This is an optimization exercise on Yosys and OpenROAD, whose aim is small area, a short achievable clock period and few clock cycles, not a production implementation.
RTL that was checked went through simulation tests only; none was proved equivalent to the original.
Not every run is shown, and edits may drop behaviour that the tests do not exercise.
Function not checked in run 1: the RTL went through the layout flow alone.
Power and IR drop assume default switching activity.

--- flow/design.v: outline only ---
// module regfile: 18 lines
// module mips: 212 lines
// module mul_st1: 634 lines
// module mul_st2: 119 lines
module mips(input clk, reset,
            input  [31:0] instr_in, data_in,
            output [31:0] instr_addr, data_addr, data_out,
            output        data_rd_wr);
  // ...
==> flow/run.sh <==
#!/bin/bash
# synth_recipe.tcl (not shown) runs the flow's synth.tcl, then flattens the netlist and writes it again
# the make line also repeats each setting of config.mk as NAME=value (left out here)
make -C /OpenROAD-flow-scripts/flow DESIGN_CONFIG=/design/flow/config.mk WORK_HOME=/design/flow/orfs CLKGATE_MAP_FILE= SYNTH_SCRIPT=/design/flow/synth_recipe.tcl finish
==> flow/config.mk <==
export PLATFORM = sky130hd
export DESIGN_NAME = mips
export DESIGN_NICKNAME = mips
export VERILOG_FILES = /design/flow/design.v
export SDC_FILE = /design/flow/constraint.sdc
export NUM_CORES = 4
export LEC_CHECK = 0
export CAP_MARGIN = 20
export CORE_MARGIN = 2
export CORE_UTILIZATION = 40
export PLACE_DENSITY = 0.6
export SETUP_SLACK_MARGIN = 5
export SLEW_MARGIN = 20
==> flow/constraint.sdc <==
create_clock -name core_clock -period 11.0 [get_ports {clk}]
set_input_delay 2.2000 -clock core_clock [delete_from_list [all_inputs] [get_ports {clk}]]
set_output_delay 2.2000 -clock core_clock [all_outputs]
set_load 0.01 [all_outputs]
### M3 wires, run 1

Cells faint in the background.
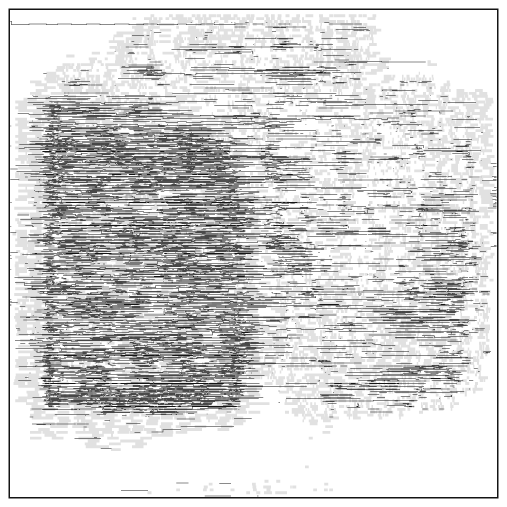
longest straight run = 229 µm
main direction = horizontal
share of all routed wire = 15%
routed wire length: 434000 µm
met3 Resource Use GR: 17.2%

### Signal routing as the flow saved it, run 1

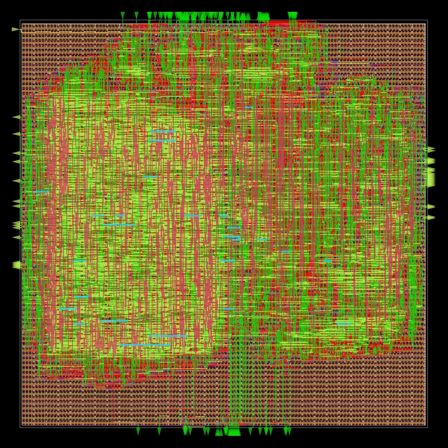
met1 WL: 146000 µm
Top Layer Used: met5

### Clock wires, drivers and flops, run 1

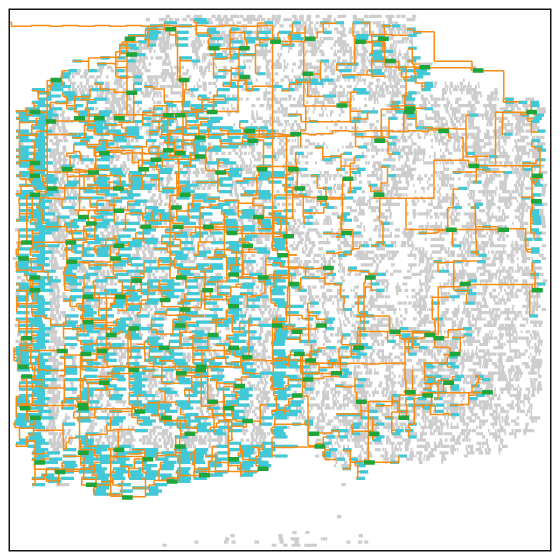
cyan -> flip-flops  # count 1497
green -> clock-net drivers  # count 162
orange -> clock wires  # length 20000 µm
routed clock nets = 163
Clock power frac: 27.4%
Power Clock: 5770 µW
Clock Skews: 0.0780 ns
Clk Latency, worst-skew pair: 0.87 ns

==> impl_metrics.yaml, run 1 <==
die:
  die-area_um2: 213000
  fp.dieH_um: 461
  start_util_pct: 40.3
synthesis:
  ys_types: 96
  synthArstFlopShare_pct: 0
  avgSynthCellArea_um2: 10.5
  ys.flop_type: "edfxtp_1"
grt:
  grt_max_degree: 97
  antenna_found_initial: 35
  grt_busiest_layer: "met2"
  grt_pass1_wl_um: 587000
  grt.overflow.total: 0
worst_hold_path:
  hold_class: "flop to flop"
timing:
  finalSetupTns_ns: 0
  finalMaxSlewViolations: 0
  setup_viol: 0
  period_minus_slack_ns: 5.67
  worst_slack_ns: 5.33
  fmax_ghz: 0.176
  hold-worst-slack_ns: 0.384
detailed_routing:
  wire_per_inst_um: 40.2
  viasPerCell: 7.19
  num_vias: 77500
pwr:
  seq-power_uw: 7540
  peakVddDrop_uv: 339
  pg_comb_uw: 7730
  leakagePower_uw: 0.0326
  seq_power_share_pct: 35.8
  p_total_uw: 21000
  power.density_nw_per_um2: 224
placement:
  pre_cts_slack_ns: 4.97
  dp_hpwl_um: 277000
  dp.cells: 10500
  placedInstanceArea_um2: 88300
  portBuffers: 162
clocking:
  postCtsSetupBuffers: 0
  cts_tree: "done"
  cts_resized: 0
  clk_pin_slew_ns: 0.06
  cts_made_buffers: 162
  cts.sinks: 1497
setup_path:
  crit_type: "flop to flop"
  cp_top_family: "simple AND/OR/NAND/NOR gates"
  worstPathArrival_ns: 6.44
  r2r_slack_ns: 5.33
  critPathMaxStageDelay_ns: 0.74
  worst_ep_required_time_ns: 11.76
  end_kind: "flop"
layout:
  layout_commonest_cell: "edfxtp_1"
  multi_input_area_um2: 39700
  drive_above_1_share_pct: 9.44
  post-route-util_pct: 45.3
  final_cells: 10800
  num-fill-cells: 19300
  syn2layout_area_growth_pct: 12.4
  layout_common_cells: "edfxtp_1 (1056), a22oi_1 (758), nand2_1 (585), nor2_1 (472), a21oi_1 (447)"
  regArea_um2: 40700
  largest_reg_flops: 992
outcome:
  status: "no timing/DRC/antenna violations"
## run 1: cell usage after synthesis, drive strengths merged (183+ instances only)
master     n  area, µm²
edfxtp  1056      31700
a22oi    759       5700
nand2    587       2210
clkbuf   523       1960
nor2     507       1900
o21ai    471       2370
a21oi    450       2260
dfxtp    441       8830
xnor2    241       2130
inv      235        885
fa       222       4440
a221oi   215       1880
buf      183        752
## run 1: area by class of cell
cell class	instances	area share, %
Sequential cell	1497	43.3
Multi-Input combinational cell	5518	42.3
Clock buffer	224	4.80
Timing Repair Buffer	421	3.80
Tap cell	2788	3.71
Clock inverter	78	1.08
Inverter	239	0.958
Antenna cell	19	0.0506
## run 1: cells by family (layout without fill, tap and decap cells)
| group | Yosys count | after routing | synth area share [%] |
|---|---|---|---|
| flops | 1497 | 1497 | 48.5 |
| xor+xnor | 358 | 358 | 3.82 |
| mux | 154 | 154 | 2.07 |
| other cells | 0 | 19 | 0 |
| compound gates | 2696 | 2696 | 22.3 |
| simple gates | 1878 | 1878 | 10.7 |
| fa+ha+maj | 432 | 432 | 8.29 |
| buf+inv | 945 | 962 | 4.33 |
### Placed cells, one color a class, run 1

The bar under the picture is 100 µm long. Fill, decap, tap and diode cells in gray.
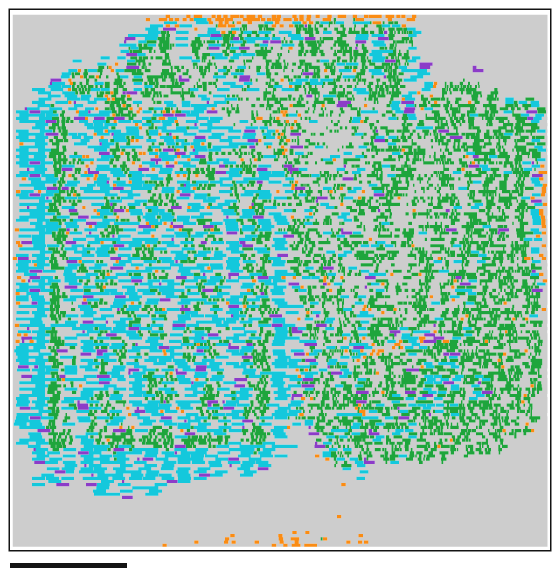

## Run 2: large edit since run 1, in outline
flow/design.v: 983 -> 977 lines; modules unchanged: 1
  mips: edited, 212 -> 219 lines
  mul_st1: edited, 634 -> 676 lines
  mul_st2: edited, 119 -> 64 lines
==> module mips as of run 2 <==
module mips(input clk, reset,
            input  [31:0] instr_in, data_in,
            output [31:0] instr_addr, data_addr, data_out,
            output        data_rd_wr);
    parameter [31:0] pc_init = 32'h80020000;
    localparam OP_SPECIAL  = 6'b000000, OP_SPECIAL2 = 6'b011100,
               OP_J = 6'b000010, OP_JAL = 6'b000011,
               OP_BEQ = 6'b000100, OP_BNE = 6'b000101,
               OP_ADDIU = 6'b001001, OP_SLTI = 6'b001010, OP_LUI = 6'b001111,
               OP_LW = 6'b100011, OP_SW = 6'b101011;
    localparam FN_SLL = 6'b000000, FN_JR = 6'b001000,
               FN_ADDU = 6'b100001, FN_SUBU = 6'b100011, FN_MUL = 6'b000010;
    localparam MB = 104;    
    wire        stall;
    wire        id_taken;
    wire [31:0] id_target;
    reg  [31:0] f_seq, f_tgt;
    reg         f_sel;
    wire [31:0] pc = f_sel ? f_tgt : f_seq;
    assign instr_addr = pc;
    reg         id_valid;
    reg  [31:0] id_instr;
    always @(posedge clk) begin
        if (reset) begin
            f_seq    <= pc_init;
            f_sel    <= 1'b0;
            id_valid <= 1'b0;
        end else if (!stall) begin
            f_seq    <= pc + 32'd4;
            f_sel    <= id_taken;
            id_valid <= 1'b1;
        end
        if (!stall) f_tgt <= id_target;
        if (reset || !stall) id_instr <= instr_in;
    end
    wire [5:0]  op    = id_instr[31:26];
    wire [5:0]  fn    = id_instr[5:0];
    wire [4:0]  f_rd  = id_instr[15:11];
    wire [4:0]  f_rs  = id_instr[25:21];
    wire [4:0]  f_rt  = id_instr[20:16];
    wire [4:0]  f_sa  = id_instr[10:6];
    wire [15:0] f_imm = id_instr[15:0];
    wire [31:0] simm  = {{16{f_imm[15]}}, f_imm};
    wire [4:0]  i_rs  = instr_in[25:21];
    wire [4:0]  i_rt  = instr_in[20:16];
    reg        d_use_rs, d_use_rt, d_wr, d_load, d_store, d_mul, d_sll, d_slt;
    reg        d_beq, d_bne, d_j, d_jr;
    reg        d_a_rt, d_a_const, d_b_imm, d_b_zero, d_inv;
    reg [4:0]  d_dst;
    always @* begin
        d_use_rs = 1'b0; d_use_rt = 1'b0; d_wr = 1'b0; d_load = 1'b0;
        d_store = 1'b0; d_mul = 1'b0; d_sll = 1'b0; d_slt = 1'b0;
        d_beq = 1'b0; d_bne = 1'b0; d_j = 1'b0; d_jr = 1'b0;
        d_a_rt = 1'b0; d_a_const = 1'b0; d_b_imm = 1'b0; d_b_zero = 1'b0; d_inv = 1'b0;
        d_dst = 5'd0;
        case (op)
            OP_ADDIU: begin d_use_rs = 1'b1; d_wr = 1'b1; d_dst = f_rt; d_b_imm = 1'b1; end
            OP_SLTI:  begin d_use_rs = 1'b1; d_wr = 1'b1; d_dst = f_rt; d_b_imm = 1'b1; d_inv = 1'b1; d_slt = 1'b1; end
            OP_LUI:   begin d_wr = 1'b1; d_dst = f_rt; d_a_const = 1'b1; d_b_zero = 1'b1; end
            OP_LW:    begin d_use_rs = 1'b1; d_wr = 1'b1; d_dst = f_rt; d_b_imm = 1'b1; d_load = 1'b1; end
            OP_SW:    begin d_use_rs = 1'b1; d_use_rt = 1'b1; d_b_imm = 1'b1; d_store = 1'b1; end
            OP_BEQ:   begin d_use_rs = 1'b1; d_use_rt = 1'b1; d_beq = 1'b1; end
            OP_BNE:   begin d_use_rs = 1'b1; d_use_rt = 1'b1; d_bne = 1'b1; end
            OP_J:     begin d_j = 1'b1; end
            OP_JAL:   begin d_j = 1'b1; d_wr = 1'b1; d_dst = 5'd31; d_a_const = 1'b1; d_b_zero = 1'b1; end
            OP_SPECIAL: case (fn)
                FN_SLL:  begin d_use_rt = 1'b1; d_wr = 1'b1; d_dst = f_rd; d_a_rt = 1'b1; d_b_zero = 1'b1; d_sll = 1'b1; end
                FN_JR:   begin d_use_rs = 1'b1; d_jr = 1'b1; end
                FN_SUBU: begin d_use_rs = 1'b1; d_use_rt = 1'b1; d_wr = 1'b1; d_dst = f_rd; d_inv = 1'b1; end
                default: begin d_use_rs = 1'b1; d_use_rt = 1'b1; d_wr = 1'b1; d_dst = f_rd; end  
            endcase
            OP_SPECIAL2: if (fn == FN_MUL) begin
                d_use_rs = 1'b1; d_use_rt = 1'b1; d_wr = 1'b1; d_dst = f_rd; d_mul = 1'b1;
            end
            default: ;
        endcase
        if (d_dst == 5'd0) d_wr = 1'b0;
    end
    reg        ex_wr, ex_load, ex_store, ex_mul, ex_sll, ex_slt, ex_cin;
    reg [4:0]  ex_dst, ex_sa;
    reg [31:0] ex_a, ex_b, ex_sd;
    reg        me_wr, me_load, me_store, me_mul;
    reg [4:0]  me_dst;
    reg [31:0] me_res, me_sd;
    reg        wb_wr;
    reg [4:0]  wb_dst;
    reg [31:0] wb_res;
    wire [31:0] alu_y, me_fwd;
    wire        alu_sum31;
    reg  [31:1] rs_oh, rt_oh;
    reg         rs_ex, rs_me, rs_wb, rt_ex, rt_me, rt_wb, rs_eq_rt;
    wire        issue = id_valid && !stall;
    wire        g_rs_ex = id_valid && d_wr && d_dst == i_rs;
    wire        g_rt_ex = id_valid && d_wr && d_dst == i_rt;
    wire        g_rs_me = ex_wr && ex_dst == i_rs;
    wire        g_rt_me = ex_wr && ex_dst == i_rt;
    wire        g_rs_wb = me_wr && me_dst == i_rs && !g_rs_me;
    wire        g_rt_wb = me_wr && me_dst == i_rt && !g_rt_me;
    wire [31:0] g_rs_dec = 32'd1 << i_rs;
    wire [31:0] g_rt_dec = 32'd1 << i_rt;
    wire        s_rs_wb = rs_me && !rs_ex;
    wire        s_rt_wb = rt_me && !rt_ex;
    wire [31:0] s_rs_dec = 32'd1 << f_rs;
    wire [31:0] s_rt_dec = 32'd1 << f_rt;
    always @(posedge clk) begin
        if (reset) begin
            rs_ex <= 1'b0; rs_me <= 1'b0; rs_wb <= 1'b0;
            rt_ex <= 1'b0; rt_me <= 1'b0; rt_wb <= 1'b0;
            rs_oh <= 31'd0; rt_oh <= 31'd0;
        end else if (stall) begin
            rs_ex <= 1'b0; rs_me <= rs_ex; rs_wb <= s_rs_wb;
            rt_ex <= 1'b0; rt_me <= rt_ex; rt_wb <= s_rt_wb;
            rs_oh <= s_rs_dec[31:1]; rt_oh <= s_rt_dec[31:1];
        end else begin
            rs_ex <= g_rs_ex; rs_me <= g_rs_me; rs_wb <= g_rs_wb;
            rt_ex <= g_rt_ex; rt_me <= g_rt_me; rt_wb <= g_rt_wb;
            rs_oh <= g_rs_dec[31:1]; rt_oh <= g_rt_dec[31:1];
        end
        if (!stall) rs_eq_rt <= i_rs == i_rt;
    end
    wire [31:0] rf_rs, rf_rt;
    regfile regs(.clk(clk), .wr_num(wb_dst), .wr_data(wb_res), .wr_en(wb_wr),
                 .rd0_sel(rs_oh), .rd0_data(rf_rs),
                 .rd1_sel(rt_oh), .rd1_data(rf_rt));
    wire [31:0] rs_v = ({32{!rs_me && !rs_wb}} & rf_rs) | ({32{rs_wb}} & wb_res) | ({32{rs_me}} & me_res);
    wire [31:0] rt_v = ({32{!rt_me && !rt_wb}} & rf_rt) | ({32{rt_wb}} & wb_res) | ({32{rt_me}} & me_res);
    wire ex_late  = ex_load | ex_mul;            
    wire me_late  = me_load | me_mul;
    wire d_branch = d_beq | d_bne | d_jr;
    wire use_ex_rs = d_use_rs && rs_ex;
    wire use_ex_rt = d_use_rt && rt_ex;
    wire use_me_rs = d_use_rs && rs_me;
    wire use_me_rt = d_use_rt && rt_me;
    wire st_late = ex_late && (use_ex_rs || use_ex_rt);
    wire st_br   = d_branch && (
                     ((use_ex_rs || use_ex_rt) && (ex_sll || d_jr)) ||
                     (me_late && (use_me_rs || use_me_rt)));
    assign stall = id_valid && (st_late || st_br);
    wire [31:0] bk     = rs_ex ? rt_v : rs_v;
    wire [31:0] kc     = (ex_a & ex_b) | ((ex_a | ex_b) & ~bk);
    wire        eq_add = ((ex_a ^ ex_b ^ bk) == {kc[30:0], ex_cin});
    wire        lt     = (ex_a[31] == ex_b[31]) ? ex_a[31] : alu_sum31;
    wire        eq_slt = (bk[31:1] == 31'd0) && (bk[0] == lt);
    wire        eq_ex  = ex_slt ? eq_slt : eq_add;
    wire        br_eq  = rs_eq_rt || ((rs_ex || rt_ex) ? eq_ex : (rs_v == rt_v));
    assign id_taken  = id_valid && (d_j || d_jr || (d_beq && br_eq) || (d_bne && !br_eq));
    assign id_target = d_jr ? rs_v :
                       d_j  ? {f_seq[31:28], id_instr[25:0], 2'b00} :
                              f_seq + {simm[29:0], 2'b00};
    wire [31:0] a_const = d_j ? f_seq + 32'd4 : {f_imm, 16'd0};
    wire [31:0] a_base  = d_a_const ? a_const : d_a_rt ? rt_v : rs_v;
    wire        a_ex    = d_a_rt ? use_ex_rt : (!d_a_const && use_ex_rs);
    wire        a_me    = me_late && (d_a_rt ? use_me_rt : (!d_a_const && use_me_rs));
    wire [31:0] a_val   = a_ex ? alu_y : a_me ? me_fwd : a_base;
    wire        b_reg   = !d_b_imm && !d_b_zero;
    wire [31:0] b_base  = d_b_imm ? simm : d_b_zero ? 32'd0 : rt_v;
    wire        b_ex    = b_reg && use_ex_rt;
    wire        b_me    = b_reg && me_late && use_me_rt;
    wire [31:0] b_val   = b_ex ? alu_y : b_me ? me_fwd : b_base;
    wire [31:0] rt_val  = use_ex_rt ? alu_y : (me_late && use_me_rt) ? me_fwd : rt_v;
    always @(posedge clk) begin
        if (reset) begin
            ex_wr    <= 1'b0;
            ex_load  <= 1'b0;
            ex_store <= 1'b0;
            ex_mul   <= 1'b0;
        end else begin
            ex_wr    <= d_wr && issue;
            ex_load  <= d_load && issue;
            ex_store <= d_store && issue;
            ex_mul   <= d_mul && issue;
        end
        ex_sll <= d_sll;
        ex_slt <= d_slt;
        ex_cin <= d_inv;
        ex_dst <= d_dst;
        ex_sa  <= f_sa;
        ex_a   <= a_val;
        ex_b   <= b_val ^ {32{d_inv}};
        ex_sd  <= rt_val;
    end
    wire [32:0] sum1 = {ex_a, 1'b1} + {ex_b, ex_cin};
    wire [31:0] sum  = sum1[32:1];
    assign alu_sum31 = sum[31];
    assign alu_y = ex_sll ? (ex_a << ex_sa) :
                   ex_slt ? {31'd0, lt} : sum;
    wire [MB-1:0] mul_m;
    mul_st1 mul1(.a(ex_a), .b(ex_sd), .m(mul_m));
    reg [MB-1:0] me_m;
    always @(posedge clk) begin
        if (reset) begin
            me_wr    <= 1'b0;
            me_load  <= 1'b0;
            me_store <= 1'b0;
            me_mul   <= 1'b0;
        end else begin
            me_wr    <= ex_wr;
            me_load  <= ex_load;
            me_store <= ex_store;
            me_mul   <= ex_mul;
        end
        me_dst <= ex_dst;
        me_res <= alu_y;
        me_sd  <= ex_sd;
        me_m   <= mul_m;
    end
    assign data_addr  = me_res;
    assign data_out   = me_sd;
    assign data_rd_wr = ~me_store;
    wire [31:0] mul_p;
    mul_st2 mul2(.m(me_m), .p(mul_p));
    assign me_fwd = me_load ? data_in : me_mul ? mul_p : me_res;
    always @(posedge clk) begin
        if (reset) wb_wr <= 1'b0;
        else       wb_wr <= me_wr;
        wb_dst <= me_dst;
        wb_res <= me_fwd;
    end
endmodule
==> module mul_st2 as of run 2 <==
module mul_st2(input [103:0] m, output [31:0] p);
    wire s393 = m[3] ^ m[4];
    wire c394 = m[3] & m[4];
    wire s395 = m[6] ^ m[7];
    wire c396 = m[6] & m[7];
    wire s397 = m[8] ^ m[9] ^ m[10];
    wire c398 = (m[8] & m[9]) | (m[8] & m[10]) | (m[9] & m[10]);
    wire s399 = m[11] ^ m[12] ^ m[13];
    wire c400 = (m[11] & m[12]) | (m[11] & m[13]) | (m[12] & m[13]);
    wire s401 = m[14] ^ m[15] ^ m[16];
    wire c402 = (m[14] & m[15]) | (m[14] & m[16]) | (m[15] & m[16]);
    wire s403 = m[17] ^ m[18] ^ m[19];
    wire c404 = (m[17] & m[18]) | (m[17] & m[19]) | (m[18] & m[19]);
    wire s405 = m[20] ^ m[21] ^ m[22];
    wire c406 = (m[20] & m[21]) | (m[20] & m[22]) | (m[21] & m[22]);
    wire s407 = m[23] ^ m[24] ^ m[25];
    wire c408 = (m[23] & m[24]) | (m[23] & m[25]) | (m[24] & m[25]);
    wire s409 = m[26] ^ m[27] ^ m[28];
    wire c410 = (m[26] & m[27]) | (m[26] & m[28]) | (m[27] & m[28]);
    wire s411 = m[29] ^ m[30] ^ m[31];
    wire c412 = (m[29] & m[30]) | (m[29] & m[31]) | (m[30] & m[31]);
    wire s413 = m[32] ^ m[33] ^ m[34];
    wire c414 = (m[32] & m[33]) | (m[32] & m[34]) | (m[33] & m[34]);
    wire s415 = m[35] ^ m[36] ^ m[37];
    wire c416 = (m[35] & m[36]) | (m[35] & m[37]) | (m[36] & m[37]);
    wire s417 = m[38] ^ m[39] ^ m[40];
    wire c418 = (m[38] & m[39]) | (m[38] & m[40]) | (m[39] & m[40]);
    wire s419 = m[41] ^ m[42] ^ m[43];
    wire c420 = (m[41] & m[42]) | (m[41] & m[43]) | (m[42] & m[43]);
    wire s421 = m[44] ^ m[45] ^ m[46];
    wire c422 = (m[44] & m[45]) | (m[44] & m[46]) | (m[45] & m[46]);
    wire s423 = m[47] ^ m[48] ^ m[49];
    wire c424 = (m[47] & m[48]) | (m[47] & m[49]) | (m[48] & m[49]);
    wire s425 = m[50] ^ m[51] ^ m[52];
    wire c426 = (m[50] & m[51]) | (m[50] & m[52]) | (m[51] & m[52]);
    wire s427 = m[53] ^ m[54] ^ m[55];
    wire c428 = (m[53] & m[54]) | (m[53] & m[55]) | (m[54] & m[55]);
    wire s429 = m[56] ^ m[57] ^ m[58];
    wire c430 = (m[56] & m[57]) | (m[56] & m[58]) | (m[57] & m[58]);
    wire s431 = m[59] ^ m[60] ^ m[61];
    wire c432 = (m[59] & m[60]) | (m[59] & m[61]) | (m[60] & m[61]);
    wire s433 = m[62] ^ m[63] ^ m[64];
    wire c434 = (m[62] & m[63]) | (m[62] & m[64]) | (m[63] & m[64]);
    wire s435 = m[65] ^ m[66] ^ m[67];
    wire c436 = (m[65] & m[66]) | (m[65] & m[67]) | (m[66] & m[67]);
    wire s437 = m[68] ^ m[69] ^ m[70];
    wire c438 = (m[68] & m[69]) | (m[68] & m[70]) | (m[69] & m[70]);
    wire s439 = m[71] ^ m[72] ^ m[73];
    wire c440 = (m[71] & m[72]) | (m[71] & m[73]) | (m[72] & m[73]);
    wire s441 = m[74] ^ m[75] ^ m[76];
    wire c442 = (m[74] & m[75]) | (m[74] & m[76]) | (m[75] & m[76]);
    wire s443 = m[77] ^ m[78] ^ m[79];
    wire c444 = (m[77] & m[78]) | (m[77] & m[79]) | (m[78] & m[79]);
    wire s445 = m[80] ^ m[81] ^ m[82];
    wire c446 = (m[80] & m[81]) | (m[80] & m[82]) | (m[81] & m[82]);
    wire s447 = m[83] ^ m[84] ^ m[85];
    wire c448 = (m[83] & m[84]) | (m[83] & m[85]) | (m[84] & m[85]);
    wire s449 = m[86] ^ m[87] ^ m[88];
    wire c450 = (m[86] & m[87]) | (m[86] & m[88]) | (m[87] & m[88]);
    wire top_y = m[90] ^ m[91] ^ m[92] ^ m[93] ^ m[94] ^ m[95] ^ m[96] ^ m[97] ^ m[98] ^ m[99] ^ m[100] ^ m[101] ^ m[102] ^ m[103] ^ c450;
    wire [31:0] s = {m[89], s449, s447, s445, s443, s441, s439, s437, s435, s433, s431, s429, s427, s425, s423, s421, s419, s417, s415, s413, s411, s409, s407, s405, s403, s401, s399, s397, s395, s393, m[2], m[0]};
    wire [31:0] c = {top_y, c448, c446, c444, c442, c440, c438, c436, c434, c432, c430, c428, c426, c424, c422, c420, c418, c416, c414, c412, c410, c408, c406, c404, c402, c400, c398, c396, c394, m[5], 1'b0, m[1]};
    assign p = s + c;
endmodule
--- a/flow/config.mk
+++ b/flow/config.mk
@@ -11,3 +11,3 @@
 export PLACE_DENSITY = 0.6
 export SETUP_SLACK_MARGIN = 5
-export SLEW_MARGIN = 20
+export SLEW_MARGIN = 60
### Placed cells, one color a class, run 2

The bar under the picture is 100 µm long. Fill, decap, tap and diode cells in gray.
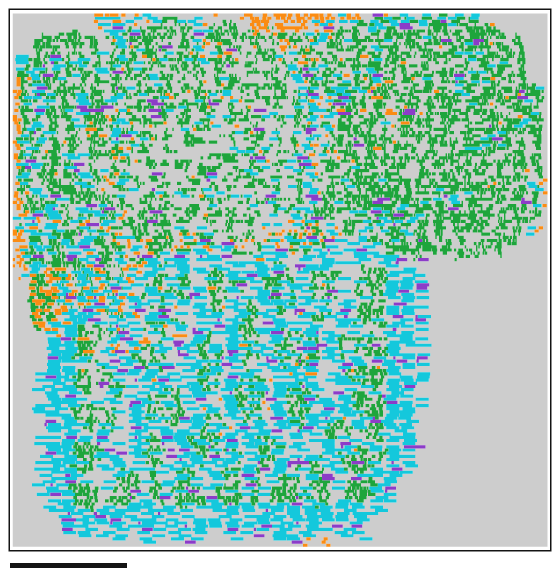
green -> remaining logic cells  # cells 5883, share of their area 45%
purple -> clock drivers and dummy loads  # cells 305, share of their area 6.1%
orange -> remaining buffers and delay cells  # cells 485, share of their area 5.3%
cyan -> sequential cells  # cells 1485, share of their area 44%
fin area: 96500 µm²
# rows: 168
core outline area: 209000 µm²
sequential portion of the cell area: 42.1%

### M3 wires, run 2

Cells faint in the background.
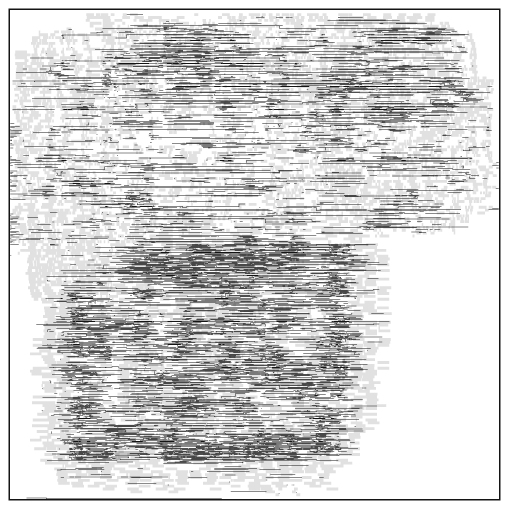
wire length on this layer = 67.2 mm
share of all routed wire = 16%
main direction = horizontal
longest straight run = 222 µm
nets with wire on the layer = 1508
Vias: 77800
met3 Resource Use GR: 14.1%
routed wire length: 425000 µm

==> run 2 against run 1 <==
- count of clock-buffer cells in the layout fell by 24
- final area rose by 2.7%
- global-route usage fell by 1.4 points
- power fell by 5.7%
- via count rose by 0.37%
- critical endpoint is now instr_addr[15]
- final cell count rose by 1.8%
- clock skew fell by 0.020 ns
==> impl_metrics.yaml, run 2 <==
clocking:
  clock_latency_ns: 0.88
  cts_tree: "done"
pwr:
  seq_power_share_pct: 37.9
  power.density_nw_per_um2: 206
timing:
  fmax_ghz: 0.198
  finalSetupTns_ns: 0
  setup_viol: 0
  finalMaxSlewViolations: 0
detailed_routing:
  wire_per_inst_um: 38.7
  highest_layer: "met5"
  viasPerCell: 7.08
  wl_met1_um: 155000
synthesis:
  synth_top_area_share_pct: 37.7
  synth_top_family_by_area: "compound AO/OA/AOI/OAI gates"
  ys.flop_type: "edfxtp_1"
  synth_xor_area_share_pct: 3.63
  yosysMostFrequentCell: "edfxtp_1"
  synthArstFlopShare_pct: 0
  synthAdderAreaFrac_pct: 8.53
  ys_types: 103
  synthTopCellsByCount: "edfxtp_1 (1057), nand2_1 (651), nor2_1 (537)"
  synth_compound_area_share_pct: 23.4
  avgSynthCellArea_um2: 10.5
grt:
  grt_max_degree: 101
  grt.overflow.total: 0
  grt_pass1_wl_um: 578000
layout:
  post-route-util_pct: 46.1
  syn2layout_area_growth_pct: 14.6
  drive_above_1_share_pct: 11.5
  num-fill-cells: 19400
  layout_common_cells: "edfxtp_1 (1057), nand2_1 (647), a21oi_1 (525), a22oi_1 (509), nor2_1 (488)"
  largest_reg_flops: 992
setup_path:
  r2r_slack_ns: 6.06
  end_kind: "output pin"
  critPathMaxStageDelay_ns: 0.57
  crit_type: "flop to output pin"
placement:
  dp_hpwl_um: 263000
  portBuffers: 162
outcome:
  status: "no timing/DRC/antenna violations"
die:
  fp.dieH_um: 463
Testbench counts for the RTL of run 2, summed over its fixed seeds: cycles 101,853.
### Clock wires, drivers and flops, run 2

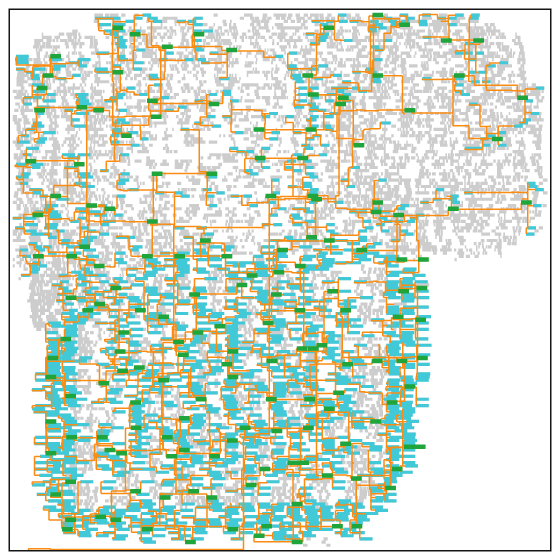
orange -> clock wires  # length 19600 µm
green -> clock-net drivers  # count 166
cyan -> flip-flops  # count 1485
routed clock nets = 167
flops lie = all over the die
Clock power frac: 29.4%
Clock Skews: 0.0575 ns

## run 2: per-layer routing
metal | vias to the layer above | track usage [%]
met3 | 1809 | 14.1
met1 | 37700 | 50.3
met5 | - | 0
met2 | 7533 | 52.8
li1 | 30700 | -
met4 | 10 | 23.9
## run 2: layout make-up
type                       instances  area share [%]
antenna                           16          0.0415
inverter                         303            1.18
timing repair buffer             485            5.12
clock inverter                   105            1.30
sequential                      1485            42.1
clock buffer                     200            4.55
multi-input combinational       5580            42.1
tap                             2805            3.64
## run 2: power groups by stage
stage               combinational [µW]  clock (µW)  sequential (µW)
finish                            6500        5820             7510
global route                      6950        6020             7510
CTS                               6240        5810             7470
detailed placement                6170           0             7580
global placement                  6050           0             7570
floorplan                         3760           0             7240
## run 2: worst max-delay path, delay by kind of cell, from the launching register on
family   cells  cell delay (ns)
mux          1             0.57
buf+inv      3             1.04
flops        1             0.33
## run 2: stage by stage
step,instances,hold slack (ns),power (µW),worst slack [ns]
2_1_floorplan,8048,0.329,11000,6.51
3_3_place_gp,10600,0.345,13600,5.63
3_5_place_dp,10600,0.347,13800,6.20
4_1_cts,10900,0.359,19500,5.91
5_1_grt,11000,0.364,20500,5.78
6_report,11000,0.358,19800,5.95
### Routed metal, one color a layer, run 2

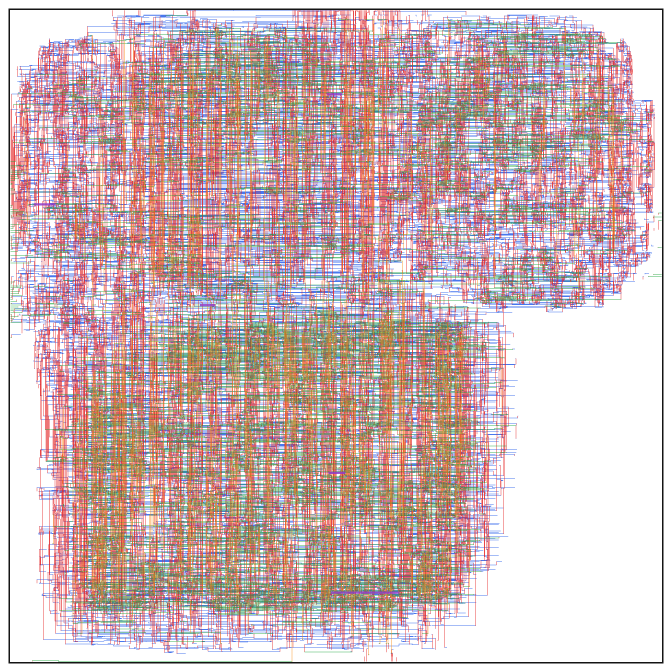

==> run 2 -> run 3 <==
--- a/flow/design.v
+++ b/flow/design.v
@@ -44,7 +44,7 @@
             f_sel    <= 1'b0;
             id_valid <= 1'b0;
         end else if (!stall) begin
-            f_seq    <= pc + 32'd4;
+            f_seq    <= f_sel ? f_tgt + 32'd4 : f_seq + 32'd4;    
             f_sel    <= id_taken;
             id_valid <= 1'b1;
         end
@@ -149,11 +149,25 @@
     wire use_ex_rt = d_use_rt && rt_ex;
     wire use_me_rs = d_use_rs && rs_me;
     wire use_me_rt = d_use_rt && rt_me;
-    wire st_late = ex_late && (use_ex_rs || use_ex_rt);
-    wire st_br   = d_branch && (
-                     ((use_ex_rs || use_ex_rt) && (ex_sll || d_jr)) ||
-                     (me_late && (use_me_rs || use_me_rt)));
-    assign stall = id_valid && (st_late || st_br);
+    wire [5:0] i_op = instr_in[31:26];
+    wire [5:0] i_fn = instr_in[5:0];
+    wire i_sp     = i_op == OP_SPECIAL;
+    wire i_mul    = i_op == OP_SPECIAL2 && i_fn == FN_MUL;
+    wire i_jr     = i_sp && i_fn == FN_JR;
+    wire i_br     = i_op == OP_BEQ || i_op == OP_BNE;
+    wire i_use_rs = i_op == OP_ADDIU || i_op == OP_SLTI || i_op == OP_LW || i_op == OP_SW ||
+                    i_br || (i_sp && i_fn != FN_SLL) || i_mul;
+    wire i_use_rt = i_op == OP_SW || i_br || (i_sp && i_fn != FN_JR) || i_mul;
+    wire g_use_ex = (i_use_rs && g_rs_ex) || (i_use_rt && g_rt_ex);
+    wire g_use_me = (i_use_rs && g_rs_me) || (i_use_rt && g_rt_me);
+    wire g_stall  = (g_use_ex && (d_load || d_mul)) ||
+                    ((i_br || i_jr) && ((g_use_ex && (d_sll || i_jr)) || (ex_late && g_use_me)));
+    wire s_stall  = d_branch && ex_late && (use_ex_rs || use_ex_rt);
+    reg  stall_q;
+    always @(posedge clk)
+        if (reset) stall_q <= 1'b0;
+        else       stall_q <= stall ? s_stall : g_stall;
+    assign stall = stall_q;
     wire [31:0] bk     = rs_ex ? rt_v : rs_v;
     wire [31:0] kc     = (ex_a & ex_b) | ((ex_a | ex_b) & ~bk);
     wire        eq_add = ((ex_a ^ ex_b ^ bk) == {kc[30:0], ex_cin});
### Routed metal, one color a layer, run 3

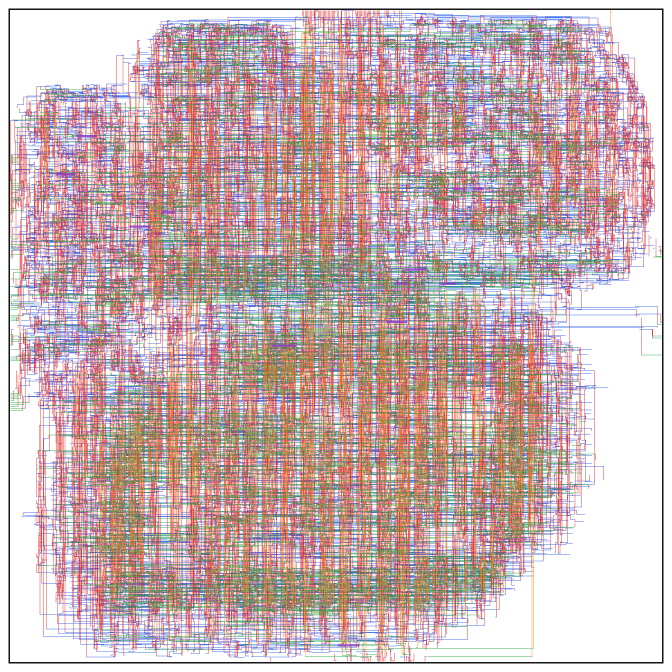
blue -> M1  # wire length 166 mm
green -> M3  # wire length 71.0 mm
purple -> M5  # wire length 134 µm
red -> M2  # wire length 179 mm
orange -> M4  # wire length 36.4 mm
GRT Util Overall: 40.3%
drt wl/cell: 40.7 µm
routed wire length: 452000 µm

### Clock wires, drivers and flops, run 3

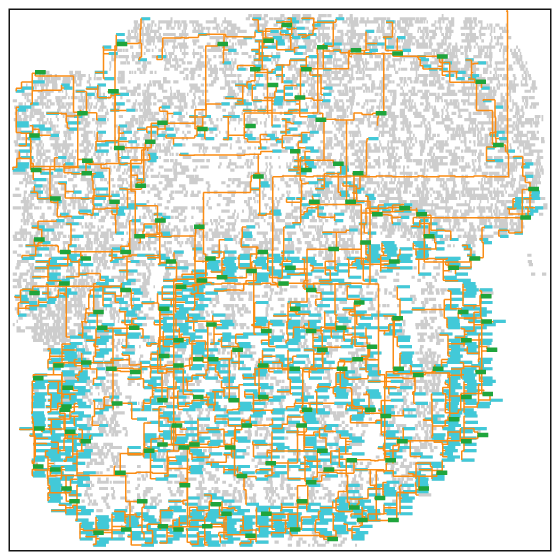
cyan -> flip-flops  # count 1486
orange -> clock wires  # length 19900 µm
green -> clock-net drivers  # count 166
routed clock nets = 167
Clock Skews: 0.0653 ns
Clk Latency, worst-skew pair: 0.88 ns
Clock power frac: 28.1%
Power Clock: 5800 µW

### Placed cells, one color a class, run 3

The bar under the picture is 100 µm long. Fill, decap, tap and diode cells in gray.
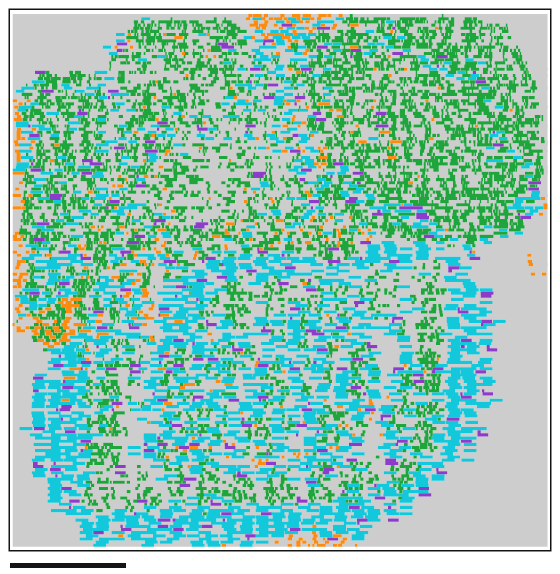
cyan -> sequential cells  # cells 1486, share of their area 43%
orange -> remaining buffers and delay cells  # cells 499, share of their area 5.4%
green -> remaining logic cells  # cells 5996, share of their area 46%
purple -> clock drivers and dummy loads  # cells 307, share of their area 5.9%
# rows: 169
core outline area: 212000 µm²
fin area: 98100 µm²

==> run 3 against run 2 <==
- highest routed layer unchanged
- first-iteration DRC count fell by 2.0%
- largest power group unchanged
- maximum frequency shrank 7.4%
- sequential power decreased by 0.8%
- utilization is 0.16 points higher
==> impl_metrics.yaml, run 3 <==
pwr:
  leakagePower_uw: 0.0336
  peakVddDrop_uv: 237
  p_total_uw: 20600
  power.density_nw_per_um2: 210
setup_path:
  critPathMaxStageDelay_ns: 0.75
  worst_ep_required_time_ns: 11.70
  cp_top_family: "compound AO/OA/AOI/OAI gates"
  crit_type: "flop to flop"
  r2r_slack_ns: 5.54
  worstPathArrival_ns: 6.16
  crit_buf_inv: 1
  end_kind: "flop"
  cp_num_cells: 15
die:
  die-area_um2: 217000
  ios: 163
  start_util_pct: 40.2
synthesis:
  synth_top_area_share_pct: 37.2
  ys.flop_type: "edfxtp_1"
  yosysTopAreaCell: "edfxtp_1"
  yosys-top-cells-area: "edfxtp_1 (37%), dfxtp_1 (10%), fa_1 (5.4%), a22oi_1 (4.9%), a21oi_1 (3.1%)"
  ys_types: 103
  synth_seq_area_share_pct: 47.3
  avgSynthCellArea_um2: 10.4
  synthArstFlopShare_pct: 0
  synthTopCellsByCount: "edfxtp_1 (1057), nor2_1 (646), nand2_1 (562)"
  yosysMostFrequentCell: "edfxtp_1"
clocking:
  postCtsSetupBuffers: 0
  clk_pin_slew_ns: 0.06
  cts_resized: 0
  cts_made_buffers: 166
  cts.sinks: 1486
  cts_tree: "done"
grt:
  grt.overflow.total: 0
  grt_max_degree: 92
  grt_pass1_wl_um: 609000
layout:
  layout_commonest_cell: "edfxtp_1"
  layout_common_cells: "edfxtp_1 (1057), nor2_1 (602), nand2_1 (559), a22oi_1 (555), a21oi_1 (523)"
  drive_above_1_share_pct: 12.5
  post-route-util_pct: 46.2
  syn2layout_area_growth_pct: 14.9
  final_cells: 11100
timing:
  worst_slack_ns: 5.54
  period_minus_slack_ns: 5.46
  finalSetupTns_ns: 0
  hold-worst-slack_ns: 0.351
  rsz0062_at_grt: "false"
  finalMaxSlewViolations: 0
  min_period_over_period_pct: 49.6
  fmax_ghz: 0.183
  setup_viol: 0
placement:
  portBuffers: 162
  pre_cts_slack_ns: 5.91
  placedInstanceArea_um2: 91900
  dp.cells: 10800
  dp_hpwl_um: 295000
outcome:
  status: "no timing/DRC/antenna violations"
detailed_routing:
  viasPerCell: 7.15
  num_vias: 79500
Testbench counts for the RTL of run 3, summed over its fixed seeds: cycles 101,853.
## run 3: final cells by class
| cell class | instances | area (µm²) |
|---|---|---|
| fillers | 19300 | 114000 |
| clock buffers | 208 | 4460 |
| flip-flops and latches | 1486 | 40600 |
| diodes | 9 | 22.5 |
| repair buffers | 499 | 5080 |
| well taps | 2821 | 3530 |
| inverters | 289 | 1090 |
| clock inverters | 99 | 1150 |
| multi-input cells | 5707 | 42200 |
## run 3: where the power goes
group | internal (µW) | switching (µW)
logic | 2530 | 4830
clock network | 3260 | 2540
registers | 6750 | 697
## run 3: cells by family after synthesis
group                    count (synthesis)  share of synthesized area (%)
buffers and inverters                  997                           4.56
multiplexers                           147                           2.07
XOR/XNOR                               348                           3.59
AO/OA/AOI/OAI                         2867                           23.9
AND/OR/NAND/NOR                       1897                           10.2
adder cells (fa/ha/maj)                448                           8.39
flip-flops                            1486                           47.3
## run 3: routing by layer
layer  share of wire (%)  GRT usage [%]  vias to the layer above
met5               0.030          0.439                        -
met3                  16           15.6                     1720
met1                  37           52.8                    39000
met4                 8.0           26.0                       24
li1                    -              -                    31300
met2                  40           54.8                     7365
### Signal routing as the flow saved it, run 3

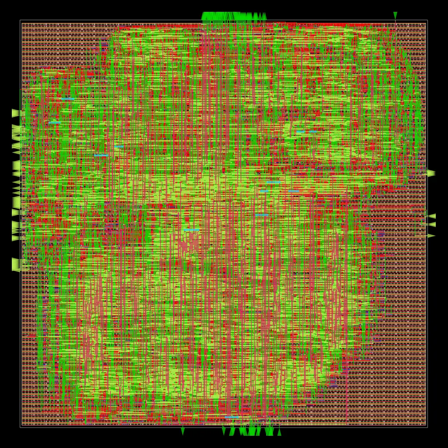

==> run 3 -> run 4 <==
--- a/flow/config.mk
+++ b/flow/config.mk
@@ -8,6 +8,8 @@
 export CAP_MARGIN = 20
 export CORE_MARGIN = 2
 export CORE_UTILIZATION = 40
+export CTS_CLUSTER_DIAMETER = 120
+export CTS_CLUSTER_SIZE = 20
 export PLACE_DENSITY = 0.6
 export SETUP_SLACK_MARGIN = 5
 export SLEW_MARGIN = 60
### Signal routing as the flow saved it, run 4

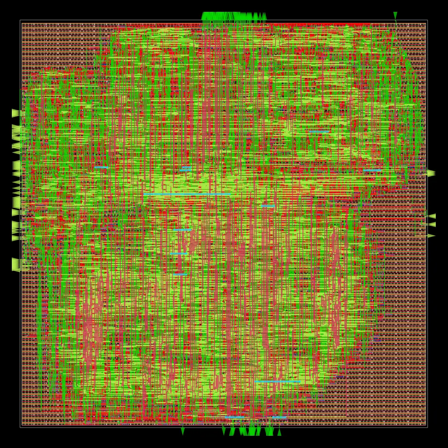
drt wl/cell: 41.1 µm
met1 WL: 167000 µm
Vias: 79100
WL met2: 178000 µm

### Placed cells, one color a class, run 4

The bar under the picture is 100 µm long. Fill, decap, tap and diode cells in gray.
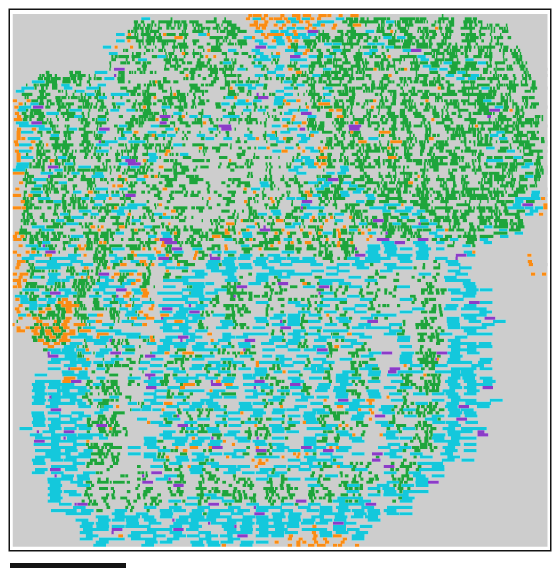
cyan -> sequential cells  # cells 1486, share of their area 44%
orange -> remaining buffers and delay cells  # cells 498, share of their area 5.5%
green -> remaining logic cells  # cells 5996, share of their area 47%
purple -> clock drivers and dummy loads  # cells 142, share of their area 2.9%
final core occ: 44.8%
sequential portion of the cell area: 42.7%
fin area: 95100 µm²

==> run 4 against run 3 <==
- critical path depth up 2
- area after synthesis unchanged
- sequential cell count unchanged
- power down 11%
- clock power down 38%
- largest cell class unchanged
- hold slack worse by 0.016 ns
- synthesized cell count unchanged
- maximum frequency down 0.50%
- first-iteration DRC count up 1.7%
- non-clock buffer count down 1
- global-route usage down 0.22 points
==> impl_metrics.yaml, run 4 <==
die:
  ios: 163
  die-area_um2: 217000
  start_util_pct: 40.2
synthesis:
  synthArstFlopShare_pct: 0
  synth_top_area_share_pct: 37.2
  ys.flop_type: "edfxtp_1"
  ys_types: 103
  yosysMostFrequentCell: "edfxtp_1"
  synth_seq_area_share_pct: 47.3
  synthTopCellsByCount: "edfxtp_1 (1057), nor2_1 (646), nand2_1 (562)"
pwr:
  leakagePower_uw: 0.0322
  p_total_uw: 18400
  power.density_nw_per_um2: 194
timing:
  worst_slack_ns: 5.52
  hold-worst-slack_ns: 0.335
  fin_skew_ns: 0.0798
  finalMaxSlewViolations: 0
  fmax_ghz: 0.182
  finalSetupTns_ns: 0
  min_period_over_period_pct: 49.9
  rsz0062_at_grt: "false"
placement:
  dp_hpwl_um: 295000
  placedInstanceArea_um2: 91900
setup_path:
  crit_buf_inv: 2
  r2r_slack_ns: 5.52
  cp_num_cells: 17
  critPathMaxStageDelay_ns: 0.76
  crit_type: "flop to flop"
  cp_top_family: "simple AND/OR/NAND/NOR gates"
  end_kind: "flop"
grt:
  antenna_found_initial: 25
  grt_pass1_wl_um: 606000
detailed_routing:
  viasPerCell: 7.22
clocking:
  cts_made_buffers: 86
  cts_resized: 0
  clock_latency_ns: 0.83
outcome:
  status: "no timing/DRC/antenna violations"
layout:
  syn2layout_area_growth_pct: 11.4
  final_cells: 11000
  num-fill-cells: 19600
  drive_above_1_share_pct: 10.8
  largest_reg_flops: 992
### Routed metal, one color a layer, run 4

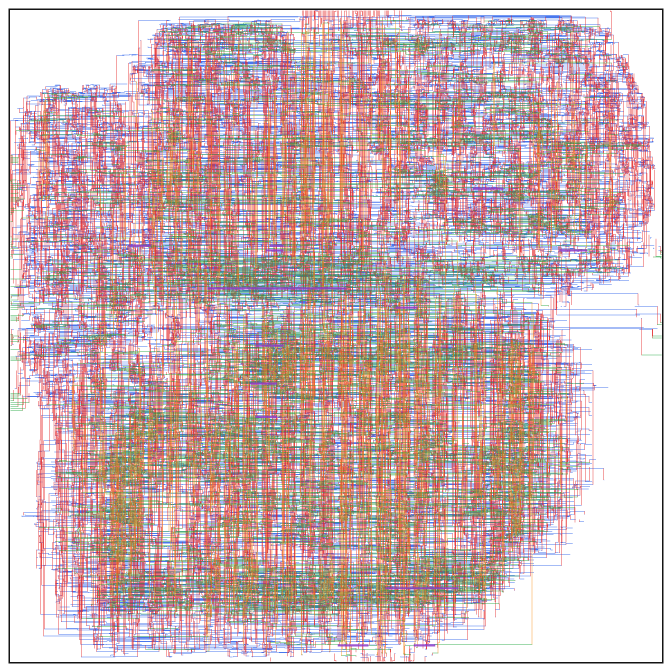
orange -> M4  # wire length 35.7 mm
purple -> M5  # wire length 317 µm
red -> M2  # wire length 178 mm
green -> M3  # wire length 69.6 mm
blue -> M1  # wire length 167 mm
routed wire length: 450000 µm
GRT Util Overall: 40.0%

## run 4: cell count changes in the layout (fill, tap and decap cells not counted), moves of 4 or more
cell and change:
clkbuf_1 +8, clkbuf_16 -83, clkinv_2 -16, clkinv_1 -25, clkinv_4 -4, clkinvlp_4 -19, bufinv_16 -13, buf_2 -4
## run 4: area by class of cell
class                           count  area, µm²  share of cell area (%)
Antenna cell                       11       27.5                  0.0289
Clock inverter                     13        272                   0.286
Tap cell                         2821       3530                    3.71
Sequential cell                  1486      40600                    42.7
Timing Repair Buffer              498       5070                    5.33
Inverter                          289       1090                    1.15
Clock buffer                      129       2370                    2.49
Multi-Input combinational cell   5707      42100                    44.3
## run 4: power by group
group	switching [µW]	internal, µW
Sequential	692	6740
Clock	2050	1570
Combinational	4820	2530
## run 4: kinds of logic after synthesis
| family | synth area share [%] |
|---|---|
| compound gates | 23.9 |
| xor+xnor | 3.59 |
| fa+ha+maj | 8.39 |
| buf+inv | 4.56 |
| flops | 47.3 |
| mux | 2.07 |
| simple gates | 10.2 |
## run 4: routing by layer
layer  global-route usage (%)  up-vias
li1                         -    31100
met3                     14.9     1727
met5                    0.593        -
met2                     54.7     7408
met1                     53.1    38900
met4                     24.9       26
### M3 wires, run 4

Cells faint in the background.
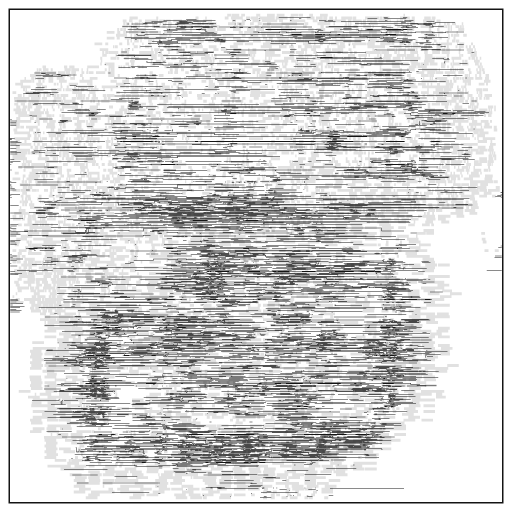

==> run 4 -> run 5 <==
--- a/flow/design.v
+++ b/flow/design.v
@@ -44,7 +44,7 @@
             f_sel    <= 1'b0;
             id_valid <= 1'b0;
         end else if (!stall) begin
-            f_seq    <= f_sel ? f_tgt + 32'd4 : f_seq + 32'd4;    
+            f_seq    <= pc + 32'd4;
             f_sel    <= id_taken;
             id_valid <= 1'b1;
         end
### M3 wires, run 5

Cells faint in the background.
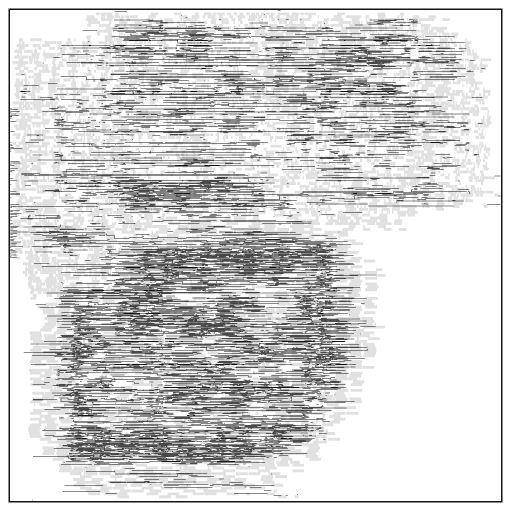
share of all routed wire = 16%
wire length on this layer = 68.4 mm
longest straight run = 192 µm
met3 Resource Use GR: 14.7%
Vias: 78000

### Signal routing as the flow saved it, run 5

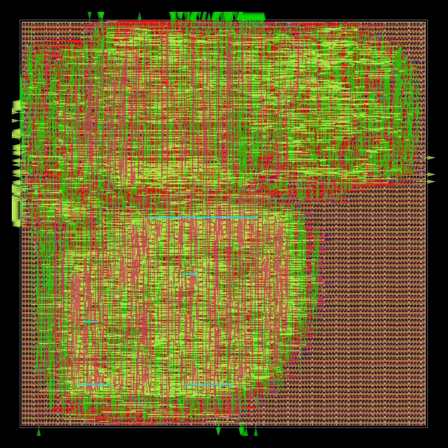
drt wl/cell: 39.0 µm
routed wire length: 424000 µm
routed wl met3: 68400 µm
met1 WL: 153000 µm
WL met2: 165000 µm

### Clock wires, drivers and flops, run 5

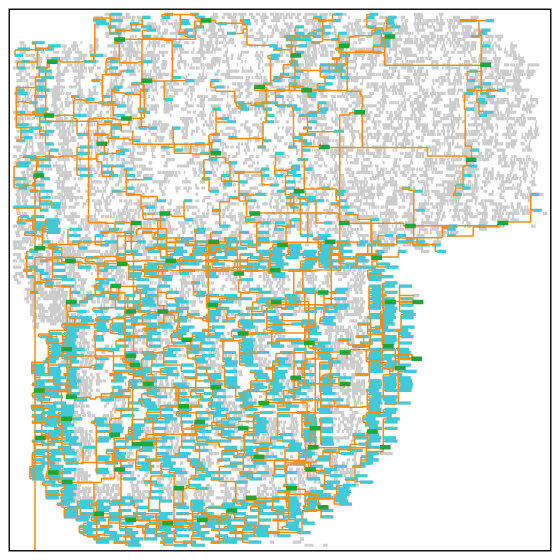
cyan -> flip-flops  # count 1486
green -> clock-net drivers  # count 87
orange -> clock wires  # length 18100 µm
routed clock nets = 88
Power Clock: 3640 µW
Clock power frac: 20.1%
Clk Latency, worst-skew pair: 0.82 ns
Clock Skews: 0.0525 ns

==> run 5 against run 4 <==
- largest power group unchanged
- non-clock buffer count shrank 18
- highest routed layer unchanged
- clock power barely moved
- final area fell by 0.96%
- combinational power is 5.0% lower
- register-to-register slack improved by 0.61 ns
- first-iteration DRC count is 5.7% higher
- critical path depth decreased by 13
- global-route usage fell by 2.2 points
- count of clock-buffer cells in the layout is 12 higher
- die area shrank 0.50%
- sequential cell count is the same
- wire length decreased by 5.8%
==> impl_metrics.yaml, run 5 <==
outcome:
  status: "no timing/DRC/antenna violations"
setup_path:
  worst_ep_required_time_ns: 8.80
  worstPathArrival_ns: 2.74
  r2r_slack_ns: 6.13
  end_kind: "output pin"
  cp_slowest_cell: "clkdlybuf4s50_1"
  critPathMaxFanout: 39
  cp-start-kind: "flop"
  crit_type: "flop to output pin"
  rr_worst_depth: 15
  path_cells: "buf_6, mux2i_1, inv_1, clkdlybuf4s50_1"
  critPathMaxStageDelay_ns: 0.52
timing:
  worst_slack_ns: 6.06
  fmax_ghz: 0.202
  finalSetupTns_ns: 0
  worst-slew-pin-transition_ns: 0.711
  setup_viol: 0
  rsz0062_at_grt: "false"
  hold-worst-slack_ns: 0.382
  timing.final.hold_violations: 0
  min_period_over_period_pct: 44.9
  period_minus_slack_ns: 4.94
  maxSlewHeadroom_pct: 52.1
  finalMaxSlewViolations: 0
clocking:
  holdBufCountCts: 0
  root_buffer: "clkbuf_16"
  cts_tree: "done"
  cts_made_buffers: 87
  clockBufferDepth: 3
  cts_resized: 0
  postCtsSetupBuffers: 0
  cts.sinks: 1486
  clk_pin_slew_ns: 0.11
  htree_levels: 3
synthesis:
  postSynthCellCount: 8087
  avgSynthCellArea_um2: 10.5
  synth_top_family_by_area: "compound AO/OA/AOI/OAI gates"
  synth_xor_area_share_pct: 3.42
  yosys.area_share.simple_pct: 10.2
  synth_compound_area_share_pct: 23.9
  synthTopCellsByCount: "edfxtp_1 (1057), nand2_1 (597), nor2_1 (579)"
  ys_seq_elements: 1486
  synthArstFlopShare_pct: 0
  ys_types: 108
  synthAdderAreaFrac_pct: 8.46
  synth_top_area_share_pct: 37.4
  yosys-top-cells-area: "edfxtp_1 (37%), dfxtp_1 (10%), fa_1 (5.4%), a22oi_1 (4.6%), a21oi_1 (2.9%)"
  yosysMostFrequentCell: "edfxtp_1"
  syn_area_um2: 84900
  synth_edf_count: 1057
  synth.mux.area_fraction_pct: 1.93
  syn_nets: 8535
  yosysWarnings: 2
  synth_seq_area_share_pct: 47.5
  yosysTopAreaCell: "edfxtp_1"
  ys.flop_type: "edfxtp_1"
layout:
  num-fill-cells: 19800
  multi_input_area_um2: 41500
  layout_commonest_cell: "edfxtp_1"
  final_nets: 8418
  regArea_um2: 40600
  layout_common_cells: "edfxtp_1 (1057), nand2_1 (596), nor2_1 (538), a22oi_1 (515), a21oi_1 (485)"
  fin_area_um2: 94200
  largest_reg_flops: 992
  drive_above_1_share_pct: 10.6
  syn2layout_area_growth_pct: 10.9
  post-route-util_pct: 44.5
  final_cells: 10900
pwr:
  seq_power_share_pct: 41.3
  leakagePower_uw: 0.0319
  power_frac_comb_pct: 38.6
  p_sw_uw: 7380
  power.density_nw_per_um2: 192
  peakVddDrop_uv: 230
  p_int_uw: 10700
  p_total_uw: 18100
  switching_share_pct: 40.9
grt:
  grt.overflow.total: 0
  grt_pass1_wl_um: 578000
  grt_max_degree: 110
  track_usage_pct: 37.9
  grt_pass1_vias: 71700
  antenna_found_initial: 17
die:
  fp.dieW_um: 465
  die-area_um2: 216000
  core_area_um2: 211000
  start_util_pct: 40.2
  fp-row-count: 169
  fp.dieH_um: 465
  ios: 163
placement:
  dp_hpwl_um: 268000
  dp.cells: 10700
  gp_congestion: 1.06
  portBuffers: 162
  placedInstanceArea_um2: 90900
  pre_cts_slack_ns: 6.38
detailed_routing:
  ant_nets: 0
  drtPass1Iterations: 17
  drt_iter0_markers: 17300
  post-route-drc-count: 0
  viasPerCell: 7.18
worst_hold_path:
  holdPathStages: 0
  hold_class: "flop to flop"
run:
  max_cap_viol_count: 0
Testbench counts for the RTL of run 5, summed over its fixed seeds: cycles 101,853.
run 5: changes by cell type after synthesis, sizes merged, moves of 17 or more:
cell    delta
nor2      -65
clkbuf    -61
a22oi     -40
a21oi     -39
buf       +39
nand2     +34
nand3     +32
and2      +17
and4      -17
run 5: power groups by stage:
| stage | logic (µW) | clock network, µW | registers (µW) |
|---|---|---|---|
| after floorplan | 3880 | 0 | 7260 |
| after global placement | 6480 | 0 | 7530 |
| after detailed placement | 6580 | 0 | 7550 |
| after CTS | 6640 | 3620 | 7420 |
| after global routing | 7360 | 3830 | 7460 |
| final | 6970 | 3640 | 7460 |
run 5: metal layers:
layer / share of wire, % / track usage, %
met2: 39 / 51.2
met1: 36 / 49.6
met3: 16 / 14.7
met4: 9.0 / 25.6
met5: 0.056 / 0.245
run 5: layout make-up:
type	instances	area share (%)
antenna	9	0.0239
sequential	1486	43.1
inverter	296	1.19
tap	2821	3.75
clock inverter	15	0.325
clock buffer	141	2.54
timing repair buffer	480	5.03
multi-input combinational	5619	44.0
run 5: critical path: cells and delay by family (launching register included):
family / cells / cell delay, ns
buf+inv: 3 / 1.05
mux: 1 / 0.50
flops: 1 / 0.35
### Routed metal, one color a layer, run 5

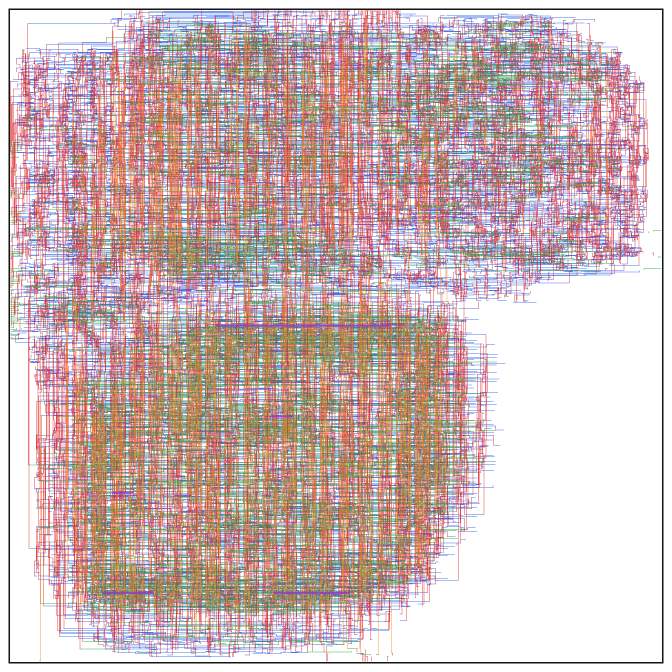

==> run 5 -> run 6 <==
--- a/flow/config.mk
+++ b/flow/config.mk
@@ -10,6 +10,6 @@
 export CORE_UTILIZATION = 40
 export CTS_CLUSTER_DIAMETER = 120
 export CTS_CLUSTER_SIZE = 20
-export PLACE_DENSITY = 0.6
+export PLACE_DENSITY = 0.65
 export SETUP_SLACK_MARGIN = 5
 export SLEW_MARGIN = 60
### Routed metal, one color a layer, run 6

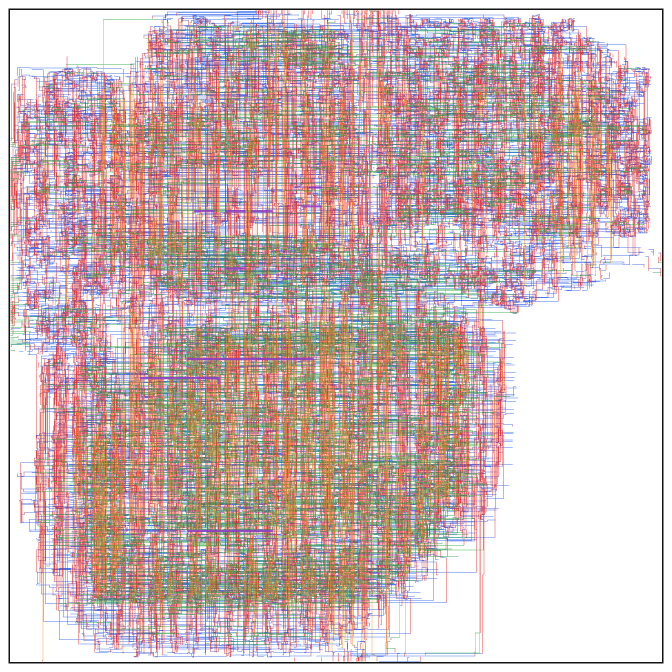
orange -> M4  # wire length 38.4 mm
blue -> M1  # wire length 150 mm
purple -> M5  # wire length 278 µm
green -> M3  # wire length 68.5 mm
red -> M2  # wire length 170 mm
Vias: 77800
drt wl/cell: 39.3 µm
routed wire length: 426000 µm
GRT Util Overall: 38.0%

### M3 wires, run 6

Cells faint in the background.
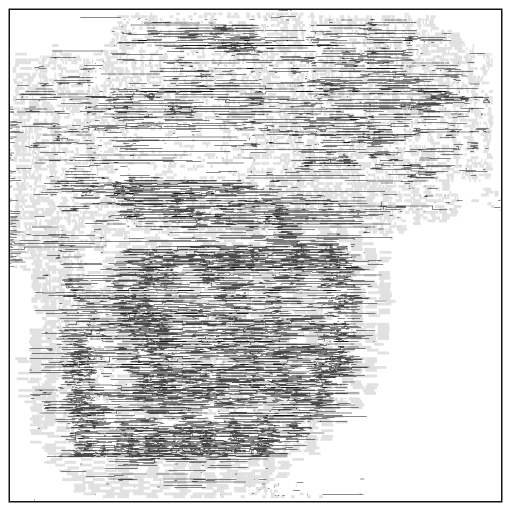
main direction = horizontal
share of all routed wire = 16%
longest straight run = 239 µm
met3 Resource Use GR: 14.4%

==> run 6 against run 5 <==
- die area stayed put
- final area hardly changed
- worst setup slack worse by 0.018 ns
- synthesized cell count stayed put
- critical endpoint is now f_sel$_SDFFE_PP0N_
==> impl_metrics.yaml, run 6 <==
timing:
  worst-slew-pin-transition_ns: 0.739
  worst_slack_ns: 6.04
  hold-worst-slack_ns: 0.367
  fin_skew_ns: 0.0534
  rsz0062_at_grt: "false"
  fmax_ghz: 0.202
  min_period_over_period_pct: 45.1
  maxSlewHeadroom_pct: 50.4
  timing.final.hold_violations: 0
  finalMaxSlewViolations: 0
  finalSetupTns_ns: 0
synthesis:
  synth_compound_area_share_pct: 23.9
  yosysMostFrequentCell: "edfxtp_1"
  syn_nets: 8535
  synthArstFlopShare_pct: 0
  ys_types: 108
  synth_edf_count: 1057
  synth_xor_area_share_pct: 3.42
  ys_seq_elements: 1486
  yosys.area_share.simple_pct: 10.2
  yosys-top-cells-area: "edfxtp_1 (37%), dfxtp_1 (10%), fa_1 (5.4%), a22oi_1 (4.6%), a21oi_1 (2.9%)"
  synth_seq_area_share_pct: 47.5
  synth_top_family_by_area: "compound AO/OA/AOI/OAI gates"
  ys.flop_type: "edfxtp_1"
  syn_area_um2: 84900
  avgSynthCellArea_um2: 10.5
  synthTopCellsByCount: "edfxtp_1 (1057), nand2_1 (597), nor2_1 (579)"
  yosysWarnings: 2
  synth.mux.area_fraction_pct: 1.93
  synth_top_area_share_pct: 37.4
die:
  fp.dieH_um: 465
  fp-row-count: 169
  core_area_um2: 211000
  start_util_pct: 40.2
  die-area_um2: 216000
  fp.dieW_um: 465
grt:
  antenna_found_initial: 20
  grt_max_degree: 110
  grt_pass1_wl_um: 579000
  grt.overflow.total: 0
  grt_pass1_vias: 72300
setup_path:
  cp_num_cells: 17
  cp_slowest_cell: "dfxtp_2"
  crit_buf_inv: 2
  r2r_slack_ns: 6.04
  end_kind: "flop"
  path_cells: "buf_4, a22o_1, a221oi_1, nand3_1, o31a_1, a221oi_2, clkdlybuf4s15_2, mux2i_1, fa_1, xnor2_1, nor4_1, nand3_1, nor3_1, a31o_2, a21oi_1, a221oi_2, nand2_1"
  worst_ep_required_time_ns: 11.68
  cp_top_family: "compound AO/OA/AOI/OAI gates"
  critPathMaxStageDelay_ns: 0.55
  critPathMaxFanout: 18
  rr_worst_depth: 17
  worstPathArrival_ns: 5.64
  crit_type: "flop to flop"
detailed_routing:
  ant_nets: 0
  drt_iter0_markers: 16400
  viasPerCell: 7.17
  post-route-drc-count: 0
  drtPass1Iterations: 13
pwr:
  power.density_nw_per_um2: 194
  seq_power_share_pct: 41.2
  p_sw_uw: 7550
  leakagePower_uw: 0.0319
  p_int_uw: 10700
  power_frac_comb_pct: 39.2
  p_total_uw: 18300
  p_clk_share_pct: 19.6
placement:
  pre_cts_slack_ns: 6.24
  portBuffers: 162
  dp.cells: 10700
  gp_congestion: 1.05
  dp_hpwl_um: 276000
  placedInstanceArea_um2: 91000
clocking:
  cts_made_buffers: 87
  root_buffer: "clkbuf_16"
  clk_pin_slew_ns: 0.11
  htree_levels: 3
  cts_tree: "done"
  cts_resized: 0
  holdBufCountCts: 0
  clockBufferDepth: 3
  postCtsSetupBuffers: 0
  clock_latency_ns: 0.81
  cts.sinks: 1486
worst_hold_path:
  holdPathStages: 0
  hold_class: "flop to flop"
layout:
  final_nets: 8409
  syn2layout_area_growth_pct: 10.9
  layout_commonest_cell: "edfxtp_1"
  drive_above_1_share_pct: 10.7
  largest_reg_flops: 992
  layout_common_cells: "edfxtp_1 (1057), nand2_1 (595), nor2_1 (535), a22oi_1 (515), a21oi_1 (488)"
  post-route-util_pct: 44.5
outcome:
  status: "no timing/DRC/antenna violations"
### Signal routing as the flow saved it, run 6

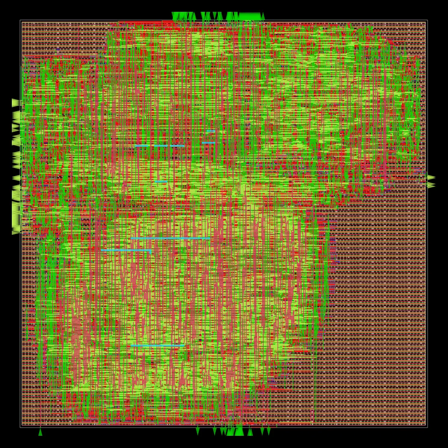
routed wl met3: 68500 µm
met1 WL: 150000 µm
WL met2: 170000 µm

-- run 6: power by group through the flow --
stage	registers [µW]	logic [µW]	clock network [µW]
2_1_floorplan	7260	3880	0
3_3_place_gp	7610	6530	0
3_5_place_dp	7630	6780	0
4_1_cts	7500	6840	3570
5_1_grt	7550	7600	3750
6_report	7540	7170	3580
-- run 6: kinds of logic (layout without fill, tap and decap cells) --
kind of cell | Yosys count | in the layout
buffers and inverters | 982 | 914
flip-flops | 1486 | 1486
adder cells (fa/ha/maj) | 450 | 450
AND/OR/NAND/NOR | 1882 | 1882
multiplexers | 135 | 135
other | 0 | 4
AO/OA/AOI/OAI | 2822 | 2822
XOR/XNOR | 330 | 330
-- run 6: per-layer routing --
metal	track usage, %	up-vias	routed length (µm)
li1	-	30600	-
met1	48.6	37700	150000
met3	14.4	1899	68500
met2	52.7	7555	170000
met4	26.2	20	38400
met5	0.824	-	277
-- run 6: area by class of cell --
type | count | area [µm²]
well taps | 2821 | 3530
repair buffers | 471 | 4660
clock buffers | 133 | 2370
flip-flops and latches | 1486 | 40600
diodes | 4 | 10.0
multi-input cells | 5619 | 41600
fillers | 19700 | 117000
inverters | 296 | 1120
clock inverters | 14 | 229
### Clock wires, drivers and flops, run 6

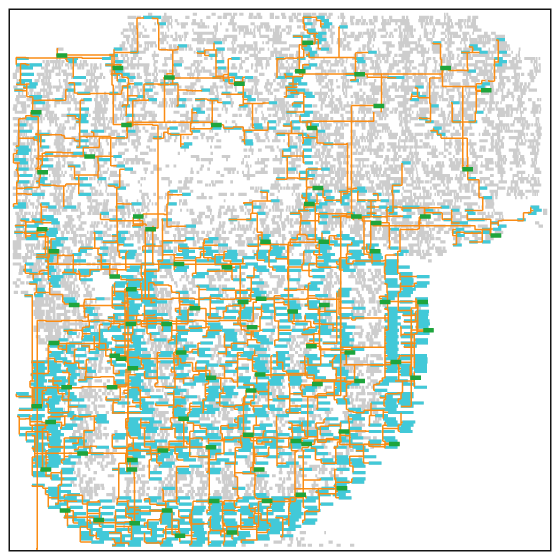

==> run 6 -> run 7 <==
--- a/flow/design.v
+++ b/flow/design.v
@@ -33,8 +33,9 @@
     wire        id_taken;
     wire [31:0] id_target;
     reg  [31:0] f_seq, f_tgt;
-    reg         f_sel;
+    reg         f_sel, f_nsel;
     wire [31:0] pc = f_sel ? f_tgt : f_seq;
+    wire [31:0] pc4 = f_nsel ? f_seq + 32'd4 : f_tgt + 32'd4;
     assign instr_addr = pc;
     reg         id_valid;
     reg  [31:0] id_instr;
@@ -42,10 +43,12 @@
         if (reset) begin
             f_seq    <= pc_init;
             f_sel    <= 1'b0;
+            f_nsel   <= 1'b1;
             id_valid <= 1'b0;
         end else if (!stall) begin
-            f_seq    <= pc + 32'd4;
+            f_seq    <= pc4;
             f_sel    <= id_taken;
+            f_nsel   <= !id_taken;
             id_valid <= 1'b1;
         end
         if (!stall) f_tgt <= id_target;
--- a/flow/config.mk
+++ b/flow/config.mk
@@ -10,6 +10,6 @@
 export CORE_UTILIZATION = 40
 export CTS_CLUSTER_DIAMETER = 120
 export CTS_CLUSTER_SIZE = 20
-export PLACE_DENSITY = 0.65
+export PLACE_DENSITY = 0.6
 export SETUP_SLACK_MARGIN = 5
 export SLEW_MARGIN = 60
### Clock wires, drivers and flops, run 7

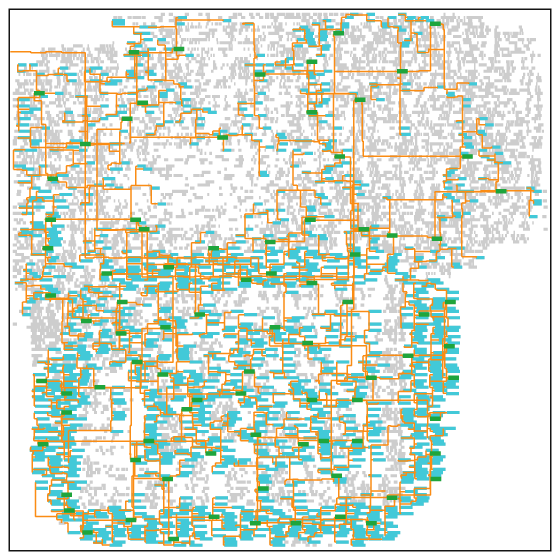
orange -> clock wires  # length 18600 µm
green -> clock-net drivers  # count 86
cyan -> flip-flops  # count 1487
routed clock nets = 87
flops lie = all over the die
Clk Latency, worst-skew pair: 0.80 ns
Clock Skews: 0.0406 ns

### Routed metal, one color a layer, run 7

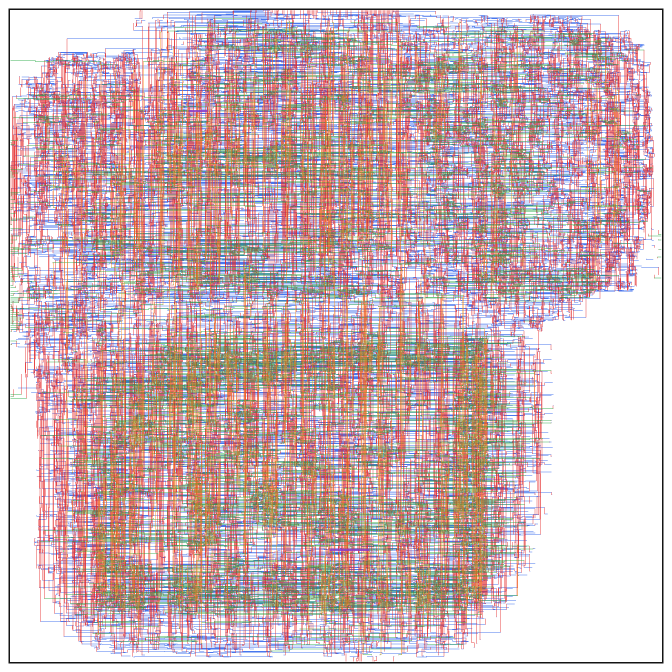
orange -> M4  # wire length 32.6 mm
blue -> M1  # wire length 165 mm
green -> M3  # wire length 65.8 mm
red -> M2  # wire length 176 mm
purple -> M5  # wire length 38.4 µm
Vias: 78400
GRT Util Overall: 39.3%
routed wire length: 440000 µm
drt wl/cell: 40.0 µm

==> run 7 against run 6 <==
- combinational power fell by 2%
- register-to-register slack worse by 0.29 ns
- worst setup slack got worse by 0.29 ns
- sequential cell count increased by 1
- critical path type unchanged
- count of clock-buffer cells in the layout is 11 lower
- maximum frequency is 5.5% lower
- clock power fell by 1%
- still clean
- clock skew fell by 0.013 ns
- power fell by 1.6%
- wire length increased by 3.1%
- largest cell class unchanged
- sequential share of layout area decreased by 0.14 points
==> impl_metrics.yaml, run 7 <==
grt:
  grt_max_degree: 86
  grt_util_met3_pct: 13.7
  grt_pass1_wl_um: 595000
  met1_usage_pct: 52.5
  grt.overflow.total: 0
  use_met2_pct: 54.7
  antenna_found_initial: 20
  grt_busiest_layer: "met2"
  grt_pass1_vias: 72300
placement:
  dp.cells: 10800
  portBuffers: 162
  gp_congestion: 1.03
  dp_hpwl_um: 279000
synthesis:
  yosysTopAreaCell: "edfxtp_1"
  synth_top_area_share_pct: 37.4
  synth_seq_area_share_pct: 47.5
  ys.flop_type: "edfxtp_1"
  syn_nets: 8663
  synth_compound_area_share_pct: 23.4
  yosysWarnings: 2
  ys_seq_elements: 1487
  postSynthCellCount: 8215
  yosys-top-cells-area: "edfxtp_1 (37%), dfxtp_1 (10%), a22oi_1 (6.0%), fa_1 (5.4%), o21ai_0 (3.0%)"
  synthArstFlopShare_pct: 0
  yosys.area_share.simple_pct: 10.5
  synth_edf_count: 1057
  yosysMostFrequentCell: "edfxtp_1"
  synth.mux.area_fraction_pct: 1.69
  synth_top_family_by_area: "compound AO/OA/AOI/OAI gates"
  synthAdderAreaFrac_pct: 8.45
  avgSynthCellArea_um2: 10.3
  ys_types: 91
  synth_xor_area_share_pct: 3.70
  synthTopCellsByCount: "edfxtp_1 (1057), a22oi_1 (682), nand2_1 (629)"
  syn_area_um2: 84900
run:
  max_cap_viol_count: 0
clocking:
  clockBufferDepth: 3
  clk_pin_slew_ns: 0.11
  cts_tree: "done"
  htree_levels: 3
  cts_made_buffers: 86
  holdBufCountCts: 0
  cts.sinks: 1487
  cts_resized: 0
  postCtsSetupBuffers: 0
  root_buffer: "clkbuf_16"
setup_path:
  cp_top_family: "compound AO/OA/AOI/OAI gates"
  critPathMaxStageDelay_ns: 0.53
  end_kind: "flop"
  cp-start-kind: "flop"
  cp_num_cells: 17
  crit_buf_inv: 1
  path_cells: "buf_4, a22o_1, a221oi_1, nand4_1, o31a_1, a221oi_4, a21oi_1, fa_1, xnor2_1, nor4_1, nand4_1, nor4_1, a41o_1, and2_1, a31oi_1, a31oi_1, a211oi_1"
  critPathMaxFanout: 21
  crit_type: "flop to flop"
  r2r_slack_ns: 5.75
  rr_worst_depth: 17
  worst_ep_required_time_ns: 11.66
  cp_slowest_cell: "dfxtp_2"
  worstPathArrival_ns: 5.91
die:
  fp.dieW_um: 465
  fp-row-count: 169
  die-area_um2: 216000
  ios: 163
  start_util_pct: 40.1
  fp.dieH_um: 465
  core_area_um2: 212000
layout:
  layout_commonest_cell: "edfxtp_1"
  syn2layout_area_growth_pct: 11.1
  final_nets: 8555
  largest_reg_flops: 992
  layout_common_cells: "edfxtp_1 (1057), a22oi_1 (682), nand2_1 (628), nor2_1 (573), a21oi_1 (503)"
  drive_above_1_share_pct: 10.2
  final_cells: 11000
pwr:
  p_total_uw: 18000
  peakVddDrop_uv: 260
  leakagePower_uw: 0.0320
  power.density_nw_per_um2: 191
worst_hold_path:
  holdPathStages: 0
  hold_class: "flop to flop"
outcome:
  status: "no timing/DRC/antenna violations"
detailed_routing:
  drt_iter0_markers: 16600
  ant_nets: 0
  highest_layer: "met5"
  viasPerCell: 7.13
  drtPass1Iterations: 15
  wl_met1_um: 165000
  post-route-drc-count: 0
timing:
  finalMaxSlewViolations: 0
  finalSetupTns_ns: 0
  maxSlewHeadroom_pct: 51.2
  rsz0062_at_grt: "false"
  min_period_over_period_pct: 47.7
  fmax_ghz: 0.191
  timing.final.hold_violations: 0
  worst-slew-pin-transition_ns: 0.733
  period_minus_slack_ns: 5.25
  setup_viol: 0
Testbench counts for the RTL of run 7, summed over its fixed seeds: cycles 101,853.
### Signal routing as the flow saved it, run 7

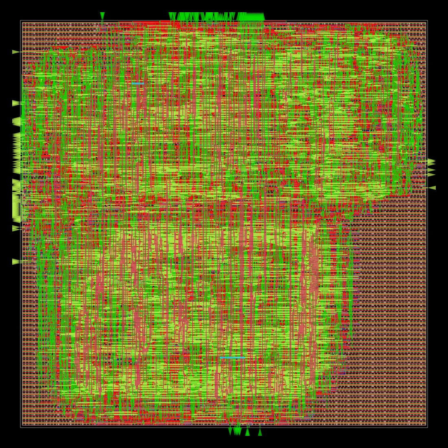
WL met2: 176000 µm
routed wl met3: 65800 µm

run 7: cell count changes after synthesis, moves of 32 or more:
cell | previous run | this run
a221oi_1 | 272 | 226
a22o_1 | 255 | 163
a22oi_1 | 515 | 682
nand2_1 | 597 | 629
nand3_1 | 201 | 143
nand4_1 | 126 | 211
o21ai_0 | 418 | 509
run 7: per-stage QoR:
| step | setup slack [ns] | area, µm² | util (%) | hold WS [ns] |
|---|---|---|---|---|
| 3_5_place_dp | 6.02 | 91300 | 43.1 | 0.384 |
| 2_1_floorplan | 6.61 | 84900 | - | 0.329 |
| 6_report | 5.75 | 94400 | 44.6 | 0.372 |
| 4_1_cts | 6.01 | 93800 | 44.3 | 0.374 |
| 5_1_grt | 5.58 | 94300 | 44.6 | 0.385 |
| 3_3_place_gp | 5.32 | 89800 | 42.4 | 0.390 |
run 7: cell type report:
class,instances,area [µm²]
inverters,301,1130
diodes,16,40.0
fillers,19600,117000
multi-input cells,5719,41400
well taps,2821,3530
flip-flops and latches,1487,40600
repair buffers,512,5160
clock inverters,13,173
clock buffers,122,2310
run 7: where the power goes:
part           total (µW)  internal [µW]  switching [µW]
Sequential           7410           6740             677
Combinational        7050           2420            4640
Clock                3530           1490            2050
Total               18000          10600            7360
### M3 wires, run 7

Cells faint in the background.
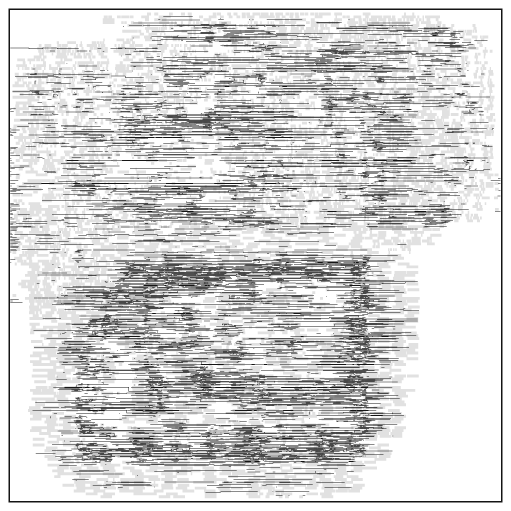

==> run 7 -> run 8 <==
--- a/flow/design.v
+++ b/flow/design.v
@@ -99,7 +99,7 @@
     end
     reg        ex_wr, ex_load, ex_store, ex_mul, ex_sll, ex_slt, ex_cin;
     reg [4:0]  ex_dst, ex_sa;
-    reg [31:0] ex_a, ex_b, ex_sd;
+    reg [31:0] ex_a, ex_b, ex_sd, ex_p;
     reg        me_wr, me_load, me_store, me_mul;
     reg [4:0]  me_dst;
     reg [31:0] me_res, me_sd;
@@ -173,7 +173,7 @@
     assign stall = stall_q;
     wire [31:0] bk     = rs_ex ? rt_v : rs_v;
     wire [31:0] kc     = (ex_a & ex_b) | ((ex_a | ex_b) & ~bk);
-    wire        eq_add = ((ex_a ^ ex_b ^ bk) == {kc[30:0], ex_cin});
+    wire        eq_add = ((ex_p ^ bk) == {kc[30:0], ex_cin});
     wire        lt     = (ex_a[31] == ex_b[31]) ? ex_a[31] : alu_sum31;
     wire        eq_slt = (bk[31:1] == 31'd0) && (bk[0] == lt);
     wire        eq_ex  = ex_slt ? eq_slt : eq_add;
@@ -212,6 +212,7 @@
         ex_sa  <= f_sa;
         ex_a   <= a_val;
         ex_b   <= b_val ^ {32{d_inv}};
+        ex_p   <= a_val ^ b_val ^ {32{d_inv}};
         ex_sd  <= rt_val;
     end
     wire [32:0] sum1 = {ex_a, 1'b1} + {ex_b, ex_cin};
### M3 wires, run 8

Cells faint in the background.
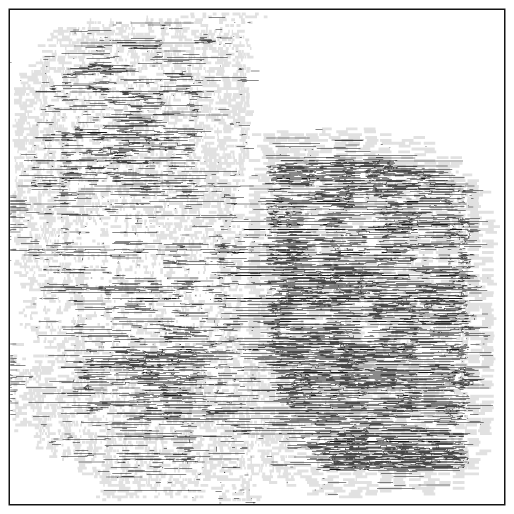
wire length on this layer = 64.1 mm
main direction = horizontal
share of all routed wire = 15%
longest straight run = 230 µm
routed wire length: 433000 µm
Vias: 78800

### Clock wires, drivers and flops, run 8

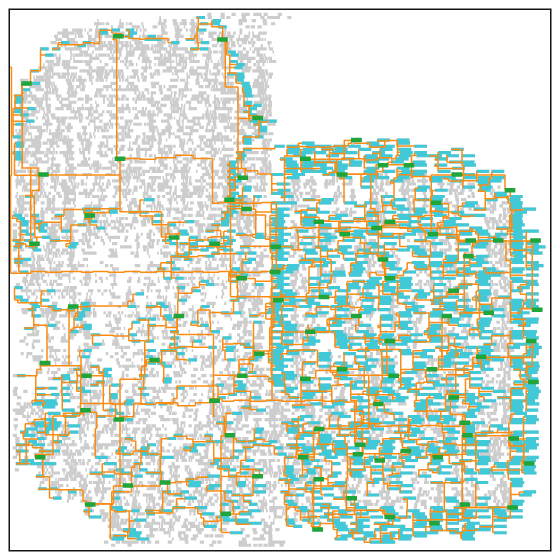
green -> clock-net drivers  # count 88
orange -> clock wires  # length 18400 µm
cyan -> flip-flops  # count 1519
routed clock nets = 89
Clock power frac: 19.8%
Power Clock: 3610 µW

==> run 8 against run 7 <==
- final area up 1.4%
- hold slack better by 0.035 ns
- critical path type unchanged
- register-to-register slack worse by 0.40 ns
==> impl_metrics.yaml, run 8 <==
pwr:
  leakagePower_uw: 0.0330
  peakVddDrop_uv: 253
  power.density_nw_per_um2: 190
  p_total_uw: 18200
  seq-power_uw: 7600
  pg_comb_uw: 7010
layout:
  final_nets: 8554
  num-fill-cells: 20000
  layout_common_cells: "edfxtp_1 (1057), a22oi_1 (615), nand2_1 (575), nor2_1 (551), a21oi_1 (498)"
  layout_commonest_cell: "edfxtp_1"
  syn2layout_area_growth_pct: 11.4
timing:
  rsz0062_at_grt: "false"
  finalMaxSlewViolations: 0
  finalSetupTns_ns: 0
  timing.final.hold_violations: 0
  period_minus_slack_ns: 5.65
  hold-worst-slack_ns: 0.407
  min_period_over_period_pct: 51.3
  fmax_ghz: 0.177
  maxSlewHeadroom_pct: 53.0
  fin_skew_ns: 0.0583
  setup_viol: 0
die:
  fp.dieH_um: 468
  ios: 163
  die-area_um2: 219000
  fp.dieW_um: 468
outcome:
  status: "no timing/DRC/antenna violations"
grt:
  grt_busiest_layer: "met2"
  use_met2_pct: 55.6
  grt_pass1_wl_um: 585000
  met1_usage_pct: 47.4
  grt_pass1_vias: 72400
  grt_max_degree: 88
worst_hold_path:
  hold_class: "flop to flop"
setup_path:
  crit_buf_inv: 3
  rr_worst_depth: 21
  cp-start-kind: "flop"
  crit_type: "flop to flop"
  path_cells: "buf_12, inv_1, buf_4, ha_1, a211oi_1, o21ai_0, and2_1, nor3b_1, o211ai_1, a21o_1, a211oi_1, o31a_1, o21ai_0, nand2b_1, fa_1, xnor2_1, nor2_1, nor4b_2, or4_1, mux2_1, o211a_1"
  end_kind: "flop"
  critPathMaxStageDelay_ns: 0.48
  r2r_slack_ns: 5.35
  worstPathArrival_ns: 6.36
  worst_ep_required_time_ns: 11.72
detailed_routing:
  post-route-drc-count: 0
  drtPass1Iterations: 10
  drt_iter0_markers: 15700
placement:
  dp_hpwl_um: 281000
  portBuffers: 162
  placedInstanceArea_um2: 92600
synthesis:
  syn_area_um2: 85900
  postSynthCellCount: 8234
  synth.mux.area_fraction_pct: 1.93
  synth_edf_count: 1057
  ys_types: 97
  ys.flop_type: "edfxtp_1"
  synth_compound_area_share_pct: 23.9
  synth_xor_area_share_pct: 4.05
  yosysWarnings: 2
  synthArstFlopShare_pct: 0
  synth_seq_area_share_pct: 47.7
  synth_top_family_by_area: "compound AO/OA/AOI/OAI gates"
clocking:
  clock_latency_ns: 0.83
  postCtsSetupBuffers: 0
  cts_made_buffers: 88
  clockBufferDepth: 3
  root_buffer: "clkbuf_16"
run:
  max_cap_viol_count: 0
Testbench counts for the RTL of run 8, summed over its fixed seeds: cycles 101,853.
### Placed cells, one color a class, run 8

The bar under the picture is 100 µm long. Fill, decap, tap and diode cells in gray.
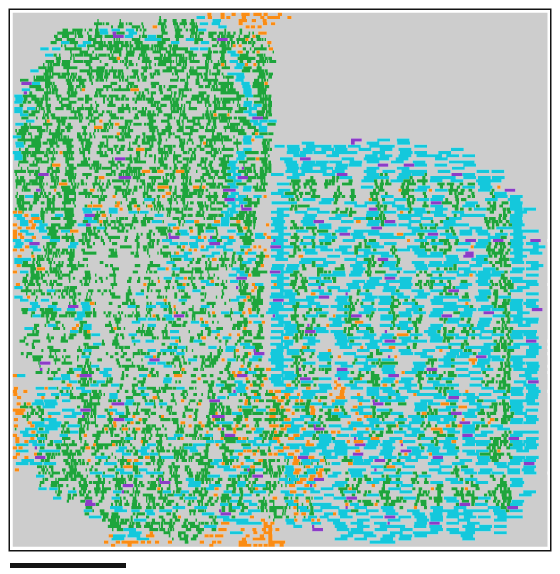
orange -> remaining buffers and delay cells  # cells 519, share of their area 5.5%
green -> remaining logic cells  # cells 6008, share of their area 47%
purple -> clock drivers and dummy loads  # cells 135, share of their area 2.8%
cyan -> sequential cells  # cells 1519, share of their area 45%
final core occ: 44.7%
core outline area: 214000 µm²
# rows: 170
sequential portion of the cell area: 43.1%
fin area: 95700 µm²

run 8: cell types whose count changed in the layout (fill, tap and decap cells not counted), sizes merged, moves of 26 or more:
cell	before	now
o22ai	117	148
xor2	124	186
nand4	211	177
a221oi	252	292
xnor2	232	198
nand2	630	581
a221o	10	50
dfxtp	430	462
o21ai	520	411
a22oi	682	617
fa	229	199
a22o	163	213
nand3	143	169
run 8: metrics by stage:
stage               utilization (%)  instances  worst slack, ns
floorplan                         -       8234             6.17
global placement               42.4      10800             4.90
detailed placement             43.3      10900             5.31
CTS                            44.5      11000             5.30
global route                   44.7      11000             5.05
finish                         44.7      11000             5.35
run 8: layout make-up:
class / instances / area [µm²] / area share, %
multi-input cells: 5691 / 42000 / 43.9
clock inverters: 14 / 236 / 0.247
repair buffers: 519 / 5050 / 5.28
flip-flops and latches: 1519 / 41300 / 43.1
inverters: 317 / 1200 / 1.26
clock buffers: 121 / 2350 / 2.45
well taps: 2838 / 3550 / 3.71
diodes: 12 / 30.0 / 0.0314
run 8: layer usage:
layer,wire [µm],share of wire (%)
met1,152000,35
met2,178000,41
met3,64100,15
met4,38700,8.9
met5,294,0.068

[static timing again, ports no longer ideal]
In the flow no input, the clock included, has a driving cell. The finished layouts below were timed again as built, in two steps.
Step 1 sets driving cells, clkbuf_16 on the clock port and buf_2 on the other inputs (assumed; they add their load-dependent delay and slew).
Step 2 also shifts input and output timing later by t, the mid clock arrival at the registers, as if the neighbouring blocks saw the same clock.
a / b / c = no drivers / after step 1 / after step 2; a / b = the first two.
run	t (ns)	setup WS [ns]	worst register clock-pin slew, ns	worst data-port slew with drivers (ns)
run 1	0.927	5.328 / 5.328 / 5.328	0.08 / 0.08	0.13
run 2	0.940	5.946 / 5.856 / 6.064	0.07 / 0.07	0.09
run 3	0.954	5.544 / 5.544 / 5.544	0.07 / 0.07	0.09
run 4	0.888	5.516 / 5.516 / 5.516	0.10 / 0.10	0.08
run 5	0.911	6.059 / 5.946 / 6.131	0.11 / 0.11	0.12
run 6	0.889	6.041 / 5.975 / 6.041	0.11 / 0.11	0.10
run 7	0.879	5.753 / 5.753 / 5.753	0.11 / 0.11	0.12
run 8	0.895	5.352 / 5.352 / 5.352	0.10 / 0.10	0.05
After both steps setup and hold are still met in every run listed.
